This design comes from an exercise in tuning for small area on the open sky130 flow, not from production work.
Function was checked by simulation only, so behaviour that the tests miss may differ from the original.
Some runs may be left out. An edit can pass the tests and still lose a function that they never use.

$ cat design/flow/design.v
module watch_project (clk, reset, set_outside, set_inside, display_sec, display_sec10,
                      display_min, display_min10, display_hour, display_hour10, state);
	input clk, reset, set_outside, set_inside;
	output [6:0] display_sec, display_sec10, display_min, display_min10, display_hour, display_hour10;
	output [5:0] state;
	parameter CT = 400;	 
	parameter PT = 999;	 
	parameter ST = 9;	 
	function [6:0] seg;
		input [3:0] d;
		case (d)
			4'd0: seg = 7'b000_0001;
			4'd1: seg = 7'b100_1111;
			4'd2: seg = 7'b001_0010;
			4'd3: seg = 7'b000_0110;
			4'd4: seg = 7'b100_1100;
			4'd5: seg = 7'b010_0100;
			4'd6: seg = 7'b010_0000;
			4'd7: seg = 7'b000_1111;
			4'd8: seg = 7'b000_0000;
			4'd9: seg = 7'b000_0100;
			default: seg = 7'b100_1111;
		endcase
	endfunction
	wire b0 = set_outside, b1 = set_inside;
	reg [8:0] ca;
	reg q4, q2, q1, q0;	 
	assign state = {1'b0, q4, 1'b0, q2, q1, q0};
	wire samp = (ca == CT);
	always @(posedge clk or posedge reset) begin
		if (reset) begin
			ca <= 0;
			{q4, q2, q1, q0} <= 4'b0001;
		end else if (samp) begin
			ca <= 0;
			case ({q4, q2, q1, q0})
				4'b0001: if (!b0) {q4, q2, q1, q0} <= 4'b0100; else if (!b1) {q4, q2, q1, q0} <= 4'b1000;
				4'b0100: if (!b0) {q4, q2, q1, q0} <= 4'b0001; else if (!b1) {q4, q2, q1, q0} <= 4'b0110;
				4'b0110: if (!b1) {q4, q2, q1, q0} <= 4'b0101;
				4'b0101: if (!b1) {q4, q2, q1, q0} <= 4'b0100;
				4'b1000: if (!b0) {q4, q2, q1, q0} <= 4'b1010; else if (!b1) {q4, q2, q1, q0} <= 4'b0001;
				4'b1010: if (!b0) {q4, q2, q1, q0} <= 4'b1001;
				4'b1001: if (!b0) {q4, q2, q1, q0} <= 4'b1000; else if (!b1) {q4, q2, q1, q0} <= 4'b0001;
				default: {q4, q2, q1, q0} <= 4'b0001;
			endcase
		end else
			ca <= ca + 1'b1;
	end
	wire sw = q4;			 
	wire set = q2;			 
	wire run = q4 & q1;		 
	wire st5 = q2 & q0;		 
	wire st6 = q2 & q1;		 
	wire add_min = st5 & !b0;
	wire add_hour = st6 & !b0;
	reg [9:0] as;			 
	reg [3:0] su; reg [2:0] st;	 
	reg [3:0] sa;			 
	reg [3:0] ssu; reg [2:0] sst;	 
	reg cs;
	reg [3:0] dsu; reg [2:0] dst;	 
	wire as_t = (as == PT);
	wire sa_t = (sa == ST);
	wire s59 = (st == 5) & (su == 9);
	wire ss59 = (sst == 5) & (ssu == 9);
	wire [3:0] su_n = (su == 9) ? 4'd0 : su + 1'b1;
	wire [2:0] st_n = (su == 9) ? ((st == 5) ? 3'd0 : st + 1'b1) : st;
	wire [3:0] ssu_n = (ssu == 9) ? 4'd0 : ssu + 1'b1;
	wire [2:0] sst_n = (ssu == 9) ? ((sst == 5) ? 3'd0 : sst + 1'b1) : sst;
	always @(posedge clk or posedge reset) begin
		if (reset) begin
			as <= 0; su <= 0; st <= 0; sa <= 0; ssu <= 0; sst <= 0; cs <= 0; dsu <= 0; dst <= 0;
		end else if (sw & !cs) begin
			cs <= 1'b1;
			dsu <= ssu; dst <= sst;
		end else if (cs & !sw & set) begin
			cs <= 1'b0;
			dsu <= 0; dst <= 0;
		end else if (!set) begin
			if (as_t) begin
				as <= 0;
				su <= su_n; st <= st_n;
				if (!sw) begin dsu <= su_n; dst <= st_n; end
			end else
				as <= as + 1'b1;
			if (run) begin
				if (sa_t) begin
					sa <= 0;
					ssu <= ssu_n; sst <= sst_n;
					dsu <= ssu_n; dst <= sst_n;
				end else
					sa <= sa + 1'b1;
			end
		end
	end
	wire en_min = s59 & !set;
	wire stc = ss59 & run;		 
	wire sm_step = stc & sa_t;	 
	reg [9:0] am;
	reg [3:0] mu; reg [2:0] mt;
	reg [3:0] smu; reg [2:0] smt;
	reg cm;
	reg [3:0] dmu; reg [2:0] dmt;
	wire am_t = (am == PT);
	wire m59 = (mt == 5) & (mu == 9);
	wire [3:0] mu_n = (mu == 9) ? 4'd0 : mu + 1'b1;
	wire [2:0] mt_n = (mu == 9) ? ((mt == 5) ? 3'd0 : mt + 1'b1) : mt;
	wire [3:0] smu_n = (smu == 9) ? 4'd0 : smu + 1'b1;
	wire [2:0] smt_n = (smu == 9) ? ((smt == 5) ? 3'd0 : smt + 1'b1) : smt;
	always @(posedge clk or posedge reset) begin
		if (reset) begin
			am <= 0; mu <= 0; mt <= 0; smu <= 0; smt <= 0; cm <= 0; dmu <= 0; dmt <= 0;
		end else if (add_min) begin
			if (am_t) begin
				am <= 0;
				mu <= mu_n; mt <= mt_n;
				cm <= 1'b0;
				dmu <= mu_n; dmt <= mt_n;
			end else
				am <= am + 1'b1;
		end else if (sw & !cm) begin
			cm <= 1'b1;
			dmu <= smu; dmt <= smt;
		end else if (cm & !sw & !en_min) begin
			cm <= 1'b0;
			dmu <= 0; dmt <= 0;
		end else begin
			if (en_min) begin
				if (am_t) begin
					am <= 0;
					mu <= mu_n; mt <= mt_n;
					if (!sw) begin cm <= 1'b0; dmu <= mu_n; dmt <= mt_n; end
				end else
					am <= am + 1'b1;
			end
			if (sm_step) begin
				smu <= smu_n; smt <= smt_n;
				dmu <= smu_n; dmt <= smt_n;
			end
		end
	end
	wire en_hour = m59 & en_min & !st6;
	reg [9:0] ah;
	reg [3:0] hu; reg [1:0] ht;
	reg ch, zf;			 
	wire ah_t = (ah == PT);
	wire h23 = (ht == 2) & (hu == 3);
	wire [3:0] hu_n = (h23 | (hu == 9)) ? 4'd0 : hu + 1'b1;
	wire [1:0] ht_n = h23 ? 2'd0 : (hu == 9) ? ht + 1'b1 : ht;
	always @(posedge clk or posedge reset) begin
		if (reset) begin
			ah <= 0; hu <= 0; ht <= 0; ch <= 0; zf <= 0;
		end else if (sw & !ch) begin
			ch <= 1'b1;
			zf <= 1'b1;
		end else if (add_hour) begin
			if (ah_t) begin
				ah <= 0;
				hu <= hu_n; ht <= ht_n;
				zf <= 1'b0;
			end else
				ah <= ah + 1'b1;
		end else if (en_hour) begin
			if (ah_t) begin
				ah <= 0;
				hu <= hu_n; ht <= ht_n;
				if (!run) zf <= 1'b0;
			end else
				ah <= ah + 1'b1;
			if (run) zf <= 1'b1;
		end
	end
	assign display_sec = seg(dsu);
	assign display_sec10 = seg({1'b0, dst});
	assign display_min = seg(dmu);
	assign display_min10 = seg({1'b0, dmt});
	assign display_hour = seg(zf ? 4'd0 : hu);
	assign display_hour10 = seg(zf ? 4'd0 : {2'b00, ht});
endmodule
$ cat design/flow/run.sh
#!/bin/bash
# synth_recipe.tcl (not shown) runs the flow's synth.tcl, then flattens the netlist and writes it again
# the make line also repeats each setting of config.mk as NAME=value (left out here)
make -C /OpenROAD-flow-scripts/flow DESIGN_CONFIG=/design/flow/config.mk WORK_HOME=/design/flow/orfs CLKGATE_MAP_FILE= SYNTH_SCRIPT=/design/flow/synth_recipe.tcl finish
$ cat design/flow/config.mk
export PLATFORM = sky130hd
export DESIGN_NAME = watch_project
export DESIGN_NICKNAME = watch_project
export VERILOG_FILES = /design/flow/design.v
export SDC_FILE = /design/flow/constraint.sdc
export NUM_CORES = 4
export LEC_CHECK = 0
export CAP_MARGIN = 20
export CORE_MARGIN = 2
export CORE_UTILIZATION = 40
export SLEW_MARGIN = 20
$ cat design/flow/constraint.sdc
create_clock -name core_clock -period 20.0 [get_ports {clk}]
set_input_delay 4.0000 -clock core_clock [delete_from_list [all_inputs] [get_ports {clk}]]
set_output_delay 4.0000 -clock core_clock [all_outputs]
set_load 0.01 [all_outputs]
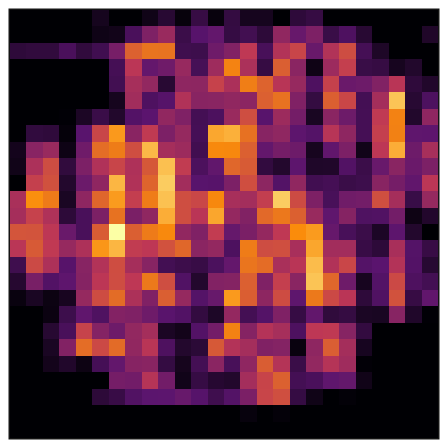
Fig. 1. Wire density map (run 1).
The die is cut into 26 by 26 equal tiles; black is low, pale yellow is high, scaled to the fullest tile. Values are wire area over tile area, all layers added.
mean over tiles: 0.12
emptiest ninth of the die: lower right
nearly empty tiles: 22%
tiles over half the peak: 19%
fullest tile: 0.44
final wirelength: 13.8 mm
total track usage: 16.4%
drt wl/cell: 14.1 µm

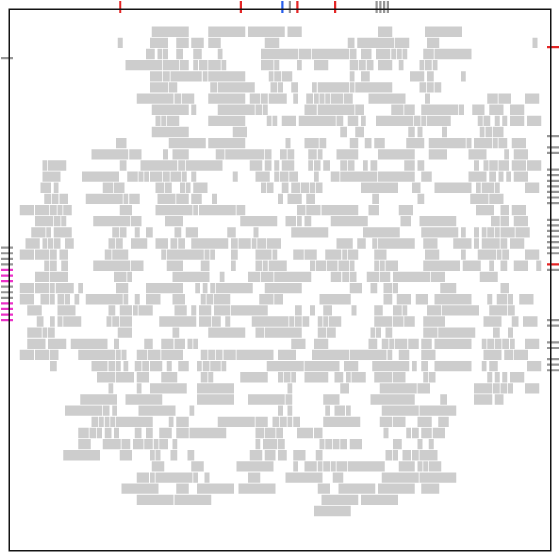
Fig. 2. I/O pins on the die edge (run 1).
Pins as bars across the die edge, other pins in grey.
| colour | port | pins | direction | edge |
|---|---|---|---|---|
| blue | set_outside | 1 | input | top |
| red | state | 6 | output | 4 top, 2 right |
| magenta | display_sec10 | 7 | output | left |
Die H: 132 µm
IO Port Bufs: 48

==> impl_metrics.ini, run 1 <==
[routing]
ant_nets = 0
vias_per_cell = 5.29
drtPass1Iterations = 4
drt_iter0_drc = 277
drc = 0

[logic_synthesis]
synth.top_cell.area_share_pct = 37.5
synth-seq-area-share_pct = 38.0
yosysWarnings = 1
yosysUniqueCellTypes = 74
avgSynthCellArea_um2 = 8.92
synth-seq-cells = 99
synth-main-ff-cell = dfrtp_1

[sta]
fin_tns_setup_ns = 0
setup_viol = 0
fin_crit_ns = 6.51
finClkSkew_ns = 0.0107
setup_ws_ns = 13.49

[outcome]
status = complete, no violations

[setup_path]
r2r_slack_ns = 17.24
crit_chain = inv_1, nand2_1, inv_1, ha_1, nor2_1, a21oi_1, o22ai_1, nor2_1, clkdlybuf4s50_1
crit_family = buffers and inverters
start_kind = flop
max_stage_delay_ns = 0.54
slowest_stage = clkdlybuf4s50_1
cp_max_fo = 8
worstPathArrival_ns = 2.51

[placement]
place_congestion = 0.827
dp_hpwl_mm = 9.97

[die]
initial_utilization_pct = 41.0
io_pins = 52

[layout]
final_common_cell = dfrtp_1
final_net_count = 801
drive_above_1_share_pct = 6.96

[clocking]
post_cts_buffers = 0
cts-buffers-inserted = 9
cts_root_buf = clkbuf_16
cts_resized = 0

[job]
cap_violations = 0
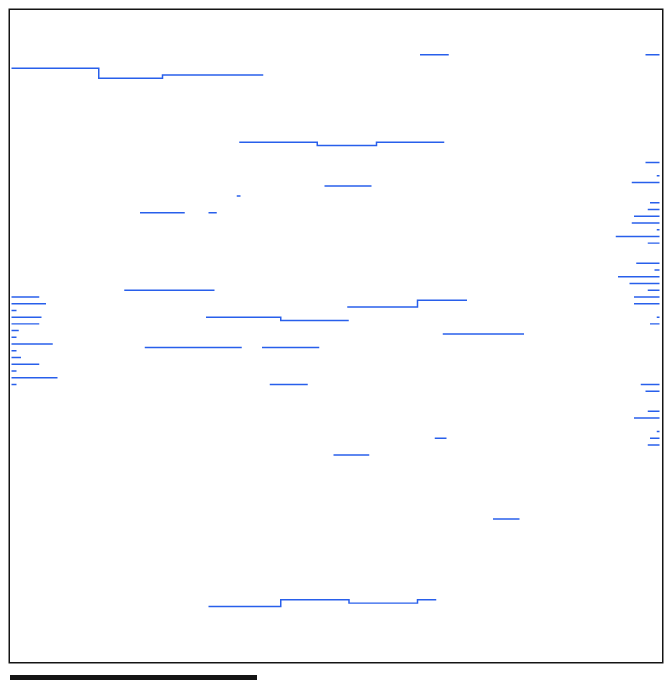
Fig. 3. M3 wires (run 1).
Scale bar: 50 µm.
nets with wire on the layer: 53
share of all routed wire: 3.2%
wire length on this layer: 446 µm
main direction: horizontal
met3 Use GR: 3.65%
via count: 5178

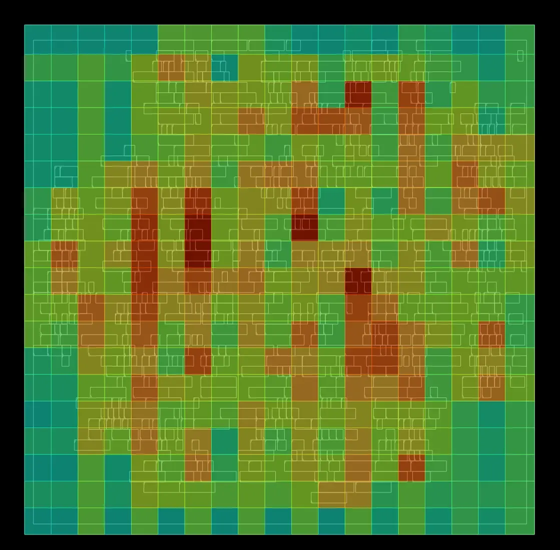
Fig. 4. Track usage over the die (run 1).
GRT busiest layer: met2
met2 Resource Use GR: 27.9%
GR Util met1: 21.1%

==> run 1: layer usage <==
metal / vias to the layer above / GRT usage (%) / wire [µm]
met4: 0 / 4.35 / 150
li1: 2610 / - / -
met1: 2486 / 21.1 / 6560
met3: 8 / 3.65 / 445
met5: - / 0 / 0
met2: 74 / 27.9 / 6670
==> run 1: cells in the mapped netlist (3+ instances only) <==
library cell and n:
dfrtp_1 98, nand2_1 80, nor2_1 79, o21ai_0 52
ha_1 40, inv_1 35, a21oi_1 34, xnor2_1 25
nand3_1 22, clkbuf_1 18, nor3_1 17, xor2_1 16
mux2_2 13, nor2b_1 13, mux2i_1 12, nand2b_1 12
o31ai_1 11, buf_4 10, nand4_1 9, nor3b_1 9
a22oi_1 8, buf_2 8, a21o_1 6, o22ai_1 6
a31oi_1 5, o211ai_1 5, or2_2 5, a221oi_1 4
a32oi_1 4, a41oi_1 4, nor4bb_1 4, a211oi_1 3
a22o_1 3, and2_1 3, and3b_1 3, and4b_1 3
nand3b_1 3, o32a_1 3
==> run 1: flip-flops by register name, summed over array words and instances (netlist names), 4 cells and up <==
| register | cells |
|---|---|
| hu | 4 |
| sa | 4 |
| mu | 4 |
| as | 10 |
| su | 4 |
| smu | 4 |
| dsu | 4 |
| am | 10 |
| ssu | 4 |
| ah | 10 |
| ca | 9 |
| dmu | 4 |
==> run 1: worst paths after layout <==
path	endpoint	depth (start not counted)	startpoint
setup / recovery	display_hour[6]	9	zf$_DFFE_PP0P_
hold / removal	ca[5]$_DFF_PP0_	1	ca[5]$_DFF_PP0_
setup reg to reg	su[0]$_DFFE_PP0P_	4	q2$_DFFE_PP0P_
hold reg to reg	ca[5]$_DFF_PP0_	1	ca[5]$_DFF_PP0_
max in group asynchronous	dsu[1]$_DFFE_PP0P_	3	reset
min in group asynchronous	dmt[2]$_DFFE_PP0P_	2	reset
==> run 1: final cells by class <==
cell class                 count  area, µm²
clock buffer                   9        225
clock inverter                 7       67.6
fill                        1527       8530
inverter                      36        138
multi-input combinational    561       3730
sequential                    99       2480
tap                          216        270
timing repair buffer          50        495
==> run 1: stage by stage <==
step           std cells  utilization, %  instance area, µm²  hold WS (ns)
3_3_place_gp         962            44.6                7120         0.474
2_1_floorplan        734               -                6540         0.445
5_1_grt              978            46.5                7410         0.505
3_5_place_dp         962            44.6                7120         0.479
4_1_cts              978            46.5                7410         0.491
6_report             978            46.5                7410         0.490
==> run 1: cells by family after synthesis <==
logic type                 count (synthesis)  synth area share (%)
adders and majority gates                 42                  7.97
other                                      1                0.0574
muxes                                     27                  4.48
xor gates and xnor gates                  41                  5.50
buffers and inverters                     74                  4.98
AOI/OAI and AO/OA                        159                  15.8
DFF                                       99                  38.0
and+or+nand+nor                          289                  23.3
Fig. 5: run 1, sizing map
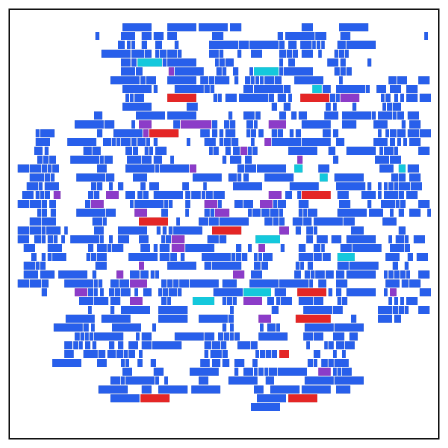

==> run 2: a larger rewrite; changed files in full <==
==> design/flow/design.v <==
module watch_project (clk, reset, set_outside, set_inside, display_sec, display_sec10,
                      display_min, display_min10, display_hour, display_hour10, state);
	input clk, reset, set_outside, set_inside;
	output [6:0] display_sec, display_sec10, display_min, display_min10, display_hour, display_hour10;
	output [5:0] state;
	parameter [8:0] CA0 = 9'd111;	 
	parameter [9:0] PA0 = 10'd24;	 
	parameter [3:0] SA0 = 4'd6;	 
	localparam [3:0] U0 = 4'd6;	 
	localparam [2:0] T0 = 3'd2;	 
	localparam [1:0] H0 = 2'd1;	 
	function [6:0] segu;		 
		input [3:0] d;
		segu = {(~d[3] & d[0]) | (~d[2] & d[1] & ~d[0]),
			(~d[2] & d[1] & d[0]) | (d[2] & ~d[1] & ~d[0]),
			(~d[2] & ~d[1] & ~d[0]),
			~((d[3] & d[1] & d[0]) | (~d[2] & ~d[1]) | (d[2] & ~d[0])),
			(~d[2] & d[1]) | d[0],
			~((d[3] & d[1]) | (d[2] & ~d[0])),
			~d[3] | (d[2] & ~d[1] & d[0])};
	endfunction
	function [6:0] segt;		 
		input [2:0] d;
		segt = {(~d[2] & d[0]) | (d[2] & d[1] & ~d[0]),
			(d[2] & d[1] & d[0]),
			(~d[1] & ~d[0]),
			(~d[2] & d[0]) | (d[2] & d[1] & ~d[0]),
			(d[2] & d[1]) | d[0],
			(~d[2] & d[0]) | ~d[1],
			~d[2]};
	endfunction
	function [6:0] segh;		 
		input [1:0] d;
		segh = {~d[0], 1'b0, d[1] & d[0], ~d[0], ~d[0], d[1], ~(d[1] & d[0])};
	endfunction
	wire b0 = set_outside, b1 = set_inside;
	reg [8:0] ca;
	reg q4, q2, q1, q0;	 
	assign state = {1'b0, q4, 1'b0, q2, q1, q0};
	wire samp;
	wire [8:0] ca_i;
	assign {samp, ca_i} = ca + 1'b1;
	always @(posedge clk or posedge reset) begin
		if (reset) begin
			ca <= CA0;
			{q4, q2, q1, q0} <= 4'b0001;
		end else begin
			ca <= ca_i | (samp ? CA0 : 9'd0);
			if (samp)
				case ({q4, q2, q1, q0})
					4'b0001: if (!b0) {q4, q2, q1, q0} <= 4'b0100; else if (!b1) {q4, q2, q1, q0} <= 4'b1000;
					4'b0100: if (!b0) {q4, q2, q1, q0} <= 4'b0001; else if (!b1) {q4, q2, q1, q0} <= 4'b0110;
					4'b0110: if (!b1) {q4, q2, q1, q0} <= 4'b0101;
					4'b0101: if (!b1) {q4, q2, q1, q0} <= 4'b0100;
					4'b1000: if (!b0) {q4, q2, q1, q0} <= 4'b1010; else if (!b1) {q4, q2, q1, q0} <= 4'b0001;
					4'b1010: if (!b0) {q4, q2, q1, q0} <= 4'b1001;
					4'b1001: if (!b0) {q4, q2, q1, q0} <= 4'b1000; else if (!b1) {q4, q2, q1, q0} <= 4'b0001;
					default: {q4, q2, q1, q0} <= 4'b0001;
				endcase
		end
	end
	wire sw = q4;			 
	wire set = q2;			 
	wire run = q4 & q1;		 
	wire st5 = q2 & q0;		 
	wire st6 = q2 & q1;		 
	wire add_min = st5 & !b0;
	wire add_hour = st6 & !b0;
	reg cs;
	reg [9:0] as;			 
	reg [3:0] su; reg [2:0] st;	 
	reg [3:0] sa;			 
	reg [3:0] ssu; reg [2:0] sst;	 
	reg [3:0] dsu; reg [2:0] dst;	 
	wire s_first = sw & !cs;	 
	wire s_blank = cs & !sw & set;	 
	wire [9:0] as_i; wire s_tick;
	assign {s_tick, as_i} = as + (!set & !s_first);
	wire [3:0] su_i; wire su_c;
	assign {su_c, su_i} = su + s_tick;
	wire [2:0] st_i; wire st_c;
	assign {st_c, st_i} = st + su_c;
	wire [3:0] su_n = su_i | (su_c ? U0 : 4'd0);
	wire [2:0] st_n = st_i | (st_c ? T0 : 3'd0);
	wire s59 = &{st, su};
	wire [3:0] sa_i; wire sa_c;
	assign {sa_c, sa_i} = sa + run;
	wire [3:0] ssu_i; wire ssu_c;
	assign {ssu_c, ssu_i} = ssu + sa_c;
	wire [2:0] sst_i; wire sst_c;
	assign {sst_c, sst_i} = sst + ssu_c;
	wire [3:0] ssu_n = ssu_i | (ssu_c ? U0 : 4'd0);
	wire [2:0] sst_n = sst_i | (sst_c ? T0 : 3'd0);
	wire ss59 = &{sst, ssu};
	always @(posedge clk or posedge reset) begin
		if (reset) begin
			cs <= 0; as <= PA0; su <= U0; st <= T0; sa <= SA0; ssu <= U0; sst <= T0; dsu <= U0; dst <= T0;
		end else begin
			as <= as_i | (s_tick ? PA0 : 10'd0);
			su <= su_n; st <= st_n;
			sa <= sa_i | (sa_c ? SA0 : 4'd0);
			ssu <= ssu_n; sst <= sst_n;
			if (s_first) begin
				cs <= 1'b1;
				dsu <= ssu; dst <= sst;
			end else if (s_blank) begin
				cs <= 1'b0;
				dsu <= U0; dst <= T0;
			end else if (sa_c) begin
				dsu <= ssu_n; dst <= sst_n;
			end else if (s_tick & !sw) begin
				dsu <= su_n; dst <= st_n;
			end
		end
	end
	wire en_min = s59 & !set;	 
	reg cm;
	reg [9:0] am;
	reg [3:0] mu; reg [2:0] mt;
	reg [3:0] smu; reg [2:0] smt;
	reg [3:0] dmu; reg [2:0] dmt;
	wire m_first = sw & !cm;
	wire m_blank = cm & !sw & !en_min;
	wire [9:0] am_i; wire m_tick;
	assign {m_tick, am_i} = am + (add_min | (en_min & !m_first));
	wire [3:0] mu_i; wire mu_c;
	assign {mu_c, mu_i} = mu + m_tick;
	wire [2:0] mt_i; wire mt_c;
	assign {mt_c, mt_i} = mt + mu_c;
	wire [3:0] mu_n = mu_i | (mu_c ? U0 : 4'd0);
	wire [2:0] mt_n = mt_i | (mt_c ? T0 : 3'd0);
	wire m59 = &{mt, mu};
	wire sm_step = ss59 & sa_c;
	wire [3:0] smu_i; wire smu_c;
	assign {smu_c, smu_i} = smu + sm_step;
	wire [2:0] smt_i; wire smt_c;
	assign {smt_c, smt_i} = smt + smu_c;
	wire [3:0] smu_n = smu_i | (smu_c ? U0 : 4'd0);
	wire [2:0] smt_n = smt_i | (smt_c ? T0 : 3'd0);
	always @(posedge clk or posedge reset) begin
		if (reset) begin
			cm <= 0; am <= PA0; mu <= U0; mt <= T0; smu <= U0; smt <= T0; dmu <= U0; dmt <= T0;
		end else begin
			am <= am_i | (m_tick ? PA0 : 10'd0);
			mu <= mu_n; mt <= mt_n;
			smu <= smu_n; smt <= smt_n;
			if (add_min) begin
				if (m_tick) begin
					cm <= 1'b0;
					dmu <= mu_n; dmt <= mt_n;
				end
			end else if (m_first) begin
				cm <= 1'b1;
				dmu <= smu; dmt <= smt;
			end else if (m_blank) begin
				cm <= 1'b0;
				dmu <= U0; dmt <= T0;
			end else if (sm_step) begin
				dmu <= smu_n; dmt <= smt_n;
			end else if (m_tick & !sw) begin
				cm <= 1'b0;
				dmu <= mu_n; dmt <= mt_n;
			end
		end
	end
	reg ch, zf;			 
	reg [9:0] ah;
	reg [3:0] hu; reg [1:0] ht;
	wire en_hour = m59 & en_min;	 
	wire h_first = sw & !ch;
	wire [9:0] ah_i; wire h_tick;
	assign {h_tick, ah_i} = ah + ((add_hour | en_hour) & !h_first);
	wire [3:0] hu_i; wire hu_c;
	assign {hu_c, hu_i} = hu + h_tick;
	wire h23 = (ht == 2'd3) & (hu == 4'd9);
	always @(posedge clk or posedge reset) begin
		if (reset) begin
			ch <= 0; zf <= 0; ah <= PA0; hu <= U0; ht <= H0;
		end else begin
			ah <= ah_i | (h_tick ? PA0 : 10'd0);
			if (h_tick & h23) begin
				hu <= U0; ht <= H0;
			end else begin
				hu <= hu_i | (hu_c ? U0 : 4'd0);
				ht <= ht + hu_c;
			end
			if (h_first) begin
				ch <= 1'b1;
				zf <= 1'b1;
			end else if (en_hour & run)
				zf <= 1'b1;
			else if (h_tick)
				zf <= 1'b0;
		end
	end
	assign display_sec = segu(dsu);
	assign display_sec10 = segt(dst);
	assign display_min = segu(dmu);
	assign display_min10 = segt(dmt);
	assign display_hour = segu(zf ? U0 : hu);
	assign display_hour10 = segh(zf ? H0 : ht);
endmodule
==> design/flow/config.mk <==
export PLATFORM = sky130hd
export DESIGN_NAME = watch_project
export DESIGN_NICKNAME = watch_project
export VERILOG_FILES = /design/flow/design.v
export SDC_FILE = /design/flow/constraint.sdc
export NUM_CORES = 4
export LEC_CHECK = 0
export CAP_MARGIN = 20
export CORE_MARGIN = 2
export CORE_UTILIZATION = 40
export CTS_BUF_LIST = sky130_fd_sc_hd__clkbuf_4 sky130_fd_sc_hd__clkbuf_8
export SLEW_MARGIN = 20
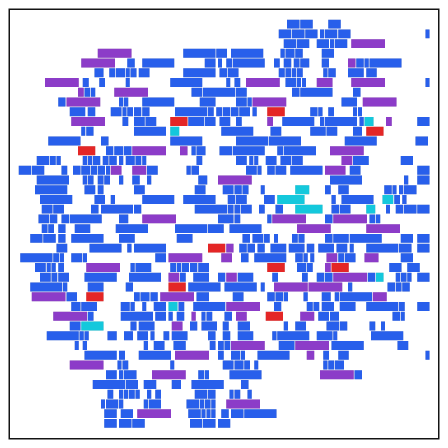
Fig. 6. Sizing map (run 2).
| colour | size | cells | share |
|---|---|---|---|
| blue | x1 and smaller | 490 | 86% |
| red | x6 and larger | 10 | 1.8% |
| purple | x2 | 59 | 10% |
| cyan | x3 and x4 | 10 | 1.8% |
PnR worst setup slack: 12.53 ns
Area growth syn-to-layout: 13.7%
final instance area: 6070 µm²
non-clock buffer total of the final layout: 49

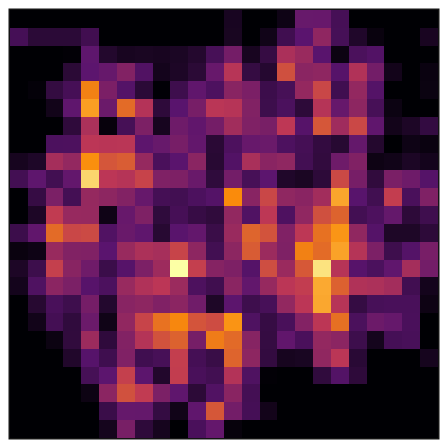
Fig. 7. Wire density map (run 2).
The die is cut into 24 by 24 equal tiles; black is low, pale yellow is high, scaled to the fullest tile. Values are wire area over tile area, all layers added.
fullest tile: 0.50
tiles over half the peak: 11%
emptiest ninth of the die: lower right
nearly empty tiles: 22%
mean over tiles: 0.12
drt wl/cell: 14.5 µm
final wirelength: 10.8 mm
total track usage: 16.2%
via count: 3911

==> run 2 against run 1 <==
Effect of this change:
- die area shrank 18%
- worst hold slack got worse by 0.017 ns
- synthesized cell count decreased by 28%
- routed wire length is 22% lower
- final cell count decreased by 24%
- register-to-register slack got worse by 1.5 ns
- clock-buffer cell count up 4
- critical path type is now in2reg
==> impl_metrics.ini, run 2 <==
[routing]
drtPass1Iterations = 4
drt_iter0_drc = 247
drc = 0

[placement]
io_buffer_count = 48
dp_hpwl_mm = 7.68
dp.cells = 729

[logic_synthesis]
yosysUniqueCellTypes = 65
synth_most_common_cell = dfrtp_1
synth_common_cells = dfrtp_1 (63), nand2_1 (43), dfstp_2 (36), nor2_1 (32), nand3_1 (30)
synth.top_cell.area_share_pct = 29.5
synth-seq-area-share_pct = 47.2
synth-main-ff-cell = dfrtp_1

[layout]
multi_input_area_um2 = 2550
top_regs = ah x10, am x10, as x10
final_net_count = 596
drive_above_1_share_pct = 13.9

[setup_path]
max_stage_delay_ns = 0.63
r2r_end = dmt[2]$_DFFE_PP0P_
crit_chain = clkdlybuf4s50_1, nand3b_1, o21ai_0, ha_1, ha_1, and4_1, nand3_1, inv_1, ha_1, ha_1, and3_1, ha_1, ha_1, xor2_1, nand2b_1, o2111ai_1, a41oi_2
crit_path_end = dmt[2]$_DFFE_PP0P_
cp-startpoint = set_outside
r2r_slack_ns = 15.78
r2r-start = q4$_DFFE_PP0P_

[die]
io_pins = 52
initial_utilization_pct = 40.6

[sta]
finClkSkew_ns = 0.0118
fin_tns_setup_ns = 0
setup_viol = 0
whs_ns = 0.473
fin_crit_ns = 7.47

[clocking]
cts-buffers-inserted = 9
cts_resized = 0
cts_root_buf = clkbuf_8
post_cts_buffers = 0

[outcome]
status = complete, no violations

[grt]
busiest_layer = met2

[job]
cap_violations = 0
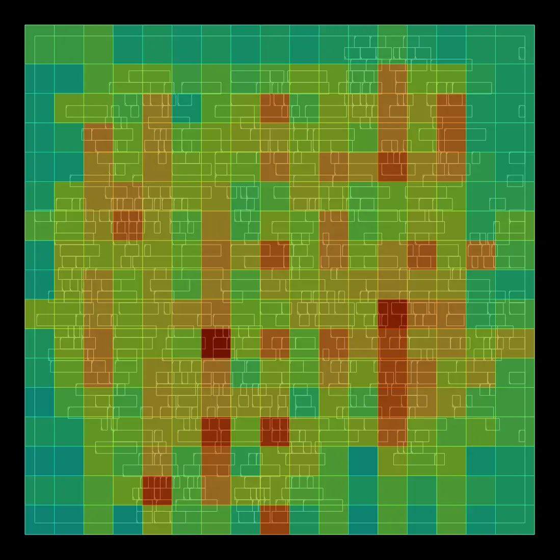
Fig. 8. Track usage over the die (run 2).
met2 Resource Use GR: 26.0%
utilization after layout: 46.2%

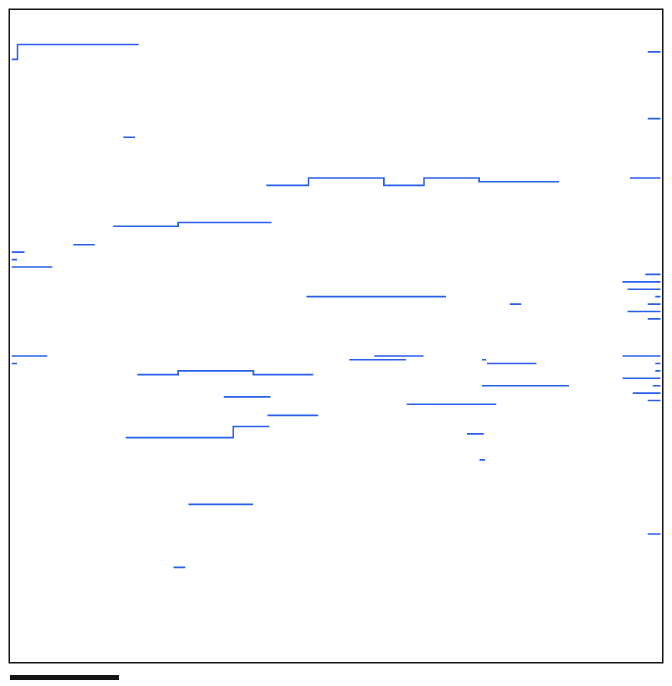
Fig. 9. M3 wires (run 2).
Scale bar: 20 µm.
wire length on this layer: 377 µm
nets with wire on the layer: 37
met3 Use GR: 4.52%

==> run 2: area by class of cell <==
cell class,count,share of cell area [%]
clock buffer,13,2.64
clock inverter,3,0.247
inverter,31,1.98
multi-input combinational,374,41.9
sequential,99,41.5
tap,176,3.63
timing repair buffer,49,8.04
==> run 2: worst min-delay path by stage <==
| stage | depth (start not counted) | endpoint | start | slack (ns) |
|---|---|---|---|---|
| 2_1_floorplan | 1 | as[6]$_DFF_PP0_ | as[6]$_DFF_PP0_ | 0.43 |
| 3_3_place_gp | 1 | as[6]$_DFF_PP0_ | as[6]$_DFF_PP0_ | 0.45 |
| 3_5_place_dp | 1 | ch$_DFFE_PP0P_ | ch$_DFFE_PP0P_ | 0.45 |
| 4_1_cts | 1 | ca[8]$_DFF_PP0_ | ca[8]$_DFF_PP0_ | 0.48 |
| 5_1_grt | 1 | ah[8]$_DFF_PP0_ | ah[8]$_DFF_PP0_ | 0.49 |
| 6_report | 1 | ch$_DFFE_PP0P_ | ch$_DFFE_PP0P_ | 0.47 |
==> run 2: layer usage <==
layer	up-vias	wire length (µm)
li1	1920	-
met1	1923	5110
met2	61	5180
met3	7	377
met4	0	116
met5	-	0
==> run 2: cells by family (layout without fill, tap and decap cells) <==
kind of cell | Yosys count | after routing | synth area share, %
compound gates | 103 | 103 | 13.4
xor+xnor | 38 | 38 | 6.23
fa+ha+maj | 28 | 28 | 6.56
buf+inv | 59 | 96 | 5.22
flops | 99 | 99 | 47.2
mux | 14 | 14 | 2.72
other cells | 1 | 3 | 0.0702
simple gates | 188 | 188 | 18.6
==> run 2: worst max-delay path, delay by kind of cell <==
family	cells	cell delay [ns]
adder cells (fa/ha/maj)	6	1.24
buffers and inverters	2	0.68
AND/OR/NAND/NOR	5	1.09
XOR/XNOR	1	0.20
AO/OA/AOI/OAI	3	0.53
Fig. 10: run 2, I/O pins on the die edge
Pins as bars across the die edge, other pins in grey.
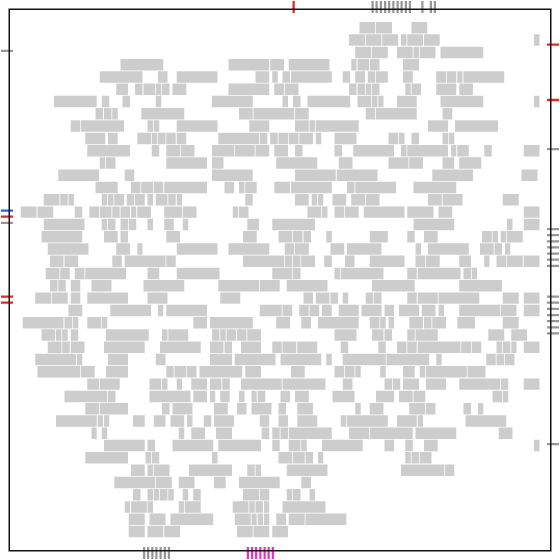

==> run 3, diff against run 2 <==
--- a/design/flow/config.mk
+++ b/design/flow/config.mk
@@ -10,3 +10,2 @@
 export CORE_UTILIZATION = 40
-export CTS_BUF_LIST = sky130_fd_sc_hd__clkbuf_4 sky130_fd_sc_hd__clkbuf_8
 export SLEW_MARGIN = 20
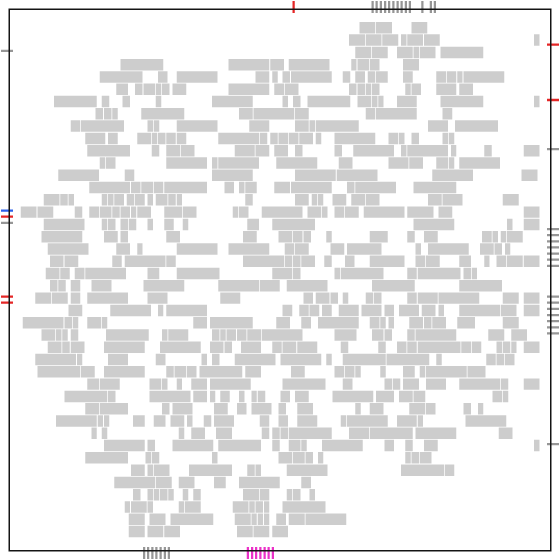
Fig. 11. I/O pins on the die edge (run 3).
Pins as bars across the die edge, other pins in grey.
| colour | port | pins | direction | edge |
|---|---|---|---|---|
| blue | set_outside | 1 | input | left |
| red | state | 6 | output | 3 left, 2 right, 1 top |
| magenta | display_sec10 | 7 | output | bottom |
all pins by edge: 18 right, 14 top, 14 bottom, 6 left
die width: 120 µm
Die H: 120 µm

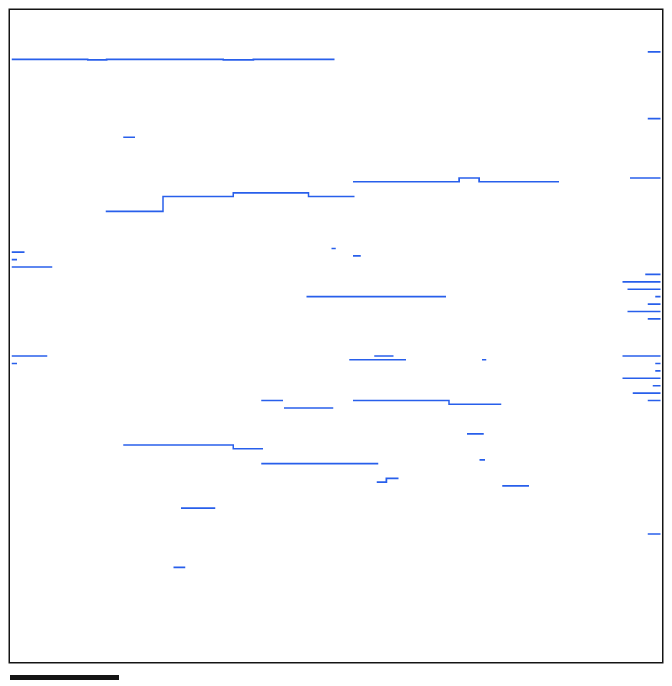
Fig. 12. M3 wires (run 3).
Scale bar: 20 µm.
wire length on this layer: 374 µm
main direction: horizontal
share of all routed wire: 3.4%
longest straight run: 25.3 µm
nets with wire on the layer: 35
final wirelength: 10.9 mm
met3 Use GR: 4.66%
via count: 3923

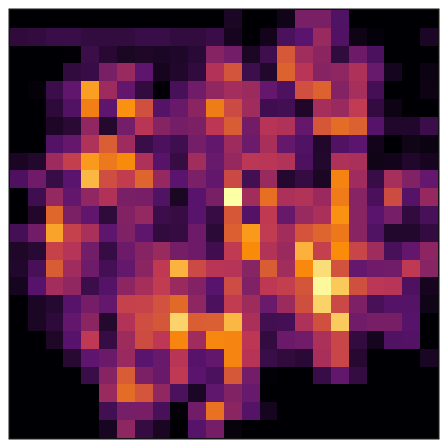
Fig. 13. Wire density map (run 3).
The die is cut into 24 by 24 equal tiles; black is low, pale yellow is high, scaled to the fullest tile. Values are wire area over tile area, all layers added.
tiles over half the peak: 17%
mean over tiles: 0.12
fullest tile: 0.43
total track usage: 16.3%
drt wl/cell: 14.6 µm

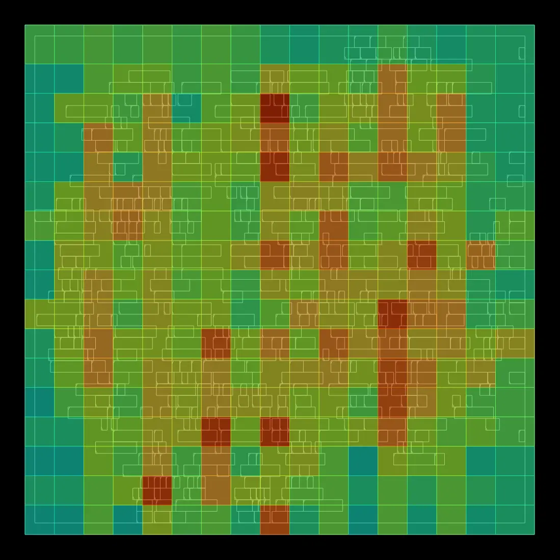
Fig. 14. Track usage over the die (run 3).
met2 Resource Use GR: 26.0%
GR Util met1: 22.1%
utilization after layout: 46.9%

==> run 3 against run 2 <==
Effect of this change:
- final cell count unchanged
- global-route usage up 0.063 points
- synthesized area unchanged
- highest routed layer unchanged
- flip-flop and latch count unchanged
- largest cell class unchanged
- sequential share of layout area down 0.61 points
- synthesized cell count unchanged
==> impl_metrics.ini, run 3 <==
[outcome]
status = complete, no violations

[clocking]
cts-buffers-inserted = 9
cts_resized = 0
cts_root_buf = clkbuf_16
post_cts_buffers = 0

[sta]
tightest_slew_ns = 0.959
finClkSkew_ns = 0.00701
slew_headroom_pct = 35.8
fin_crit_ns = 7.50
period_share_pct = 37.5
whs_ns = 0.467

[die]
coreArea_um2 = 13100
io_pins = 52
initial_utilization_pct = 40.6

[min_path]
hp-start = ch$_DFFE_PP0P_

[routing]
drc = 0
drtPass1Iterations = 4
drt_iter0_drc = 219

[layout]
multi_input_area_um2 = 2550
final_net_count = 596
top_regs = ah x10, am x10, as x10
area_growth_pct = 15.4
drive_above_1_share_pct = 13.4

[setup_path]
max_stage_delay_ns = 0.64
cp-startpoint = set_outside
r2r-start = q4$_DFFE_PP0P_
cp_num_cells = 17
r2r_end = dmt[2]$_DFFE_PP0P_
crit_chain = clkdlybuf4s50_1, nand3b_1, o21ai_0, ha_1, ha_1, and4_1, nand3_1, inv_1, ha_1, ha_1, and3_1, ha_1, ha_1, xor2_1, nand2b_1, o2111ai_1, a41oi_2
cp_num_buf_inv = 2

[logic_synthesis]
synth_common_cells = dfrtp_1 (63), nand2_1 (43), dfstp_2 (36), nor2_1 (32), nand3_1 (30)
yosysUniqueCellTypes = 65
synth-seq-area-share_pct = 47.2
synth-main-ff-cell = dfrtp_1
synth.top_cell.area_share_pct = 29.5
synth_most_common_cell = dfrtp_1

[placement]
dp_hpwl_mm = 7.68
io_buffer_count = 48

[job]
cap_violations = 0
[run 3: worst reg2reg max path, stage by stage (launching register included)]
cell and delay [ns]:
dfrtp_1 0.84, nor2b_1 0.56, o21ai_0 0.17, ha_1 0.24, ha_1 0.22, and4_1 0.27
nand3_1 0.15, inv_1 0.06, ha_1 0.19, ha_1 0.21, and3_1 0.15, ha_1 0.19
ha_1 0.19, xor2_1 0.20, nand2b_1 0.14, o2111ai_1 0.13, a41oi_2 0.22
[run 3: per-stage QoR]
step	util (%)	std cells	setup slack, ns
detailed placement	44.9	729	12.12
CTS	46.9	745	12.52
global route	46.9	745	12.23
global placement	44.9	729	12.30
floorplan	-	532	13.16
finish	46.9	745	12.50
[run 3: kinds of logic (layout without fill, tap and decap cells)]
kind of cell	count (synthesis)	after routing	synth area share, %
multiplexers	14	14	2.72
adder cells (fa/ha/maj)	28	28	6.56
buffers and inverters	59	96	5.22
XOR/XNOR	38	38	6.23
other	1	3	0.0702
AND/OR/NAND/NOR	188	188	18.6
AO/OA/AOI/OAI	103	103	13.4
flip-flops	99	99	47.2
[run 3: worst min-delay path by stage]
stage / to / slack [ns] / cells after the start
detailed placement: ch$_DFFE_PP0P_ / 0.45 / 1
floorplan: as[6]$_DFF_PP0_ / 0.43 / 1
global placement: as[6]$_DFF_PP0_ / 0.45 / 1
finish: ch$_DFFE_PP0P_ / 0.47 / 1
global route: ah[8]$_DFF_PP0_ / 0.49 / 1
CTS: ch$_DFFE_PP0P_ / 0.47 / 1
[run 3: cell type report]
cell class | count | share of cell area (%)
repair buffers | 49 | 7.92
multi-input cells | 374 | 41.3
well taps | 176 | 3.57
inverters | 31 | 1.95
clock buffers | 13 | 4.06
flip-flops and latches | 99 | 40.9
clock inverters | 3 | 0.244
[run 3: per-layer routing]
layer,vias to the layer above,GRT usage (%),share of wire (%)
met5,-,0,0
met4,0,3.75,0.86
met3,8,4.66,3.4
met2,60,26.0,48
met1,1932,22.1,47
li1,1923,-,-
Fig. 15: run 3, sizing map
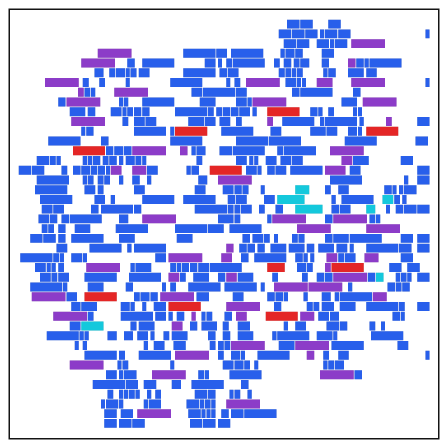

==> run 4, diff against run 3 <==
--- a/design/flow/config.mk
+++ b/design/flow/config.mk
@@ -10,2 +10,3 @@
 export CORE_UTILIZATION = 40
+export CTS_BUF_LIST = sky130_fd_sc_hd__clkbuf_8
 export SLEW_MARGIN = 20
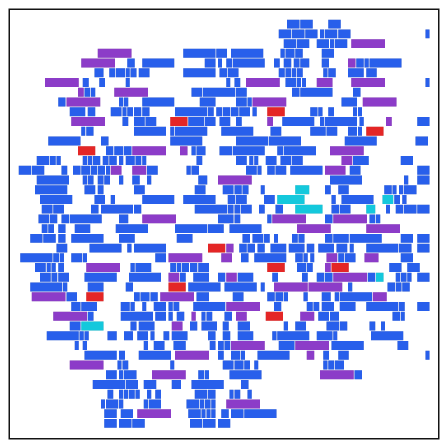
Fig. 16. Sizing map (run 4).
| colour | size | cells | share |
|---|---|---|---|
| purple | x2 | 59 | 10% |
| blue | x1 and smaller | 493 | 87% |
| cyan | x3 and x4 | 7 | 1.2% |
| red | x6 and larger | 10 | 1.8% |
Area growth syn-to-layout: 13.5%
final instance area: 6060 µm²
PnR worst setup slack: 12.51 ns

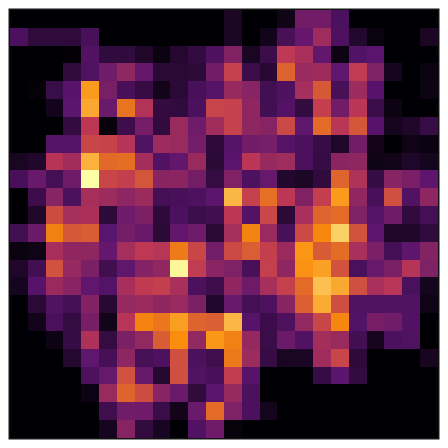
Fig. 17. Wire density map (run 4).
The die is cut into 24 by 24 equal tiles; black is low, pale yellow is high, scaled to the fullest tile. Values are wire area over tile area, all layers added.
fullest tile: 0.46
mean over tiles: 0.12
nearly empty tiles: 22%
emptiest ninth of the die: lower right
total track usage: 16.2%
drt wl/cell: 14.5 µm

==> run 4 against run 3 <==
Effect of this change:
- global-route usage down 0.11 points
- critical path depth stayed put
- setup slack better by 0.011 ns
- maximum frequency rose by 0.15%
- routed wire length decreased by 1.0%
- via count decreased by 0.41%
- synthesized area did not move
- sequential share of layout area grew 0.68 points
==> impl_metrics.ini, run 4 <==
[setup_path]
max_stage_delay_ns = 0.63
cp_num_buf_inv = 2
crit_chain = clkdlybuf4s50_1, nand3b_1, o21ai_0, ha_1, ha_1, and4_1, nand3_1, inv_1, ha_1, ha_1, and3_1, ha_1, ha_1, xor2_1, nand2b_1, o2111ai_1, a41oi_2

[logic_synthesis]
avgSynthCellArea_um2 = 10.1
yosysUniqueCellTypes = 65
synth.top_cell.area_share_pct = 29.5
synth_most_common_cell = dfrtp_1
synth-main-ff-cell = dfrtp_1
synth-seq-area-share_pct = 47.2
synth_common_cells = dfrtp_1 (63), nand2_1 (43), dfstp_2 (36), nor2_1 (32), nand3_1 (30)

[layout]
top_regs = ah x10, am x10, as x10
final_core_util_pct = 46.1
final_net_count = 596

[placement]
dpl_worst_slack_ns = 12.12
dp.cells = 729
io_buffer_count = 48
dp_hpwl_mm = 7.68

[sta]
finClkSkew_ns = 0.0120
fin_crit_ns = 7.49
tightest_slew_ns = 0.954
slew_headroom_pct = 36.2
whs_ns = 0.473

[routing]
wl_met3_um = 361
drtPass1Iterations = 4
wl_met2_mm = 5.14

[die]
die_h_um = 120
io_pins = 52
die_x_um = 120
coreArea_um2 = 13100
initial_utilization_pct = 40.6

[outcome]
status = complete, no violations

[clocking]
cts.sinks = 99
cts_resized = 0
cts_root_buf = clkbuf_8
post_cts_buffers = 0

[job]
cap_violations = 0

[grt]
grt_antenna_before_repair = 0

[min_path]
holdPathStages = 1

[power]
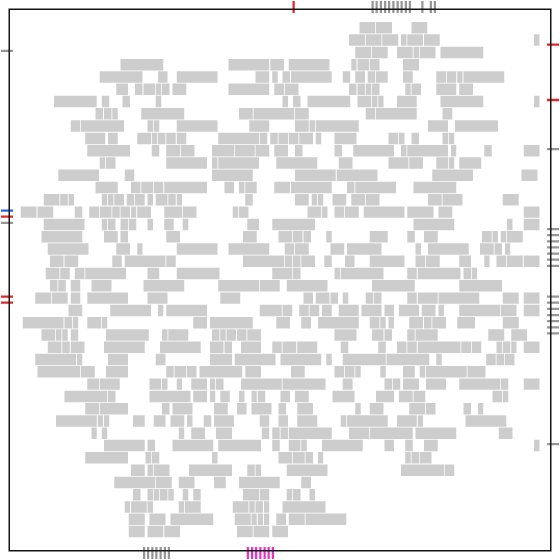
Fig. 18. I/O pins on the die edge (run 4).
Pins as bars across the die edge, other pins in grey.
| colour | port | pins | direction | edge |
|---|---|---|---|---|
| magenta | display_sec10 | 7 | output | bottom |
| red | state | 6 | output | 3 left, 2 right, 1 top |
| blue | set_outside | 1 | input | left |
all pins by edge: 18 right, 14 top, 14 bottom, 6 left

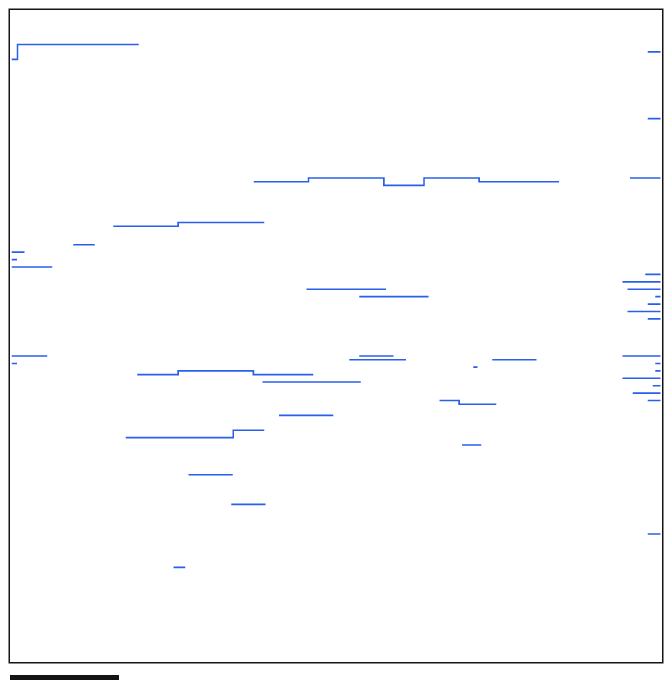
Fig. 19. M3 wires (run 4).
Scale bar: 20 µm.
share of all routed wire: 3.4%
nets with wire on the layer: 34
main direction: horizontal
final wirelength: 10.8 mm
via count: 3907
met3 Use GR: 4.52%

run 4: cell types whose count changed in the layout (fill, tap and decap cells not counted), sizes merged:
cell and change:
inv +3, clkbuf -3
run 4: path summary, 6_finish.rpt:
kind | startpoint | to | slack, ns
setup / recovery | set_outside | dmt[2]$_DFFE_PP0P_ | 12.51
hold / removal | ch$_DFFE_PP0P_ | ch$_DFFE_PP0P_ | 0.47
setup reg to reg | q4$_DFFE_PP0P_ | dmt[2]$_DFFE_PP0P_ | 15.77
hold reg to reg | ch$_DFFE_PP0P_ | ch$_DFFE_PP0P_ | 0.47
max in group asynchronous | reset | smu[3]$_DFF_PP0_ | 14.75
min in group asynchronous | reset | ht[1]$_DFF_PP0_ | 4.02
run 4: routing by layer:
metal	track usage, %	up-vias
met1	21.9	1920
met5	0	-
met4	4.19	0
met3	4.52	8
li1	-	1922
met2	25.8	57
run 4: final cells by class:
| type | count | area [µm²] |
|---|---|---|
| clock buffer | 10 | 138 |
| tap | 176 | 220 |
| clock inverter | 6 | 26.3 |
| multi-input combinational | 374 | 2550 |
| inverter | 31 | 120 |
| timing repair buffer | 49 | 488 |
| fill | 1251 | 7080 |
| sequential | 99 | 2520 |
run 4: cells by family (layout without fill, tap and decap cells):
kind of cell	count (synthesis)	after routing	synth area share, %
xor gates and xnor gates	38	38	6.23
other	1	3	0.0702
DFF	99	99	47.2
adders and majority gates	28	28	6.56
muxes	14	14	2.72
buffers and inverters	59	96	5.22
AOI/OAI and AO/OA	103	103	13.4
and+or+nand+nor	188	188	18.6
Fig. 20: run 4, track usage over the die
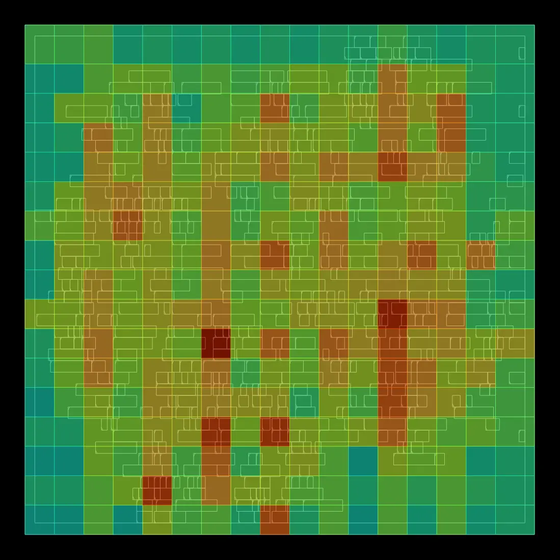

==> run 5, diff against run 4 <==
==> design/flow/flow/run.sh (new file) <==
#!/bin/bash
# Own layout flow: the standard ORFS flow (standard.sh) with
#  - an area-oriented ABC script for the synthesis's logic mapping
#    (registers are mapped before ABC, so they are the standard synthesis's)
#  - port buffers of the smallest buffer cell
#  - clock tree of clkbuf_8 without dummy loads
set -euo pipefail
W=$(pwd)
rm -rf "$W/myscripts"
cp -r "$FLOW_HOME/scripts" "$W/myscripts"
cp "$W/flow/abc_area.script" "$W/myscripts/abc_area.script"
export BUFFER_PORTS_ARGS="-buffer_cell sky130_fd_sc_hd__buf_1"
export CTS_ARGS="-sink_clustering_enable -repair_clock_nets -dont_use_dummy_load -buf_list sky130_fd_sc_hd__clkbuf_8"
bash "$W/standard.sh" SCRIPTS_DIR="$W/myscripts" ABC_AREA=1 finish > "$W/flow_make.log" 2>&1
==> design/flow/flow/abc_area.script (new file) <==
strash
&get -n
&deepsyn -T 60
&put
dch -f
amap
topo
==> design/flow/standard.sh (new file) <==
#!/bin/bash
# synth_recipe.tcl (not shown) runs the flow's synth.tcl, then flattens the netlist and writes it again
# the make line also repeats each setting of config.mk as NAME=value (left out here)
make -C /OpenROAD-flow-scripts/flow DESIGN_CONFIG=/design/flow/config.mk WORK_HOME=/design/flow/orfs CLKGATE_MAP_FILE= SYNTH_SCRIPT=/design/flow/synth_recipe.tcl "${@:-finish}"
--- a/design/flow/config.mk
+++ b/design/flow/config.mk
@@ -10,3 +10,2 @@
 export CORE_UTILIZATION = 40
-export CTS_BUF_LIST = sky130_fd_sc_hd__clkbuf_8
 export SLEW_MARGIN = 20
removed: design/flow/run.sh
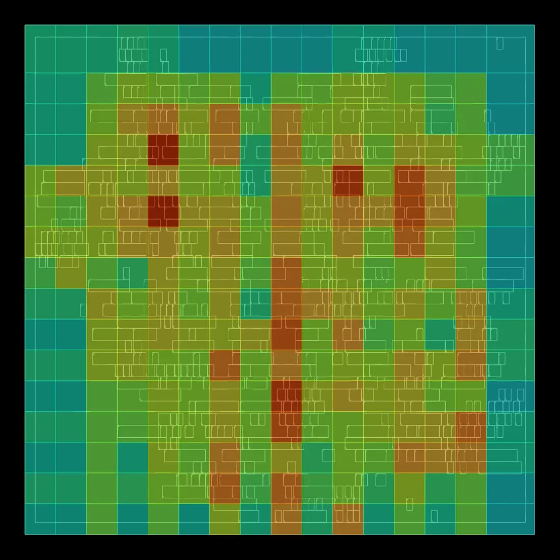
Fig. 21. Track usage over the die (run 5).
met2 Resource Use GR: 25.6%
utilization after layout: 44.2%

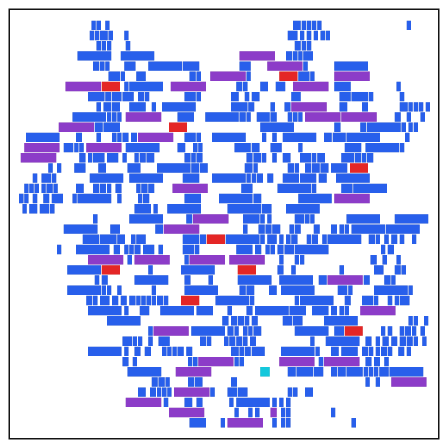
Fig. 22. Sizing map (run 5).
| colour | size | cells | share |
|---|---|---|---|
| red | x6 and larger | 9 | 1.6% |
| blue | x1 and smaller | 523 | 92% |
| cyan | x3 and x4 | 1 | 0.18% |
| purple | x2 | 37 | 6.5% |
final instance area: 5280 µm²
Area growth syn-to-layout: 8.67%
PnR worst setup slack: 11.80 ns

==> run 5 against run 4 <==
Effect of this change:
- via count shrank 6.0%
- cell area decreased by 13%
- non-clock buffer count is the same
- synthesized cell count down 1.7%
- largest cell class is now sequential cells
- clock skew is 0.0035 ns higher
- setup slack got worse by 0.71 ns
- critical path depth up 5
- maximum frequency shrank 8.7%
- die area is 8.7% lower
- final cell count fell by 3.8%
- still clean on timing, DRC and antenna
==> impl_metrics.ini, run 5 <==
[setup_path]
r2r-start = q2$_DFFE_PP0P_
cp-startpoint = set_outside
r2r_end = dmt[1]$_DFFE_PP1P_
r2r_slack_ns = 14.81
crit_path_end = dmt[1]$_DFFE_PP1P_

[placement]
dp_hpwl_mm = 7.05
io_buffer_count = 48

[logic_synthesis]
synth_common_cells = clkinv_1 (85), dfrtp_1 (63), nor2_1 (59), nand2_1 (41), dfstp_2 (36)
yosysUniqueCellTypes = 35
avgSynthCellArea_um2 = 9.33
ys_top_cells_by_area = dfrtp_1 (32%), dfstp_2 (19%), ha_1 (7.2%), clkinv_1 (6.6%), nor2_1 (4.6%)
synth.top_cell.area_share_pct = 32.4
synth-seq-area-share_pct = 51.9
synth-main-ff-cell = dfrtp_1
synth_most_common_cell = clkinv_1
synth-seq-cells = 99

[routing]
ant_nets = 0
drtPass1Iterations = 4
drt_iter0_drc = 233

[clocking]
cts.sinks = 99
cts_resized = 0
cts_root_buf = clkbuf_8
post_cts_buffers = 0

[sta]
finClkSkew_ns = 0.0155
final-hold-violation-count = 0
fin_crit_ns = 8.20
slew_headroom_pct = 45.6
tightest_slew_ns = 0.817

[layout]
fillers = 1188
final_net_count = 604
top_regs = ah x10, am x10, as x10

[job]
cap_violations = 0

[die]
dieArea_um2 = 13100
io_pins = 52
initial_utilization_pct = 40.6
coreArea_um2 = 12000

[min_path]
hold_path_class = reg2reg

[outcome]
status = complete, no violations

[grt]
grt_antenna_before_repair = 0
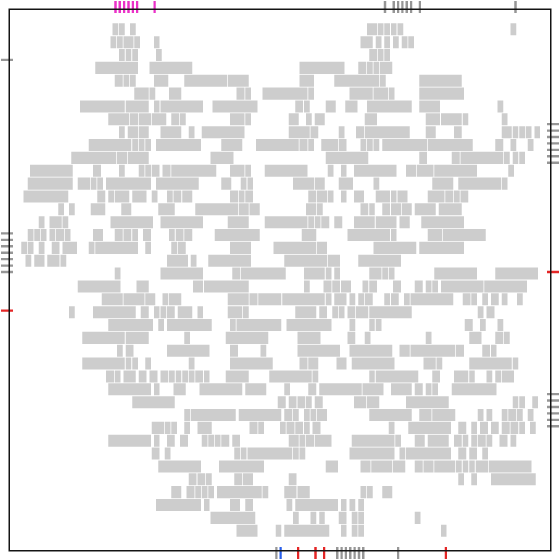
Fig. 23. I/O pins on the die edge (run 5).
Pins as bars across the die edge, other pins in grey.
| colour | port | pins | direction | edge |
|---|---|---|---|---|
| blue | set_outside | 1 | input | bottom |
| red | state | 6 | output | 4 bottom, 1 left, 1 right |
| magenta | display_sec10 | 7 | output | top |
die width: 114 µm
Die H: 114 µm

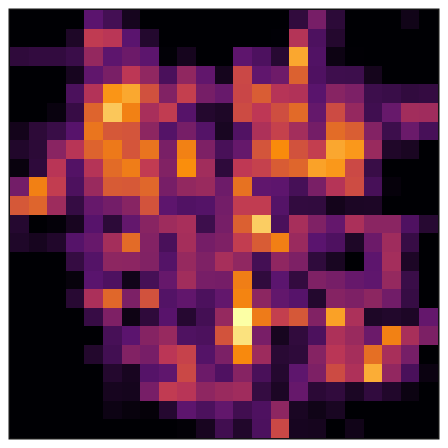
Fig. 24. Wire density map (run 5).
The die is cut into 23 by 23 equal tiles; black is low, pale yellow is high, scaled to the fullest tile. Values are wire area over tile area, all layers added.
fullest tile: 0.44
mean over tiles: 0.11
densest ninth of the die: centre
emptiest ninth of the die: lower left
total track usage: 15.4%
final wirelength: 9.23 mm
via count: 3671
drt wl/cell: 12.9 µm

run 5: kinds of logic after synthesis:
group                      Yosys count  share of synthesized area [%]
AOI/OAI and AO/OA                  126                           16.8
adders and majority gates           28                           7.21
buffers and inverters               96                           8.26
DFF                                 99                           51.9
other                                1                         0.0771
and+or+nand+nor                    171                           15.8
run 5: routing by layer:
metal  part of all wire (%)  up-vias  global-route usage [%]
met4                    1.3        0                    4.96
met2                     48       55                    25.6
met3                    3.5        9                    4.50
met1                     47     1712                    19.5
li1                       -     1895                       -
met5                      0        -                       0
run 5: final cells by class:
cell class	count	area (µm²)	share of cell area, %
sequential	99	2520	47.7
multi-input combinational	328	1950	36.8
inverter	85	320	6.06
timing repair buffer	49	188	3.55
tap	147	184	3.48
clock buffer	9	124	2.34
run 5: per-stage QoR:
step | setup WS (ns) | cell area, µm² | hold WS, ns | instances
6_report | 11.80 | 5280 | 0.462 | 717
5_1_grt | 11.05 | 5280 | 0.481 | 717
4_1_cts | 11.77 | 5280 | 0.465 | 717
3_5_place_dp | 11.37 | 5160 | 0.453 | 708
3_3_place_gp | 11.55 | 5160 | 0.439 | 708
2_1_floorplan | 12.30 | 4870 | 0.431 | 523
run 5: critical path: stages:
cell and delay (ns):
buf_1 0.17, nor3_1 0.47, nor3_1 0.24, nor2_1 0.22, ha_1 0.21, ha_1 0.18, clkinv_1 0.08, nor3_1 0.25
clkinv_1 0.13, nor3_1 0.26, clkinv_1 0.12, nor3_1 0.25, clkinv_1 0.12, nor3_1 0.35, ha_1 0.24, ha_1 0.18
and3_1 0.17, ha_1 0.18, ha_1 0.24, a31o_1 0.21, o22ai_1 0.17, a21oi_1 0.09
run 5: worst min path at each step:
stage               cells after the start            start         endpoint
CTS                                     1  am[8]$_DFF_PP0_  am[8]$_DFF_PP0_
floorplan                               1  ca[0]$_DFF_PP1_  ca[0]$_DFF_PP1_
finish                                  1  am[8]$_DFF_PP0_  am[8]$_DFF_PP0_
global placement                        1  ca[0]$_DFF_PP1_  ca[0]$_DFF_PP1_
global route                            1  am[8]$_DFF_PP0_  am[8]$_DFF_PP0_
detailed placement                      1   ch$_DFFE_PP0P_   ch$_DFFE_PP0P_
Fig. 25: run 5, M3 wires
Scale bar: 20 µm.
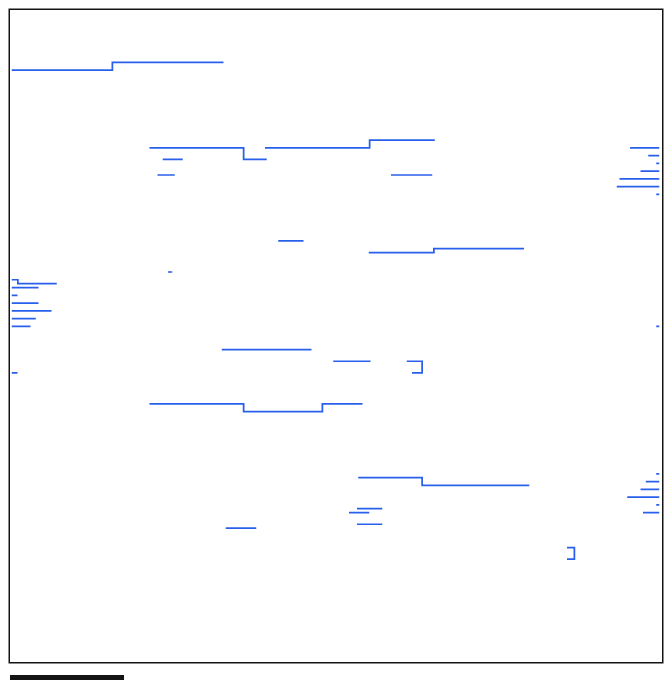

==> run 6, diff against run 5 <==
--- a/design/flow/design.v
+++ b/design/flow/design.v
@@ -5,3 +5,4 @@
 	output [5:0] state;
-	parameter [8:0] CA0 = 9'd111;	 
+	parameter [8:0] CA0 = 9'd324;	 
+	parameter [8:0] CA_S = 9'd162;	 
 	parameter [9:0] PA0 = 10'd24;	 
@@ -35,2 +36,44 @@
 	endfunction
+	function [10:0] inc10;
+		input [9:0] a; input ci;
+		integer i; reg c;
+		begin
+			c = ci;
+			for (i = 0; i < 10; i = i + 1) begin inc10[i] = a[i] ^ c; c = c & a[i]; end
+			inc10[10] = c;
+		end
+	endfunction
+	function [9:0] inc9;
+		input [8:0] a; input ci;
+		integer i; reg c;
+		begin
+			c = ci;
+			for (i = 0; i < 9; i = i + 1) begin inc9[i] = a[i] ^ c; c = c & a[i]; end
+			inc9[9] = c;
+		end
+	endfunction
+	function [4:0] inc4;
+		input [3:0] a; input ci;
+		integer i; reg c;
+		begin
+			c = ci;
+			for (i = 0; i < 4; i = i + 1) begin inc4[i] = a[i] ^ c; c = c & a[i]; end
+			inc4[4] = c;
+		end
+	endfunction
+	function [3:0] inc3;
+		input [2:0] a; input ci;
+		integer i; reg c;
+		begin
+			c = ci;
+			for (i = 0; i < 3; i = i + 1) begin inc3[i] = a[i] ^ c; c = c & a[i]; end
+			inc3[3] = c;
+		end
+	endfunction
+	function [1:0] inc2;
+		input [1:0] a; input ci;
+		begin
+			inc2 = {a[1] ^ (ci & a[0]), a[0] ^ ci};
+		end
+	endfunction
 	wire b0 = set_outside, b1 = set_inside;
@@ -39,5 +82,4 @@
 	assign state = {1'b0, q4, 1'b0, q2, q1, q0};
-	wire samp;
-	wire [8:0] ca_i;
-	assign {samp, ca_i} = ca + 1'b1;
+	wire samp = (ca[6:0] == CA_S[6:0]);	 
+	wire [8:0] ca_i = {ca[7:0], ~(ca[8] ^ ca[3]) ^ samp};
 	always @(posedge clk or posedge reset) begin
@@ -47,3 +89,3 @@
 		end else begin
-			ca <= ca_i | (samp ? CA0 : 9'd0);
+			ca <= ca_i;
 			if (samp)
@@ -77,7 +119,7 @@
 	wire [9:0] as_i; wire s_tick;
-	assign {s_tick, as_i} = as + (!set & !s_first);
+	assign {s_tick, as_i} = inc10(as, (!set & !s_first));
 	wire [3:0] su_i; wire su_c;
-	assign {su_c, su_i} = su + s_tick;
+	assign {su_c, su_i} = inc4(su, s_tick);
 	wire [2:0] st_i; wire st_c;
-	assign {st_c, st_i} = st + su_c;
+	assign {st_c, st_i} = inc3(st, su_c);
 	wire [3:0] su_n = su_i | (su_c ? U0 : 4'd0);
@@ -86,7 +128,7 @@
 	wire [3:0] sa_i; wire sa_c;
-	assign {sa_c, sa_i} = sa + run;
+	assign {sa_c, sa_i} = inc4(sa, run);
 	wire [3:0] ssu_i; wire ssu_c;
-	assign {ssu_c, ssu_i} = ssu + sa_c;
+	assign {ssu_c, ssu_i} = inc4(ssu, sa_c);
 	wire [2:0] sst_i; wire sst_c;
-	assign {sst_c, sst_i} = sst + ssu_c;
+	assign {sst_c, sst_i} = inc3(sst, ssu_c);
 	wire [3:0] ssu_n = ssu_i | (ssu_c ? U0 : 4'd0);
@@ -124,7 +166,7 @@
 	wire [9:0] am_i; wire m_tick;
-	assign {m_tick, am_i} = am + (add_min | (en_min & !m_first));
+	assign {m_tick, am_i} = inc10(am, (add_min | (en_min & !m_first)));
 	wire [3:0] mu_i; wire mu_c;
-	assign {mu_c, mu_i} = mu + m_tick;
+	assign {mu_c, mu_i} = inc4(mu, m_tick);
 	wire [2:0] mt_i; wire mt_c;
-	assign {mt_c, mt_i} = mt + mu_c;
+	assign {mt_c, mt_i} = inc3(mt, mu_c);
 	wire [3:0] mu_n = mu_i | (mu_c ? U0 : 4'd0);
@@ -134,5 +176,5 @@
 	wire [3:0] smu_i; wire smu_c;
-	assign {smu_c, smu_i} = smu + sm_step;
+	assign {smu_c, smu_i} = inc4(smu, sm_step);
 	wire [2:0] smt_i; wire smt_c;
-	assign {smt_c, smt_i} = smt + smu_c;
+	assign {smt_c, smt_i} = inc3(smt, smu_c);
 	wire [3:0] smu_n = smu_i | (smu_c ? U0 : 4'd0);
@@ -171,5 +213,5 @@
 	wire [9:0] ah_i; wire h_tick;
-	assign {h_tick, ah_i} = ah + ((add_hour | en_hour) & !h_first);
+	assign {h_tick, ah_i} = inc10(ah, ((add_hour | en_hour) & !h_first));
 	wire [3:0] hu_i; wire hu_c;
-	assign {hu_c, hu_i} = hu + h_tick;
+	assign {hu_c, hu_i} = inc4(hu, h_tick);
 	wire h23 = (ht == 2'd3) & (hu == 4'd9);
@@ -184,3 +226,3 @@
 				hu <= hu_i | (hu_c ? U0 : 4'd0);
-				ht <= ht + hu_c;
+				ht <= inc2(ht, hu_c);
 			end
--- a/design/flow/flow/run.sh
+++ b/design/flow/flow/run.sh
@@ -12,3 +12,3 @@
 export BUFFER_PORTS_ARGS="-buffer_cell sky130_fd_sc_hd__buf_1"
-export CTS_ARGS="-sink_clustering_enable -repair_clock_nets -dont_use_dummy_load -buf_list sky130_fd_sc_hd__clkbuf_8"
+export CTS_ARGS="-sink_clustering_enable -repair_clock_nets -dont_use_dummy_load -buf_list sky130_fd_sc_hd__clkbuf_16 -sink_clustering_size 50 -sink_clustering_max_diameter 200"
 bash "$W/standard.sh" SCRIPTS_DIR="$W/myscripts" ABC_AREA=1 finish > "$W/flow_make.log" 2>&1
==> design/flow/flow/abc_area.script (replaced) <==
strash
&get -n
&deepsyn -T 60
&put
dch -f
amap -m
topo
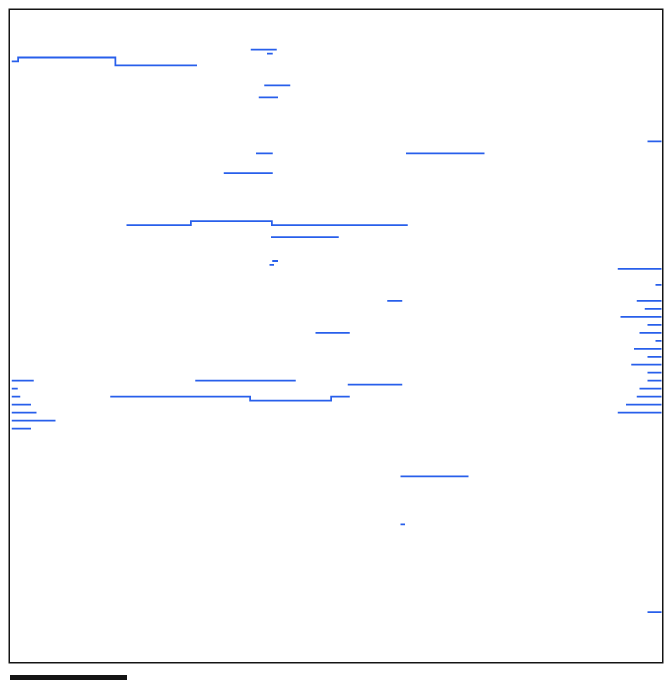
Fig. 26. M3 wires (run 6).
Scale bar: 20 µm.
nets with wire on the layer: 34
wire length on this layer: 306 µm
main direction: horizontal
met3 Use GR: 4.54%
final wirelength: 8.16 mm
via count: 3022

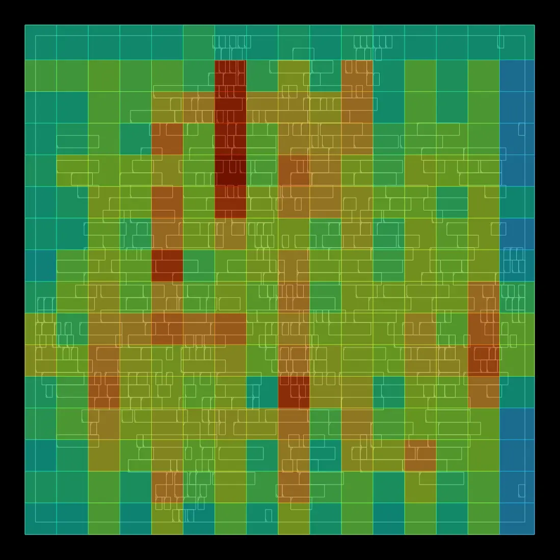
Fig. 27. Track usage over the die (run 6).
met2 Resource Use GR: 23.4%
drt wl/cell: 13.9 µm

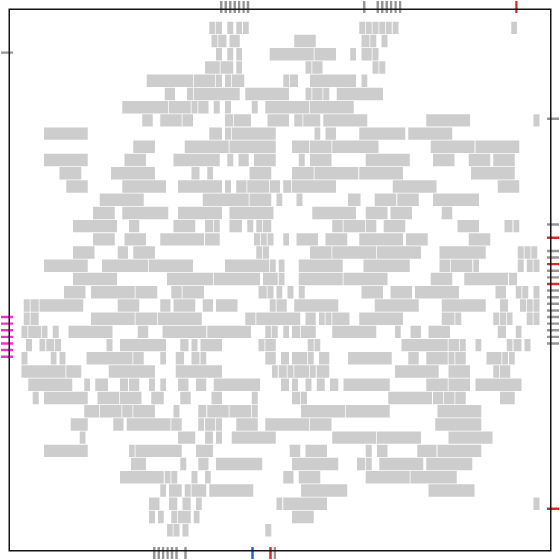
Fig. 28. I/O pins on the die edge (run 6).
Pins as bars across the die edge, other pins in grey.
| colour | port | pins | direction | edge |
|---|---|---|---|---|
| red | state | 6 | output | 4 right, 1 bottom, 1 top |
| magenta | display_sec10 | 7 | output | left |
| blue | set_outside | 1 | input | bottom |
die width: 111 µm
Die H: 111 µm

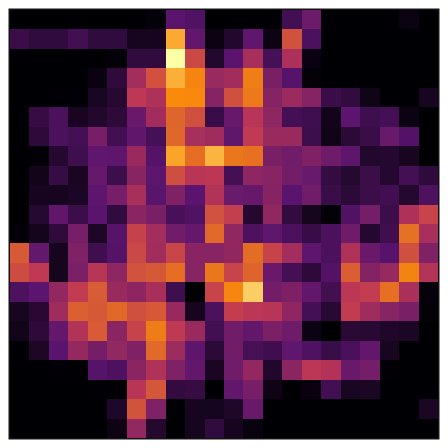
Fig. 29. Wire density map (run 6).
The die is cut into 22 by 22 equal tiles; black is low, pale yellow is high, scaled to the fullest tile. Values are wire area over tile area, all layers added.
tiles over half the peak: 13%
nearly empty tiles: 25%
fullest tile: 0.44
mean over tiles: 0.10
emptiest ninth of the die: upper right
total track usage: 14.3%

==> run 6 against run 5 <==
Effect of this change:
- maximum frequency fell by 2.2%
- still clean
- setup slack got worse by 0.19 ns
- core utilization rose by 0.94 points
- via count down 18%
- global-route usage is 1.2 points lower
- cell area decreased by 3.3%
- clock skew rose by 0.0082 ns
- critical path type unchanged
==> impl_metrics.ini, run 6 <==
[outcome]
status = complete, no violations

[setup_path]
crit_family = adder cells
crit_top_cell = ha_1
slowest_stage = nor2_1
r2r-start = q4$_DFFE_PP0P_
cp-startpoint = set_outside
max_stage_delay_ns = 0.30
cp_num_buf_inv = 3

[sta]
slew_headroom_pct = 46.5
final-hold-violation-count = 0
fin_crit_ns = 8.38
tightest_slew_ns = 0.795
finClkSkew_ns = 0.0237

[layout]
area_growth_pct = 11.3
top_regs = ah x10, am x10, as x10
final_net_count = 519

[die]
coreArea_um2 = 11300
dieArea_um2 = 12300
initial_utilization_pct = 40.5

[min_path]
hold_path_class = reg2reg
hp-start = ca[7]$_DFF_PP0_

[logic_synthesis]
ys_top_cells_by_area = dfrtp_1 (36%), dfstp_2 (19%), ha_1 (18%), nor2_1 (3.7%), or2_0 (3.3%)
synth-seq-cells = 99
yosysUniqueCellTypes = 33
synth-main-ff-cell = dfrtp_1
synth_most_common_cell = ha_1
avgSynthCellArea_um2 = 11.6
synth-seq-area-share_pct = 54.9
synth.top_cell.area_share_pct = 36.0

[grt]
grt_antenna_before_repair = 0
first_global_vias = 3055

[clocking]
cts.sinks = 99
cts_resized = 0
post_cts_buffers = 0
cts_root_buf = clkbuf_16

[placement]
dp_hpwl_mm = 6.21

[job]
cap_violations = 0

[routing]
drtPass1Iterations = 4
ant_nets = 0
## run 6: cell count changes after synthesis, moves of 14 or more
cell / previous run / this run
nor3_1: 26 / 8
o21ai_0: 31 / 17
nor2_1: 59 / 45
clkinv_1: 85 / 39
nand2_1: 41 / 19
ha_1: 28 / 67
a21oi_1: 30 / 6
## run 6: metal layers
| metal | track usage, % | vias to the layer above | wire length (µm) |
|---|---|---|---|
| met1 | 17.8 | 1478 | 3760 |
| li1 | - | 1477 | - |
| met3 | 4.54 | 17 | 305 |
| met2 | 23.4 | 50 | 3920 |
| met4 | 5.10 | 0 | 177 |
| met5 | 0 | - | 0 |
## run 6: cell type report
cell class,count,area (µm²)
multi-input cells,250,1850
fillers,1064,6210
well taps,143,179
inverters,39,148
flip-flops and latches,99,2520
repair buffers,49,188
clock buffers,9,225
## run 6: cells by family (layout without fill, tap and decap cells)
family                     after synthesis  after routing  synth area share (%)
AOI/OAI and AO/OA                       61             61                  9.22
adders and majority gates               67             67                  18.3
buffers and inverters                   50             97                  4.99
DFF                                     99             99                  54.9
other                                    1              3                0.0817
and+or+nand+nor                        119            119                  12.6
## run 6: worst paths after layout
check | endpoint | slack [ns] | cells after the start
setup reg to reg | dst[2]$_DFFE_PP0P_ | 14.74 | 22
min in group asynchronous | ah[0]$_DFF_PP0_ | 3.76 | 2
hold reg to reg | ca[8]$_DFF_PP1_ | 0.36 | 0
setup / recovery | dmt[2]$_DFFE_PP0P_ | 11.62 | 26
hold / removal | ca[8]$_DFF_PP1_ | 0.36 | 0
max in group asynchronous | dst[2]$_DFFE_PP0P_ | 15.10 | 3
## run 6: per-stage QoR
stage	setup WS [ns]	cells	utilization, %	cell area [µm²]
after floorplan	11.80	399	-	4600
after global placement	11.30	580	43.1	4880
after detailed placement	11.20	580	43.1	4880
after CTS	11.57	589	45.1	5110
after global routing	11.25	589	45.1	5110
final	11.62	589	45.1	5110
Fig. 30: run 6, sizing map
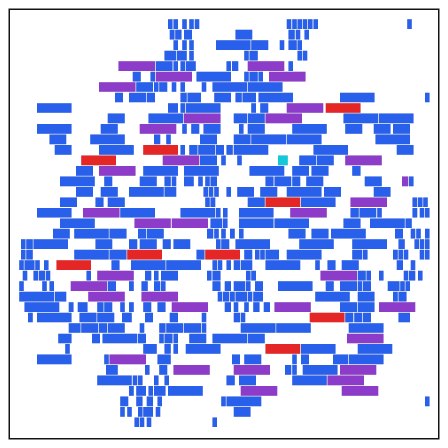

==> run 7, diff against run 6 <==
--- a/design/flow/flow/run.sh
+++ b/design/flow/flow/run.sh
@@ -12,3 +12,3 @@
 export BUFFER_PORTS_ARGS="-buffer_cell sky130_fd_sc_hd__buf_1"
-export CTS_ARGS="-sink_clustering_enable -repair_clock_nets -dont_use_dummy_load -buf_list sky130_fd_sc_hd__clkbuf_16 -sink_clustering_size 50 -sink_clustering_max_diameter 200"
+export CTS_ARGS="-sink_clustering_enable -repair_clock_nets -dont_use_dummy_load -buf_list sky130_fd_sc_hd__clkbuf_8"
 bash "$W/standard.sh" SCRIPTS_DIR="$W/myscripts" ABC_AREA=1 finish > "$W/flow_make.log" 2>&1
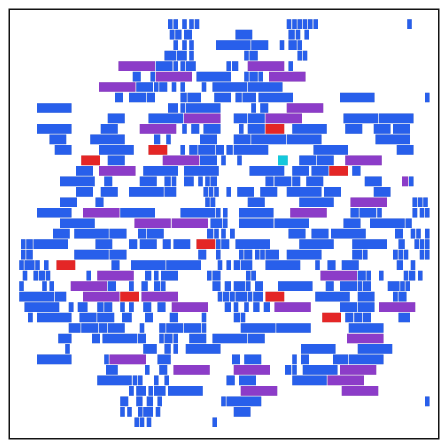
Fig. 31. Sizing map (run 7).
| colour | size | cells | share |
|---|---|---|---|
| blue | x1 and smaller | 402 | 90% |
| purple | x2 | 34 | 7.6% |
| cyan | x3 and x4 | 1 | 0.22% |
| red | x6 and larger | 9 | 2.0% |
PnR worst setup slack: 11.65 ns
Area growth syn-to-layout: 9.08%
final instance area: 5010 µm²

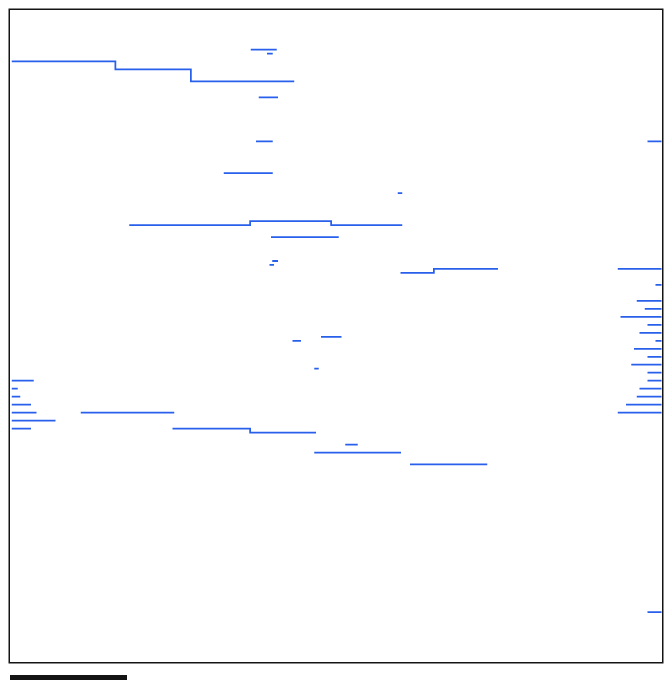
Fig. 32. M3 wires (run 7).
Scale bar: 20 µm.
nets with wire on the layer: 34
longest straight run: 20.5 µm
final wirelength: 8.11 mm
met3 Use GR: 4.70%

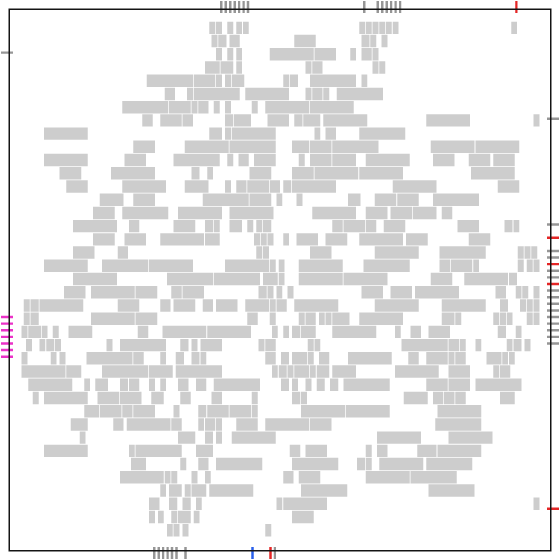
Fig. 33. I/O pins on the die edge (run 7).
Pins as bars across the die edge, other pins in grey.
| colour | port | pins | direction | edge |
|---|---|---|---|---|
| blue | set_outside | 1 | input | bottom |
| magenta | display_sec10 | 7 | output | left |
| red | state | 6 | output | 4 right, 1 bottom, 1 top |

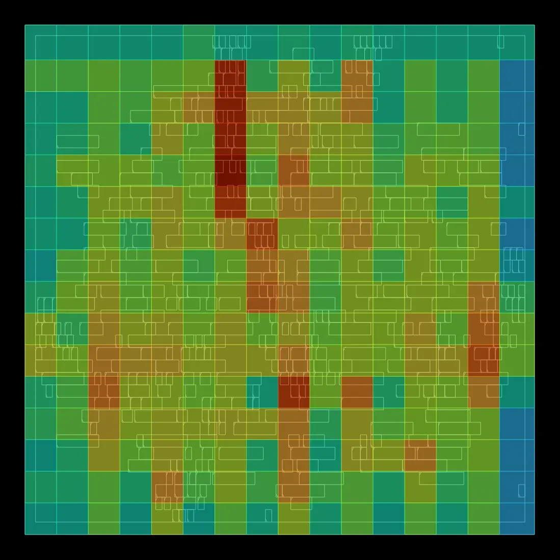
Fig. 34. Track usage over the die (run 7).
utilization after layout: 44.2%
GR Util met1: 17.8%
drt wl/cell: 13.8 µm

==> run 7 against run 6 <==
Effect of this change:
- synthesized area is the same
- maximum frequency grew 0.37%
- critical path depth unchanged
- core utilization down 0.90 points
- critical endpoint unchanged
==> impl_metrics.ini, run 7 <==
[clocking]
cts_resized = 0
cts_root_buf = clkbuf_8
post_cts_buffers = 0
cts_tree = yes
cts.sinks = 99

[placement]
dp.cells = 580
io_buffer_count = 48
post_dp_cell_area_um2 = 4880
dp_hpwl_mm = 6.21

[sta]
tightest_slew_ns = 0.793
final-hold-violation-count = 0
finClkSkew_ns = 0.0352
fin_tns_setup_ns = 0
slew_headroom_pct = 46.6
fin_crit_ns = 8.35

[routing]
ant_nets = 0
vias_per_cell = 5.14
drtPass1Iterations = 4
num_vias = 3027

[grt]
first_global_vias = 3048
grtUsageTotal_pct = 14.2
grt_antenna_before_repair = 0

[logic_synthesis]
synth_most_common_cell = ha_1
synth-seq-area-share_pct = 54.9
synth-main-ff-cell = dfrtp_1
synth.top_cell.area_share_pct = 36.0
synth_common_cells = ha_1 (67), dfrtp_1 (66), nor2_1 (45), clkinv_1 (39), dfstp_2 (33)
ys_top_cells_by_area = dfrtp_1 (36%), dfstp_2 (19%), ha_1 (18%), nor2_1 (3.7%), or2_0 (3.3%)
synth-seq-cells = 99
yosysUniqueCellTypes = 33
avgSynthCellArea_um2 = 11.6

[job]
cap_violations = 0

[min_path]
hold_path_class = reg2reg

[die]
initial_utilization_pct = 40.5
die_x_um = 111
coreArea_um2 = 11300
dieArea_um2 = 12300
die_h_um = 111

[outcome]
status = complete, no violations

[layout]
final_net_count = 519
stdcell_count = 589
antenna_cells = 0
top_regs = ah x10, am x10, as x10
run 7: cell counts after synthesis:
Identical to the previous run, type by type.
run 7: worst max-delay path: stages:
cell,delay [ns]
buf_1,0.17
nor2b_1,0.09
nand2_1,0.09
clkinv_1,0.09
nor2_1,0.14
clkinv_1,0.12
nor2_1,0.30
nor2_1,0.10
ha_1,0.19
ha_1,0.18
ha_1,0.18
ha_1,0.18
ha_1,0.18
ha_1,0.18
ha_1,0.18
ha_1,0.18
ha_1,0.18
ha_1,0.23
ha_1,0.20
ha_1,0.18
ha_1,0.18
ha_1,0.21
ha_1,0.19
ha_1,0.18
ha_1,0.28
a221o_1,0.29
run 7: area by class of cell:
type | instances | area (µm²)
flip-flops and latches | 99 | 2520
multi-input cells | 250 | 1850
fillers | 1072 | 6310
clock buffers | 9 | 124
well taps | 143 | 179
inverters | 39 | 148
repair buffers | 49 | 188
run 7: per-layer routing:
metal	share of wire [%]	wire, µm	global-route usage (%)
met2	48	3930	23.1
met3	3.8	310	4.70
met1	46	3710	17.8
met5	0	0	0
met4	1.9	156	4.86
run 7: logic make-up after synthesis:
group / count (synthesis) / share of synthesized area [%]
and+or+nand+nor: 119 / 12.6
DFF: 99 / 54.9
adders and majority gates: 67 / 18.3
AOI/OAI and AO/OA: 61 / 9.22
buffers and inverters: 50 / 4.99
other: 1 / 0.0817
run 7: final timing paths:
kind	slack, ns	start	to	cells past startpoint
worst max-delay path	11.65	set_outside	dmt[2]$_DFFE_PP0P_	26
worst min-delay path	0.37	ca[7]$_DFF_PP0_	ca[8]$_DFF_PP1_	0
worst max register to register	14.73	q4$_DFFE_PP0P_	dst[2]$_DFFE_PP0P_	22
worst min register to register	0.37	ca[7]$_DFF_PP0_	ca[8]$_DFF_PP1_	0
max in group asynchronous	15.12	reset	dst[2]$_DFFE_PP0P_	3
min in group asynchronous	3.72	reset	ah[0]$_DFF_PP0_	2
run 7: stage by stage:
step	worst slack (ns)	hold slack, ns	util (%)
global placement	11.30	0.337	43.1
CTS	11.62	0.373	44.2
global route	11.29	0.389	44.2
finish	11.65	0.367	44.2
floorplan	11.80	0.333	-
detailed placement	11.20	0.343	43.1
Fig. 35: run 7, wire density map
The die is cut into 22 by 22 equal tiles; black is low, pale yellow is high, scaled to the fullest tile. Values are wire area over tile area, all layers added.
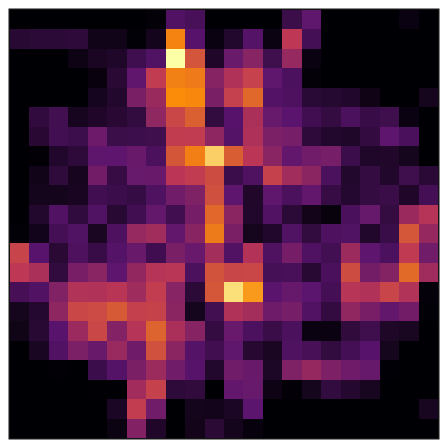

--- run 8 (changed files replaced; the others as in run 7) ---
==> design/flow/design.v <==
module watch_project (clk, reset, set_outside, set_inside, display_sec, display_sec10,
                      display_min, display_min10, display_hour, display_hour10, state);
	input clk, reset, set_outside, set_inside;
	output [6:0] display_sec, display_sec10, display_min, display_min10, display_hour, display_hour10;
	output [5:0] state;
	parameter [8:0] CA0 = 9'd324;	 
	parameter [8:0] CA_S = 9'd162;	 
	parameter [9:0] PA0 = 10'd24;	 
	parameter [3:0] SA0 = 4'd6;	 
	localparam [3:0] U0 = 4'd6;	 
	localparam [2:0] T0 = 3'b000;	 
	localparam [1:0] H0 = 2'b00;	 
	function [6:0] segu;		 
		input [3:0] d;
		segu = {(~d[3] & d[0]) | (~d[2] & d[1] & ~d[0]),
			(~d[2] & d[1] & d[0]) | (d[2] & ~d[1] & ~d[0]),
			(~d[2] & ~d[1] & ~d[0]),
			~((d[3] & d[1] & d[0]) | (~d[2] & ~d[1]) | (d[2] & ~d[0])),
			(~d[2] & d[1]) | d[0],
			~((d[3] & d[1]) | (d[2] & ~d[0])),
			~d[3] | (d[2] & ~d[1] & d[0])};
	endfunction
	function [6:0] segt;		 
		input [2:0] d;
		segt = {d[1] ^ d[0],
			d[2] & ~d[1],
			~d[2] & d[1],
			d[1] ^ d[0],
			d[2] | (~d[1] & d[0]),
			d[0],
			~d[2] & ~d[1]};
	endfunction
	function [6:0] segh;		 
		input [1:0] d;
		segh = {~d[1] & d[0], 1'b0, d[1], ~d[1] & d[0], ~d[1] & d[0], d[0], ~d[1]};
	endfunction
	function [10:0] inc10;
		input [9:0] a; input ci;
		integer i; reg c;
		begin
			c = ci;
			for (i = 0; i < 10; i = i + 1) begin inc10[i] = a[i] ^ c; c = c & a[i]; end
			inc10[10] = c;
		end
	endfunction
	function [4:0] inc4;
		input [3:0] a; input ci;
		integer i; reg c;
		begin
			c = ci;
			for (i = 0; i < 4; i = i + 1) begin inc4[i] = a[i] ^ c; c = c & a[i]; end
			inc4[4] = c;
		end
	endfunction
	function [2:0] jstep;
		input [2:0] q; input en;
		jstep = en ? {q[1:0], ~q[2]} : q;
	endfunction
	wire b0 = set_outside, b1 = set_inside;
	reg [8:0] ca;
	reg q4, q2, q1, q0;	 
	assign state = {1'b0, q4, 1'b0, q2, q1, q0};
	wire samp = (ca[6:0] == CA_S[6:0]);	 
	always @(posedge clk or posedge reset) begin
		if (reset) begin
			ca <= CA0;
			{q4, q2, q1, q0} <= 4'b0001;
		end else begin
			ca <= {ca[7:0], ~(ca[8] ^ ca[3]) ^ samp};
			if (samp)
				case ({q4, q2, q1, q0})
					4'b0001: if (!b0) {q4, q2, q1, q0} <= 4'b0100; else if (!b1) {q4, q2, q1, q0} <= 4'b1000;
					4'b0100: if (!b0) {q4, q2, q1, q0} <= 4'b0001; else if (!b1) {q4, q2, q1, q0} <= 4'b0110;
					4'b0110: if (!b1) {q4, q2, q1, q0} <= 4'b0101;
					4'b0101: if (!b1) {q4, q2, q1, q0} <= 4'b0100;
					4'b1000: if (!b0) {q4, q2, q1, q0} <= 4'b1010; else if (!b1) {q4, q2, q1, q0} <= 4'b0001;
					4'b1010: if (!b0) {q4, q2, q1, q0} <= 4'b1001;
					4'b1001: if (!b0) {q4, q2, q1, q0} <= 4'b1000; else if (!b1) {q4, q2, q1, q0} <= 4'b0001;
					default: {q4, q2, q1, q0} <= 4'b0001;
				endcase
		end
	end
	wire sw = q4;			 
	wire set = q2;			 
	wire run = q4 & q1;		 
	wire add_min = q2 & q0 & !b0;	 
	wire add_hour = q2 & q1 & !b0;	 
	reg cs;
	reg [9:0] as;			 
	reg [3:0] su; reg [2:0] st;	 
	reg [3:0] sa;			 
	reg [3:0] ssu; reg [2:0] sst;	 
	reg [3:0] dsu; reg [2:0] dst;	 
	wire s_first = sw & !cs;	 
	wire s_blank = cs & !sw & set;	 
	wire [9:0] as_i; wire s_tick;
	assign {s_tick, as_i} = inc10(as, !set & !s_first);
	wire [3:0] su_i; wire su_c;
	assign {su_c, su_i} = inc4(su, s_tick);
	wire [3:0] su_n = su_i | (su_c ? U0 : 4'd0);
	wire st_c = su_c & st[2] & !st[1];
	wire [2:0] st_n = jstep(st, su_c);
	wire s59 = (&su) & st[2] & !st[1];
	wire [3:0] sa_i; wire sa_c;
	assign {sa_c, sa_i} = inc4(sa, run);
	wire [3:0] ssu_i; wire ssu_c;
	assign {ssu_c, ssu_i} = inc4(ssu, sa_c);
	wire [3:0] ssu_n = ssu_i | (ssu_c ? U0 : 4'd0);
	wire [2:0] sst_n = jstep(sst, ssu_c);
	wire ss59 = (&ssu) & sst[2] & !sst[1];
	always @(posedge clk or posedge reset) begin
		if (reset) begin
			cs <= 0; as <= PA0; su <= U0; st <= T0; sa <= SA0; ssu <= U0; sst <= T0; dsu <= U0; dst <= T0;
		end else begin
			as <= as_i | (s_tick ? PA0 : 10'd0);
			su <= su_n; st <= st_n;
			sa <= sa_i | (sa_c ? SA0 : 4'd0);
			ssu <= ssu_n; sst <= sst_n;
			if (s_first)
				cs <= 1'b1;
			else if (s_blank)
				cs <= 1'b0;
			if (s_blank) begin
				dsu <= U0; dst <= T0;
			end else if (s_first | sa_c) begin
				dsu <= ssu_n; dst <= sst_n;
			end else if (s_tick & !sw) begin
				dsu <= su_n; dst <= st_n;
			end
		end
	end
	wire en_min = s59 & !set;	 
	reg cm;
	reg [9:0] am;
	reg [3:0] mu; reg [2:0] mt;
	reg [3:0] smu; reg [2:0] smt;
	reg [3:0] dmu; reg [2:0] dmt;
	wire m_first = sw & !cm;
	wire m_blank = cm & !sw & !en_min & !add_min;
	wire [9:0] am_i; wire m_tick;
	assign {m_tick, am_i} = inc10(am, add_min | (en_min & !m_first));
	wire [3:0] mu_i; wire mu_c;
	assign {mu_c, mu_i} = inc4(mu, m_tick);
	wire [3:0] mu_n = mu_i | (mu_c ? U0 : 4'd0);
	wire [2:0] mt_n = jstep(mt, mu_c);
	wire m59 = (&mu) & mt[2] & !mt[1];
	wire sm_step = ss59 & sa_c;
	wire [3:0] smu_i; wire smu_c;
	assign {smu_c, smu_i} = inc4(smu, sm_step);
	wire [3:0] smu_n = smu_i | (smu_c ? U0 : 4'd0);
	wire [2:0] smt_n = jstep(smt, smu_c);
	always @(posedge clk or posedge reset) begin
		if (reset) begin
			cm <= 0; am <= PA0; mu <= U0; mt <= T0; smu <= U0; smt <= T0; dmu <= U0; dmt <= T0;
		end else begin
			am <= am_i | (m_tick ? PA0 : 10'd0);
			mu <= mu_n; mt <= mt_n;
			smu <= smu_n; smt <= smt_n;
			if (m_tick & !sw) begin
				cm <= 1'b0;
				dmu <= mu_n; dmt <= mt_n;
			end else if (m_first) begin
				cm <= 1'b1;
				dmu <= smu_n; dmt <= smt_n;
			end else if (m_blank) begin
				cm <= 1'b0;
				dmu <= U0; dmt <= T0;
			end else if (sm_step) begin
				dmu <= smu_n; dmt <= smt_n;
			end
		end
	end
	reg ch, zf;			 
	reg [9:0] ah;
	reg [3:0] hu; reg [1:0] ht;
	wire en_hour = m59 & en_min;	 
	wire h_first = sw & !ch;
	wire [9:0] ah_i; wire h_tick;
	assign {h_tick, ah_i} = inc10(ah, (add_hour | en_hour) & !h_first);
	wire [3:0] hu_i; wire hu_c;
	assign {hu_c, hu_i} = inc4(hu, h_tick);
	wire h23 = ht[1] & (hu == 4'd9);	 
	always @(posedge clk or posedge reset) begin
		if (reset) begin
			ch <= 0; zf <= 0; ah <= PA0; hu <= U0; ht <= H0;
		end else begin
			ah <= ah_i | (h_tick ? PA0 : 10'd0);
			if (h_tick & h23) begin
				hu <= U0; ht <= H0;
			end else begin
				hu <= hu_i | (hu_c ? U0 : 4'd0);
				if (hu_c) ht <= {ht[0], 1'b1};
			end
			if (h_first) begin
				ch <= 1'b1;
				zf <= 1'b1;
			end else if (en_hour & run)
				zf <= 1'b1;
			else if (h_tick)
				zf <= 1'b0;
		end
	end
	assign display_sec = segu(dsu);
	assign display_sec10 = segt(dst);
	assign display_min = segu(dmu);
	assign display_min10 = segt(dmt);
	assign display_hour = segu(zf ? U0 : hu);
	assign display_hour10 = segh(zf ? H0 : ht);
endmodule
==> design/flow/flow/run.sh <==
#!/bin/bash
# Own layout flow: the standard ORFS flow (standard.sh) with
#  - an area-oriented ABC script for the synthesis's logic mapping
#    (registers are mapped before ABC, so they are the standard synthesis's)
#  - port buffers of the smallest buffer cell
#  - clock tree of clkbuf_8 without dummy loads
set -euo pipefail
W=$(pwd)
rm -rf "$W/myscripts"
cp -r "$FLOW_HOME/scripts" "$W/myscripts"
cp "$W/flow/abc_area.script" "$W/myscripts/abc_area.script"
export BUFFER_PORTS_ARGS="-buffer_cell sky130_fd_sc_hd__buf_1"
export CTS_ARGS="-sink_clustering_enable -repair_clock_nets -dont_use_dummy_load -buf_list sky130_fd_sc_hd__clkbuf_8 -sink_clustering_size 40 -sink_buffer_max_cap_derate 1.0"
bash "$W/standard.sh" SCRIPTS_DIR="$W/myscripts" ABC_AREA=1 finish > "$W/flow_make.log" 2>&1
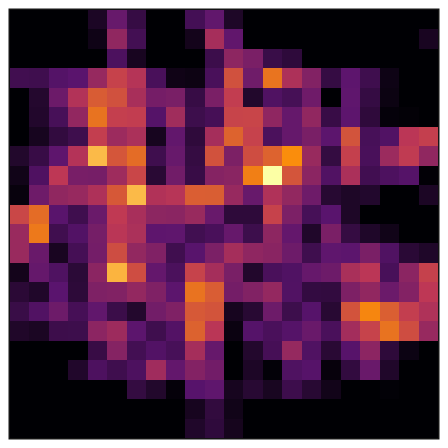
Fig. 36. Wire density map (run 8).
The die is cut into 22 by 22 equal tiles; black is low, pale yellow is high, scaled to the fullest tile. Values are wire area over tile area, all layers added.
nearly empty tiles: 27%
emptiest ninth of the die: lower left
tiles over half the peak: 12%
fullest tile: 0.45
mean over tiles: 0.099
total track usage: 14.0%
via count: 2882
final wirelength: 7.59 mm
drt wl/cell: 13.2 µm

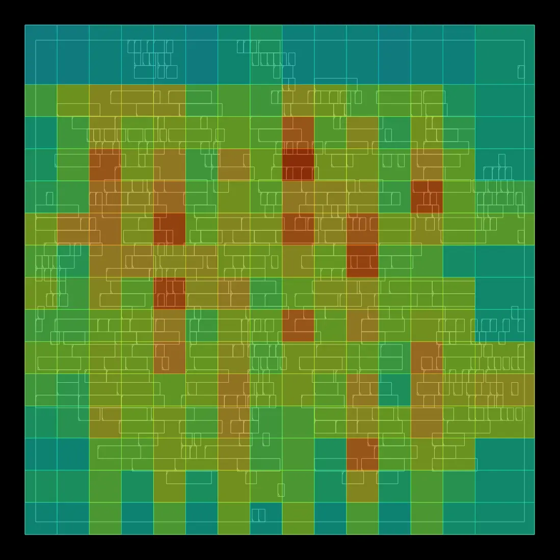
Fig. 37. Track usage over the die (run 8).
utilization after layout: 44.6%
met3 Use GR: 3.44%

==> run 8 against run 7 <==
Effect of this change:
- flip-flop and latch count is the same
- synthesized cell count shrank 2.5%
- die area shrank 3.2%
- final cell count shrank 2.5%
- global-route usage shrank 0.15 points
- core utilization grew 0.40 points
- critical path depth shrank 7
- cell area shrank 3.4%
- routed wire length shrank 6.4%
- clock skew shrank 0.011 ns
- largest cell class unchanged
- highest routed layer unchanged
==> impl_metrics.ini, run 8 <==
[die]
dieArea_um2 = 12000

[outcome]
status = complete, no violations

[logic_synthesis]
synth-seq-cells = 99
synth_most_common_cell = dfrtp_1
yosysUniqueCellTypes = 31
synth_common_cells = dfrtp_1 (73), ha_1 (57), clkinv_1 (50), nor2_1 (35), dfstp_2 (26)

[min_path]
hp-start = ca[7]$_DFF_PP0_
hold_path_class = reg2reg

[setup_path]
r2r_end = dmt[1]$_DFFE_PP0P_
crit_top_cell = ha_1
r2r-start = q4$_DFFE_PP0P_
slowest_stage = ha_1
crit_family = adder cells

[clocking]
cts_tree = yes
cts_resized = 0
cts.sinks = 99
cts_root_buf = clkbuf_8
post_cts_buffers = 0

[placement]
dp.cells = 565
dpl_worst_slack_ns = 12.36

[sta]
whs_ns = 0.357
fin_tns_setup_ns = 0
slew_headroom_pct = 37.6
finClkSkew_ns = 0.0239

[routing]
vias_per_cell = 5.02

[layout]
fillers = 1025
antenna_cells = 0

[grt]
grt_antenna_before_repair = 0

[job]
cap_violations = 0
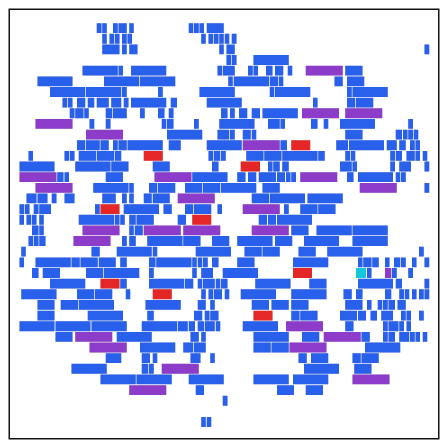
Fig. 38. Sizing map (run 8).
| colour | size | cells | share |
|---|---|---|---|
| cyan | x3 and x4 | 1 | 0.23% |
| blue | x1 and smaller | 397 | 91% |
| purple | x2 | 27 | 6.2% |
| red | x6 and larger | 9 | 2.1% |
final instance area: 4840 µm²
Area growth syn-to-layout: 8.96%
PnR worst setup slack: 12.71 ns

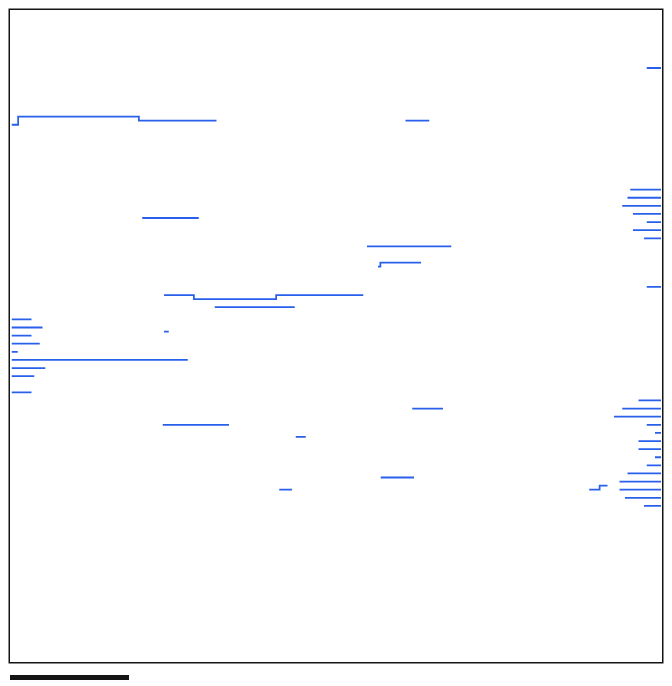
Fig. 39. M3 wires (run 8).
Scale bar: 20 µm.
longest straight run: 29.2 µm
nets with wire on the layer: 40
wire length on this layer: 293 µm

## run 8: cell count changes after synthesis, sizes merged, moves of 3 or more
cell    previous run  this run
nand2             19        16
nor4               6         3
dfstp             33        26
dfrtp             66        73
nand3              2         7
o221ai             2         6
ha                67        57
o22ai              8        11
or2               24        20
a221o              4         0
clkinv            39        50
nor2              45        35
o21ai             17        21
## run 8: worst reg2reg max path, cell delays in order, from the launching register on
cell and delay (ns):
dfrtp_1 0.51, clkinv_1 0.43, nor2_1 0.34, o32ai_1 0.16, ha_1 0.21, ha_1 0.18
ha_1 0.17, ha_1 0.17, ha_1 0.18, ha_1 0.18, ha_1 0.18, ha_1 0.19
ha_1 0.19, ha_1 0.27, ha_1 0.21, ha_1 0.18, ha_1 0.20, ha_1 0.23
o22ai_1 0.19, o22a_1 0.18, o21ai_0 0.08
## run 8: through the flow
stage | area [µm²]
CTS | 4840
floorplan | 4450
global route | 4840
finish | 4840
detailed placement | 4710
global placement | 4710
## run 8: how the worst max path moves through the flow
stage | slack, ns | end | start | cells after the start
after global routing | 12.47 | dmt[1]$_DFFE_PP0P_ | set_outside | 19
final | 12.71 | dmt[1]$_DFFE_PP0P_ | set_outside | 19
after global placement | 12.42 | hu[1]$_DFF_PP1_ | set_outside | 19
after CTS | 12.71 | dmt[1]$_DFFE_PP0P_ | set_outside | 19
after detailed placement | 12.36 | dmt[1]$_DFFE_PP0P_ | set_outside | 19
after floorplan | 12.86 | hu[1]$_DFF_PP1_ | set_outside | 18
## run 8: cells by family (layout without fill, tap and decap cells)
group | count (synthesis) | in the layout | share of synthesized area [%]
flip-flops | 99 | 99 | 56.5
buffers and inverters | 63 | 108 | 6.43
AND/OR/NAND/NOR | 102 | 102 | 11.3
other | 1 | 3 | 0.0845
adder cells (fa/ha/maj) | 57 | 57 | 16.1
AO/OA/AOI/OAI | 65 | 65 | 9.55
## run 8: cell type report
class,count,area (µm²),area share (%)
Sequential cell,99,2510,51.9
Tap cell,140,175,3.62
Multi-Input combinational cell,227,1650,34.1
Clock buffer,9,124,2.56
Timing Repair Buffer,49,188,3.88
Inverter,50,189,3.91
## run 8: metal layers
layer	wire, µm	vias up	share of wire (%)	global-route usage (%)
met4	85	0	1.1	4.34
met2	3690	56	49	23.8
met1	3520	1406	46	17.8
met3	292	7	3.8	3.44
met5	0	-	0	0
li1	-	1413	-	-
==> run 9, diff against run 8 <==
--- a/design/flow/flow/run.sh
+++ b/design/flow/flow/run.sh
@@ -12,3 +12,3 @@
 export BUFFER_PORTS_ARGS="-buffer_cell sky130_fd_sc_hd__buf_1"
-export CTS_ARGS="-sink_clustering_enable -repair_clock_nets -dont_use_dummy_load -buf_list sky130_fd_sc_hd__clkbuf_8 -sink_clustering_size 40 -sink_buffer_max_cap_derate 1.0"
+export CTS_ARGS="-sink_clustering_enable -repair_clock_nets -dont_use_dummy_load -buf_list sky130_fd_sc_hd__clkbuf_8"
 bash "$W/standard.sh" SCRIPTS_DIR="$W/myscripts" ABC_AREA=1 finish > "$W/flow_make.log" 2>&1
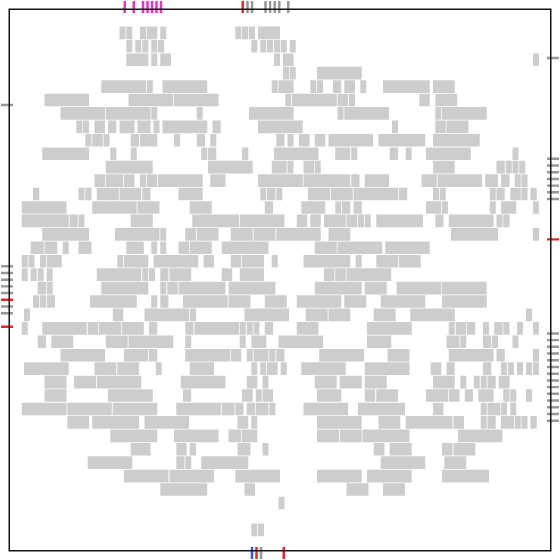
Fig. 40. I/O pins on the die edge (run 9).
Pins as bars across the die edge, other pins in grey.
| colour | port | pins | direction | edge |
|---|---|---|---|---|
| magenta | display_sec10 | 7 | output | top |
| blue | set_outside | 1 | input | bottom |
| red | state | 6 | output | 2 bottom, 2 left, 1 top, 1 right |
all pins by edge: 23 right, 15 top, 10 left, 4 bottom
Die H: 109 µm
die width: 109 µm

==> run 9 against run 8 <==
Effect of this change:
- core utilization stayed put
- global-route usage unchanged
- final cell count did not move
- non-clock buffer count is the same
- routed wire length did not move
- synthesized area did not move
- clock-buffer cell count unchanged
- setup slack unchanged
- largest cell class unchanged
- worst hold slack is the same
- critical path type unchanged
==> impl_metrics.ini, run 9 <==
[clocking]
cts_resized = 0
post_cts_buffers = 0
cts_tree = yes
cts.sinks = 99
cts_root_buf = clkbuf_8

[routing]
routed_wl_mm = 7.59
wire_per_inst_um = 13.2
wl_met1_mm = 3.52
num_vias = 2882
wl_met2_mm = 3.69
vias_per_cell = 5.02
top_layer = met4
wl_met3_um = 292

[layout]
area_growth_pct = 8.96
ff_latch_area_um2 = 2510
final_core_util_pct = 44.6
drive_above_1_share_pct = 8.53
fillers = 1025
multi_input_area_um2 = 1650
top_regs = ah x10, am x10, as x10
antenna_cells = 0

[grt]
grt_antenna_before_repair = 0
grtUsageTotal_pct = 14.0

[setup_path]
crit_top_cell = ha_1
slowest_stage = ha_1
crit_family = adder cells

[die]
num_rows = 38
dieArea_um2 = 12000

[logic_synthesis]
synth_common_cells = dfrtp_1 (73), ha_1 (57), clkinv_1 (50), nor2_1 (35), dfstp_2 (26)
synth-seq-cells = 99
synth_most_common_cell = dfrtp_1
synth_area_leader_cell = dfrtp_1
async_reset_ff_share_pct = 100
yosysUniqueCellTypes = 31

[sta]
setup_ws_ns = 12.71
finClkSkew_ns = 0.0239
slew_headroom_pct = 37.6
fin_tns_setup_ns = 0

[job]
cap_violations = 0

[outcome]
status = complete, no violations
run 9: cell counts after synthesis:
No cell type changed its count.
run 9: area by class of cell:
cell class,instances,area share (%)
sequential,99,51.9
tap,140,3.62
clock buffer,9,2.56
multi-input combinational,227,34.1
timing repair buffer,49,3.88
inverter,50,3.91
run 9: kinds of logic after synthesis:
kind of cell | after synthesis | synth area share [%]
adders and majority gates | 57 | 16.1
other | 1 | 0.0845
DFF | 99 | 56.5
AOI/OAI and AO/OA | 65 | 9.55
buffers and inverters | 63 | 6.43
and+or+nand+nor | 102 | 11.3
run 9: final timing paths:
path | to | start | cells past startpoint
max | dmt[1]$_DFFE_PP0P_ | set_outside | 19
min | ca[8]$_DFF_PP1_ | ca[7]$_DFF_PP0_ | 0
min in group asynchronous | zf$_DFFE_PP0P_ | reset | 2
max reg2reg | dmt[1]$_DFFE_PP0P_ | q4$_DFFE_PP0P_ | 20
min reg2reg | ca[8]$_DFF_PP1_ | ca[7]$_DFF_PP0_ | 0
max in group asynchronous | su[0]$_DFF_PP0_ | reset | 3
run 9: metal layers:
layer  vias up  track usage [%]
met3         7             3.44
met5         -                0
met2        56             23.8
met4         0             4.34
li1       1413                -
met1      1406             17.8
run 9: metrics by stage:
step           instance area, µm²  instances
6_report                     4840        574
5_1_grt                      4840        574
4_1_cts                      4840        574
3_5_place_dp                 4710        565
3_3_place_gp                 4710        565
2_1_floorplan                4450        389
==> run 10, diff against run 9 <==
--- a/design/flow/design.v
+++ b/design/flow/design.v
@@ -136,5 +136,5 @@
 	reg [3:0] smu; reg [2:0] smt;
-	reg [3:0] dmu; reg [2:0] dmt;
+	reg zm;				 
 	wire m_first = sw & !cm;
-	wire m_blank = cm & !sw & !en_min & !add_min;
+	wire m_blank = cm & !sw & !en_min;	 
 	wire [9:0] am_i; wire m_tick;
@@ -153,3 +153,3 @@
 		if (reset) begin
-			cm <= 0; am <= PA0; mu <= U0; mt <= T0; smu <= U0; smt <= T0; dmu <= U0; dmt <= T0;
+			cm <= 0; zm <= 0; am <= PA0; mu <= U0; mt <= T0; smu <= U0; smt <= T0;
 		end else begin
@@ -160,11 +160,8 @@
 				cm <= 1'b0;
-				dmu <= mu_n; dmt <= mt_n;
-			end else if (m_first) begin
+				zm <= 1'b0;
+			end else if (m_first)
 				cm <= 1'b1;
-				dmu <= smu_n; dmt <= smt_n;
-			end else if (m_blank) begin
+			else if (m_blank) begin
 				cm <= 1'b0;
-				dmu <= U0; dmt <= T0;
-			end else if (sm_step) begin
-				dmu <= smu_n; dmt <= smt_n;
+				zm <= 1'b1;
 			end
@@ -172,2 +169,4 @@
 	end
+	wire [3:0] dmu = cm ? smu : zm ? U0 : mu;
+	wire [2:0] dmt = cm ? smt : zm ? T0 : mt;
 	reg ch, zf;			 
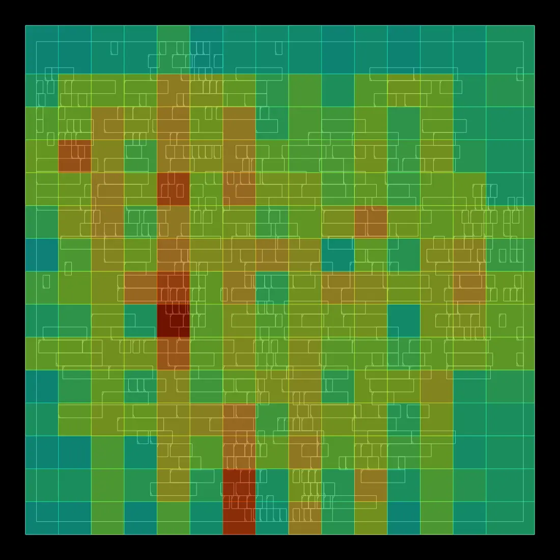
Fig. 41. Track usage over the die (run 10).
met3 Use GR: 3.04%
GR Util met1: 18.9%
utilization after layout: 45.0%

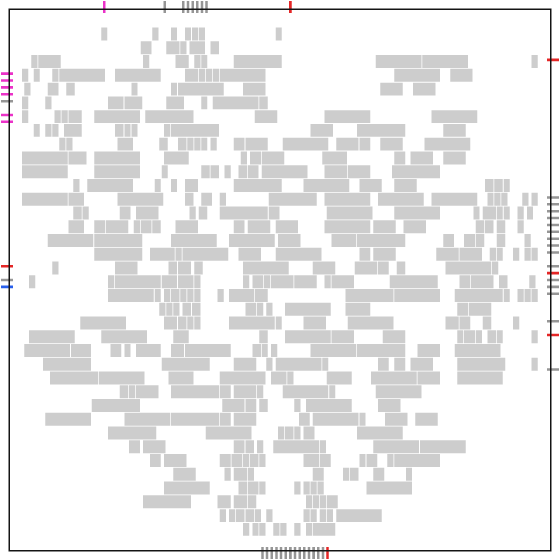
Fig. 42. I/O pins on the die edge (run 10).
Pins as bars across the die edge, other pins in grey.
| colour | port | pins | direction | edge |
|---|---|---|---|---|
| red | state | 6 | output | 3 right, 1 bottom, 1 left, 1 top |
| blue | set_outside | 1 | input | left |
| magenta | display_sec10 | 7 | output | 6 left, 1 top |
all pins by edge: 18 right, 15 bottom, 10 left, 9 top
die width: 107 µm
Die H: 107 µm

==> run 10 against run 9 <==
Effect of this change:
- still clean on timing, DRC and antenna
- flip-flop and latch count shrank 6
- cell area decreased by 4.4%
- critical endpoint is now hu[2]$_DFF_PP1_
- largest cell class unchanged
- highest routed layer unchanged
==> impl_metrics.ini, run 10 <==
[outcome]
status = complete, no violations

[setup_path]
r2r_end = hu[2]$_DFF_PP1_
end_kind = flop
cp.required_ns = 20.28
r2r-start = q4$_DFFE_PP0P_
slowest_stage = or3_1
crit_top_cell = ha_1
r2r_slack_ns = 15.73
crit_family = adder cells
r2r_cells = 18
cp_num_cells = 19
worstPathArrival_ns = 7.52

[sta]
fin_crit_ns = 7.24
fin_tns_setup_ns = 0
finClkSkew_ns = 0.0268
rsz0062_at_grt = false
slew_headroom_pct = 46.4

[min_path]
hp-start = ca[7]$_DFF_PP0_
hold_path_end = ca[8]$_DFF_PP1_
holdPathStages = 0

[routing]
vias_per_cell = 5.02
drtPass1Iterations = 4
drc = 0
wire_per_inst_um = 12.8

[clocking]
cts_resized = 0
worstSkewPairLatency_ns = 0.36
cts_tree = yes
cts.sinks = 93
cts_root_buf = clkbuf_8
htreeDepth = 3
post_cts_buffers = 0

[logic_synthesis]
synth_cells = 371
yosysUniqueCellTypes = 31
synth-seq-cells = 93
synth_most_common_cell = dfrtp_1
synth-edff-count = 0
synth.cell_area_um2 = 4220
synth_common_cells = dfrtp_1 (69), ha_1 (56), clkinv_1 (43), nor2_1 (41), dfstp_2 (24)
synth_area_leader_cell = dfrtp_1
async_reset_ff_share_pct = 100

[grt]
grtUsageTotal_pct = 13.6
grt_antenna_before_repair = 0

[die]
dieArea_um2 = 11400
num_rows = 37

[layout]
drive_above_1_share_pct = 8.35
stdcell_count = 555
antenna_cells = 0
fillers = 979
top_regs = ah x10, am x10, as x10

[job]
cap_violations = 0

[placement]
dp.cells = 546
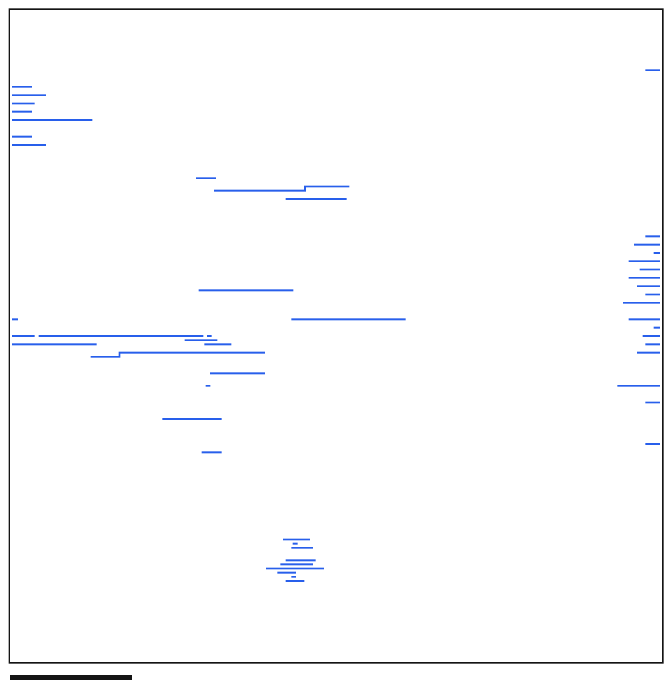
Fig. 43. M3 wires (run 10).
Scale bar: 20 µm.
share of all routed wire: 4.2%
main direction: horizontal
wire length on this layer: 298 µm
nets with wire on the layer: 43
via count: 2785
final wirelength: 7.12 mm

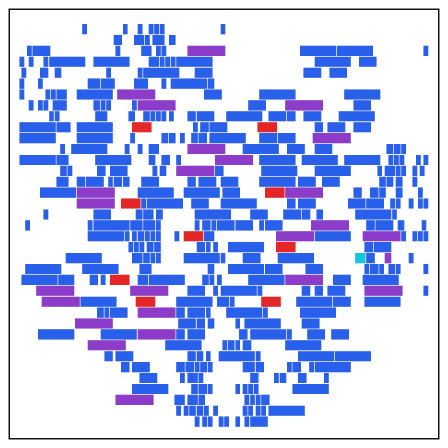
Fig. 44. Sizing map (run 10).
| colour | size | cells | share |
|---|---|---|---|
| cyan | x3 and x4 | 1 | 0.24% |
| blue | x1 and smaller | 384 | 92% |
| purple | x2 | 25 | 6.0% |
| red | x6 and larger | 9 | 2.1% |
PnR worst setup slack: 12.76 ns
Area growth syn-to-layout: 9.48%

-- run 10: cell count changes after synthesis, sizes merged, moves of 3 or more --
cell	change
clkinv	-7
o21ai	-7
nor2	+6
a221o	+4
dfrtp	-4
nor3	+4
o221ai	-4
a21oi	+3
a222oi	-3
nor2b	-3
o21a	+3
o22a	+3
-- run 10: area by class of cell --
type	count	area [µm²]	share of cell area (%)
clock buffer	9	124	2.68
multi-input combinational	225	1620	35.1
inverter	43	163	3.52
sequential	93	2360	51.0
tap	136	170	3.68
timing repair buffer	49	188	4.06
-- run 10: worst max-delay path by stage --
stage | endpoint | from | slack, ns
after floorplan | hu[1]$_DFF_PP1_ | set_outside | 12.80
after global placement | hu[1]$_DFF_PP1_ | set_outside | 12.53
after detailed placement | hu[2]$_DFF_PP1_ | set_outside | 12.37
after CTS | hu[2]$_DFF_PP1_ | set_outside | 12.74
after global routing | hu[1]$_DFF_PP1_ | set_outside | 12.59
final | hu[2]$_DFF_PP1_ | set_outside | 12.76
-- run 10: metal layers --
metal	GRT usage (%)	routed length, µm	up-vias
met5	0	0	-
met4	4.73	98	0
met3	3.04	298	11
met2	21.1	3310	66
met1	18.9	3420	1331
li1	-	-	1377
-- run 10: worst register-to-register path: stages, from the launching register on --
cell and delay [ns]:
dfrtp_1 0.52, clkinv_1 0.38, nor2_1 0.24, nor2_1 0.06
ha_1 0.18, ha_1 0.17, ha_1 0.18, ha_1 0.18
ha_1 0.19, ha_1 0.18, ha_1 0.19, ha_1 0.18
ha_1 0.18, ha_1 0.23, ha_1 0.21, ha_1 0.19
ha_1 0.18, ha_1 0.22, or3_1 0.38
-- run 10: through the flow --
| stage | cell area, µm² | setup WS [ns] |
|---|---|---|
| 2_1_floorplan | 4230 | 12.80 |
| 5_1_grt | 4620 | 12.59 |
| 6_report | 4620 | 12.76 |
| 3_3_place_gp | 4500 | 12.53 |
| 3_5_place_dp | 4500 | 12.37 |
| 4_1_cts | 4620 | 12.74 |
-- run 10: cells by family (layout without fill, tap and decap cells) --
family          after synthesis  count (layout)  synth area share [%]
compound gates               64              64                  10.1
fa+ha+maj                    56              56                  16.6
buf+inv                      55             101                  5.95
flops                        93              93                  55.8
other cells                   1               3                0.0888
simple gates                102             102                  11.5

==> static timing again, ports no longer ideal <==
No port has a modelled driver above. Below, the same layouts with a new extraction and two added sets of constraints.
Step 1: set_driving_cell puts a clkbuf_16 on clk and a buf_2 on each other input, an assumption about the parent block.
Step 2 also shifts input and output timing later by t, the mid clock arrival at the registers, as if the neighbouring blocks saw the same clock.
Slacks: ideal / step 1 / step 2; pairs: ideal / step 1.
run	t, ns	setup slack, ns	worst setup path at the end	worst data-port slew with drivers (ns)
run 1	0.394	13.492 / 13.451 / 13.736	input to register	0.04
run 2	0.402	12.533 / 12.549 / 12.147	input to register	0.03
run 3	0.380	12.503 / 12.518 / 12.139	input to register	0.03
run 4	0.401	12.514 / 12.530 / 12.129	input to register	0.03
run 5	0.405	11.805 / 11.816 / 11.411	input to register	0.03
run 6	0.372	11.618 / 11.620 / 11.248	input to register	0.04
run 7	0.387	11.649 / 11.645 / 11.258	input to register	0.04
run 8	0.374	12.709 / 12.702 / 12.328	input to register	0.04
run 9	0.374	12.709 / 12.702 / 12.328	input to register	0.04
run 10	0.374	12.755 / 12.754 / 12.379	input to register	0.03
After both steps every run listed still meets setup and hold. The setup slack of run 5, which loses most, moves by +0.011 ns with the drivers and by -0.394 ns with both steps.
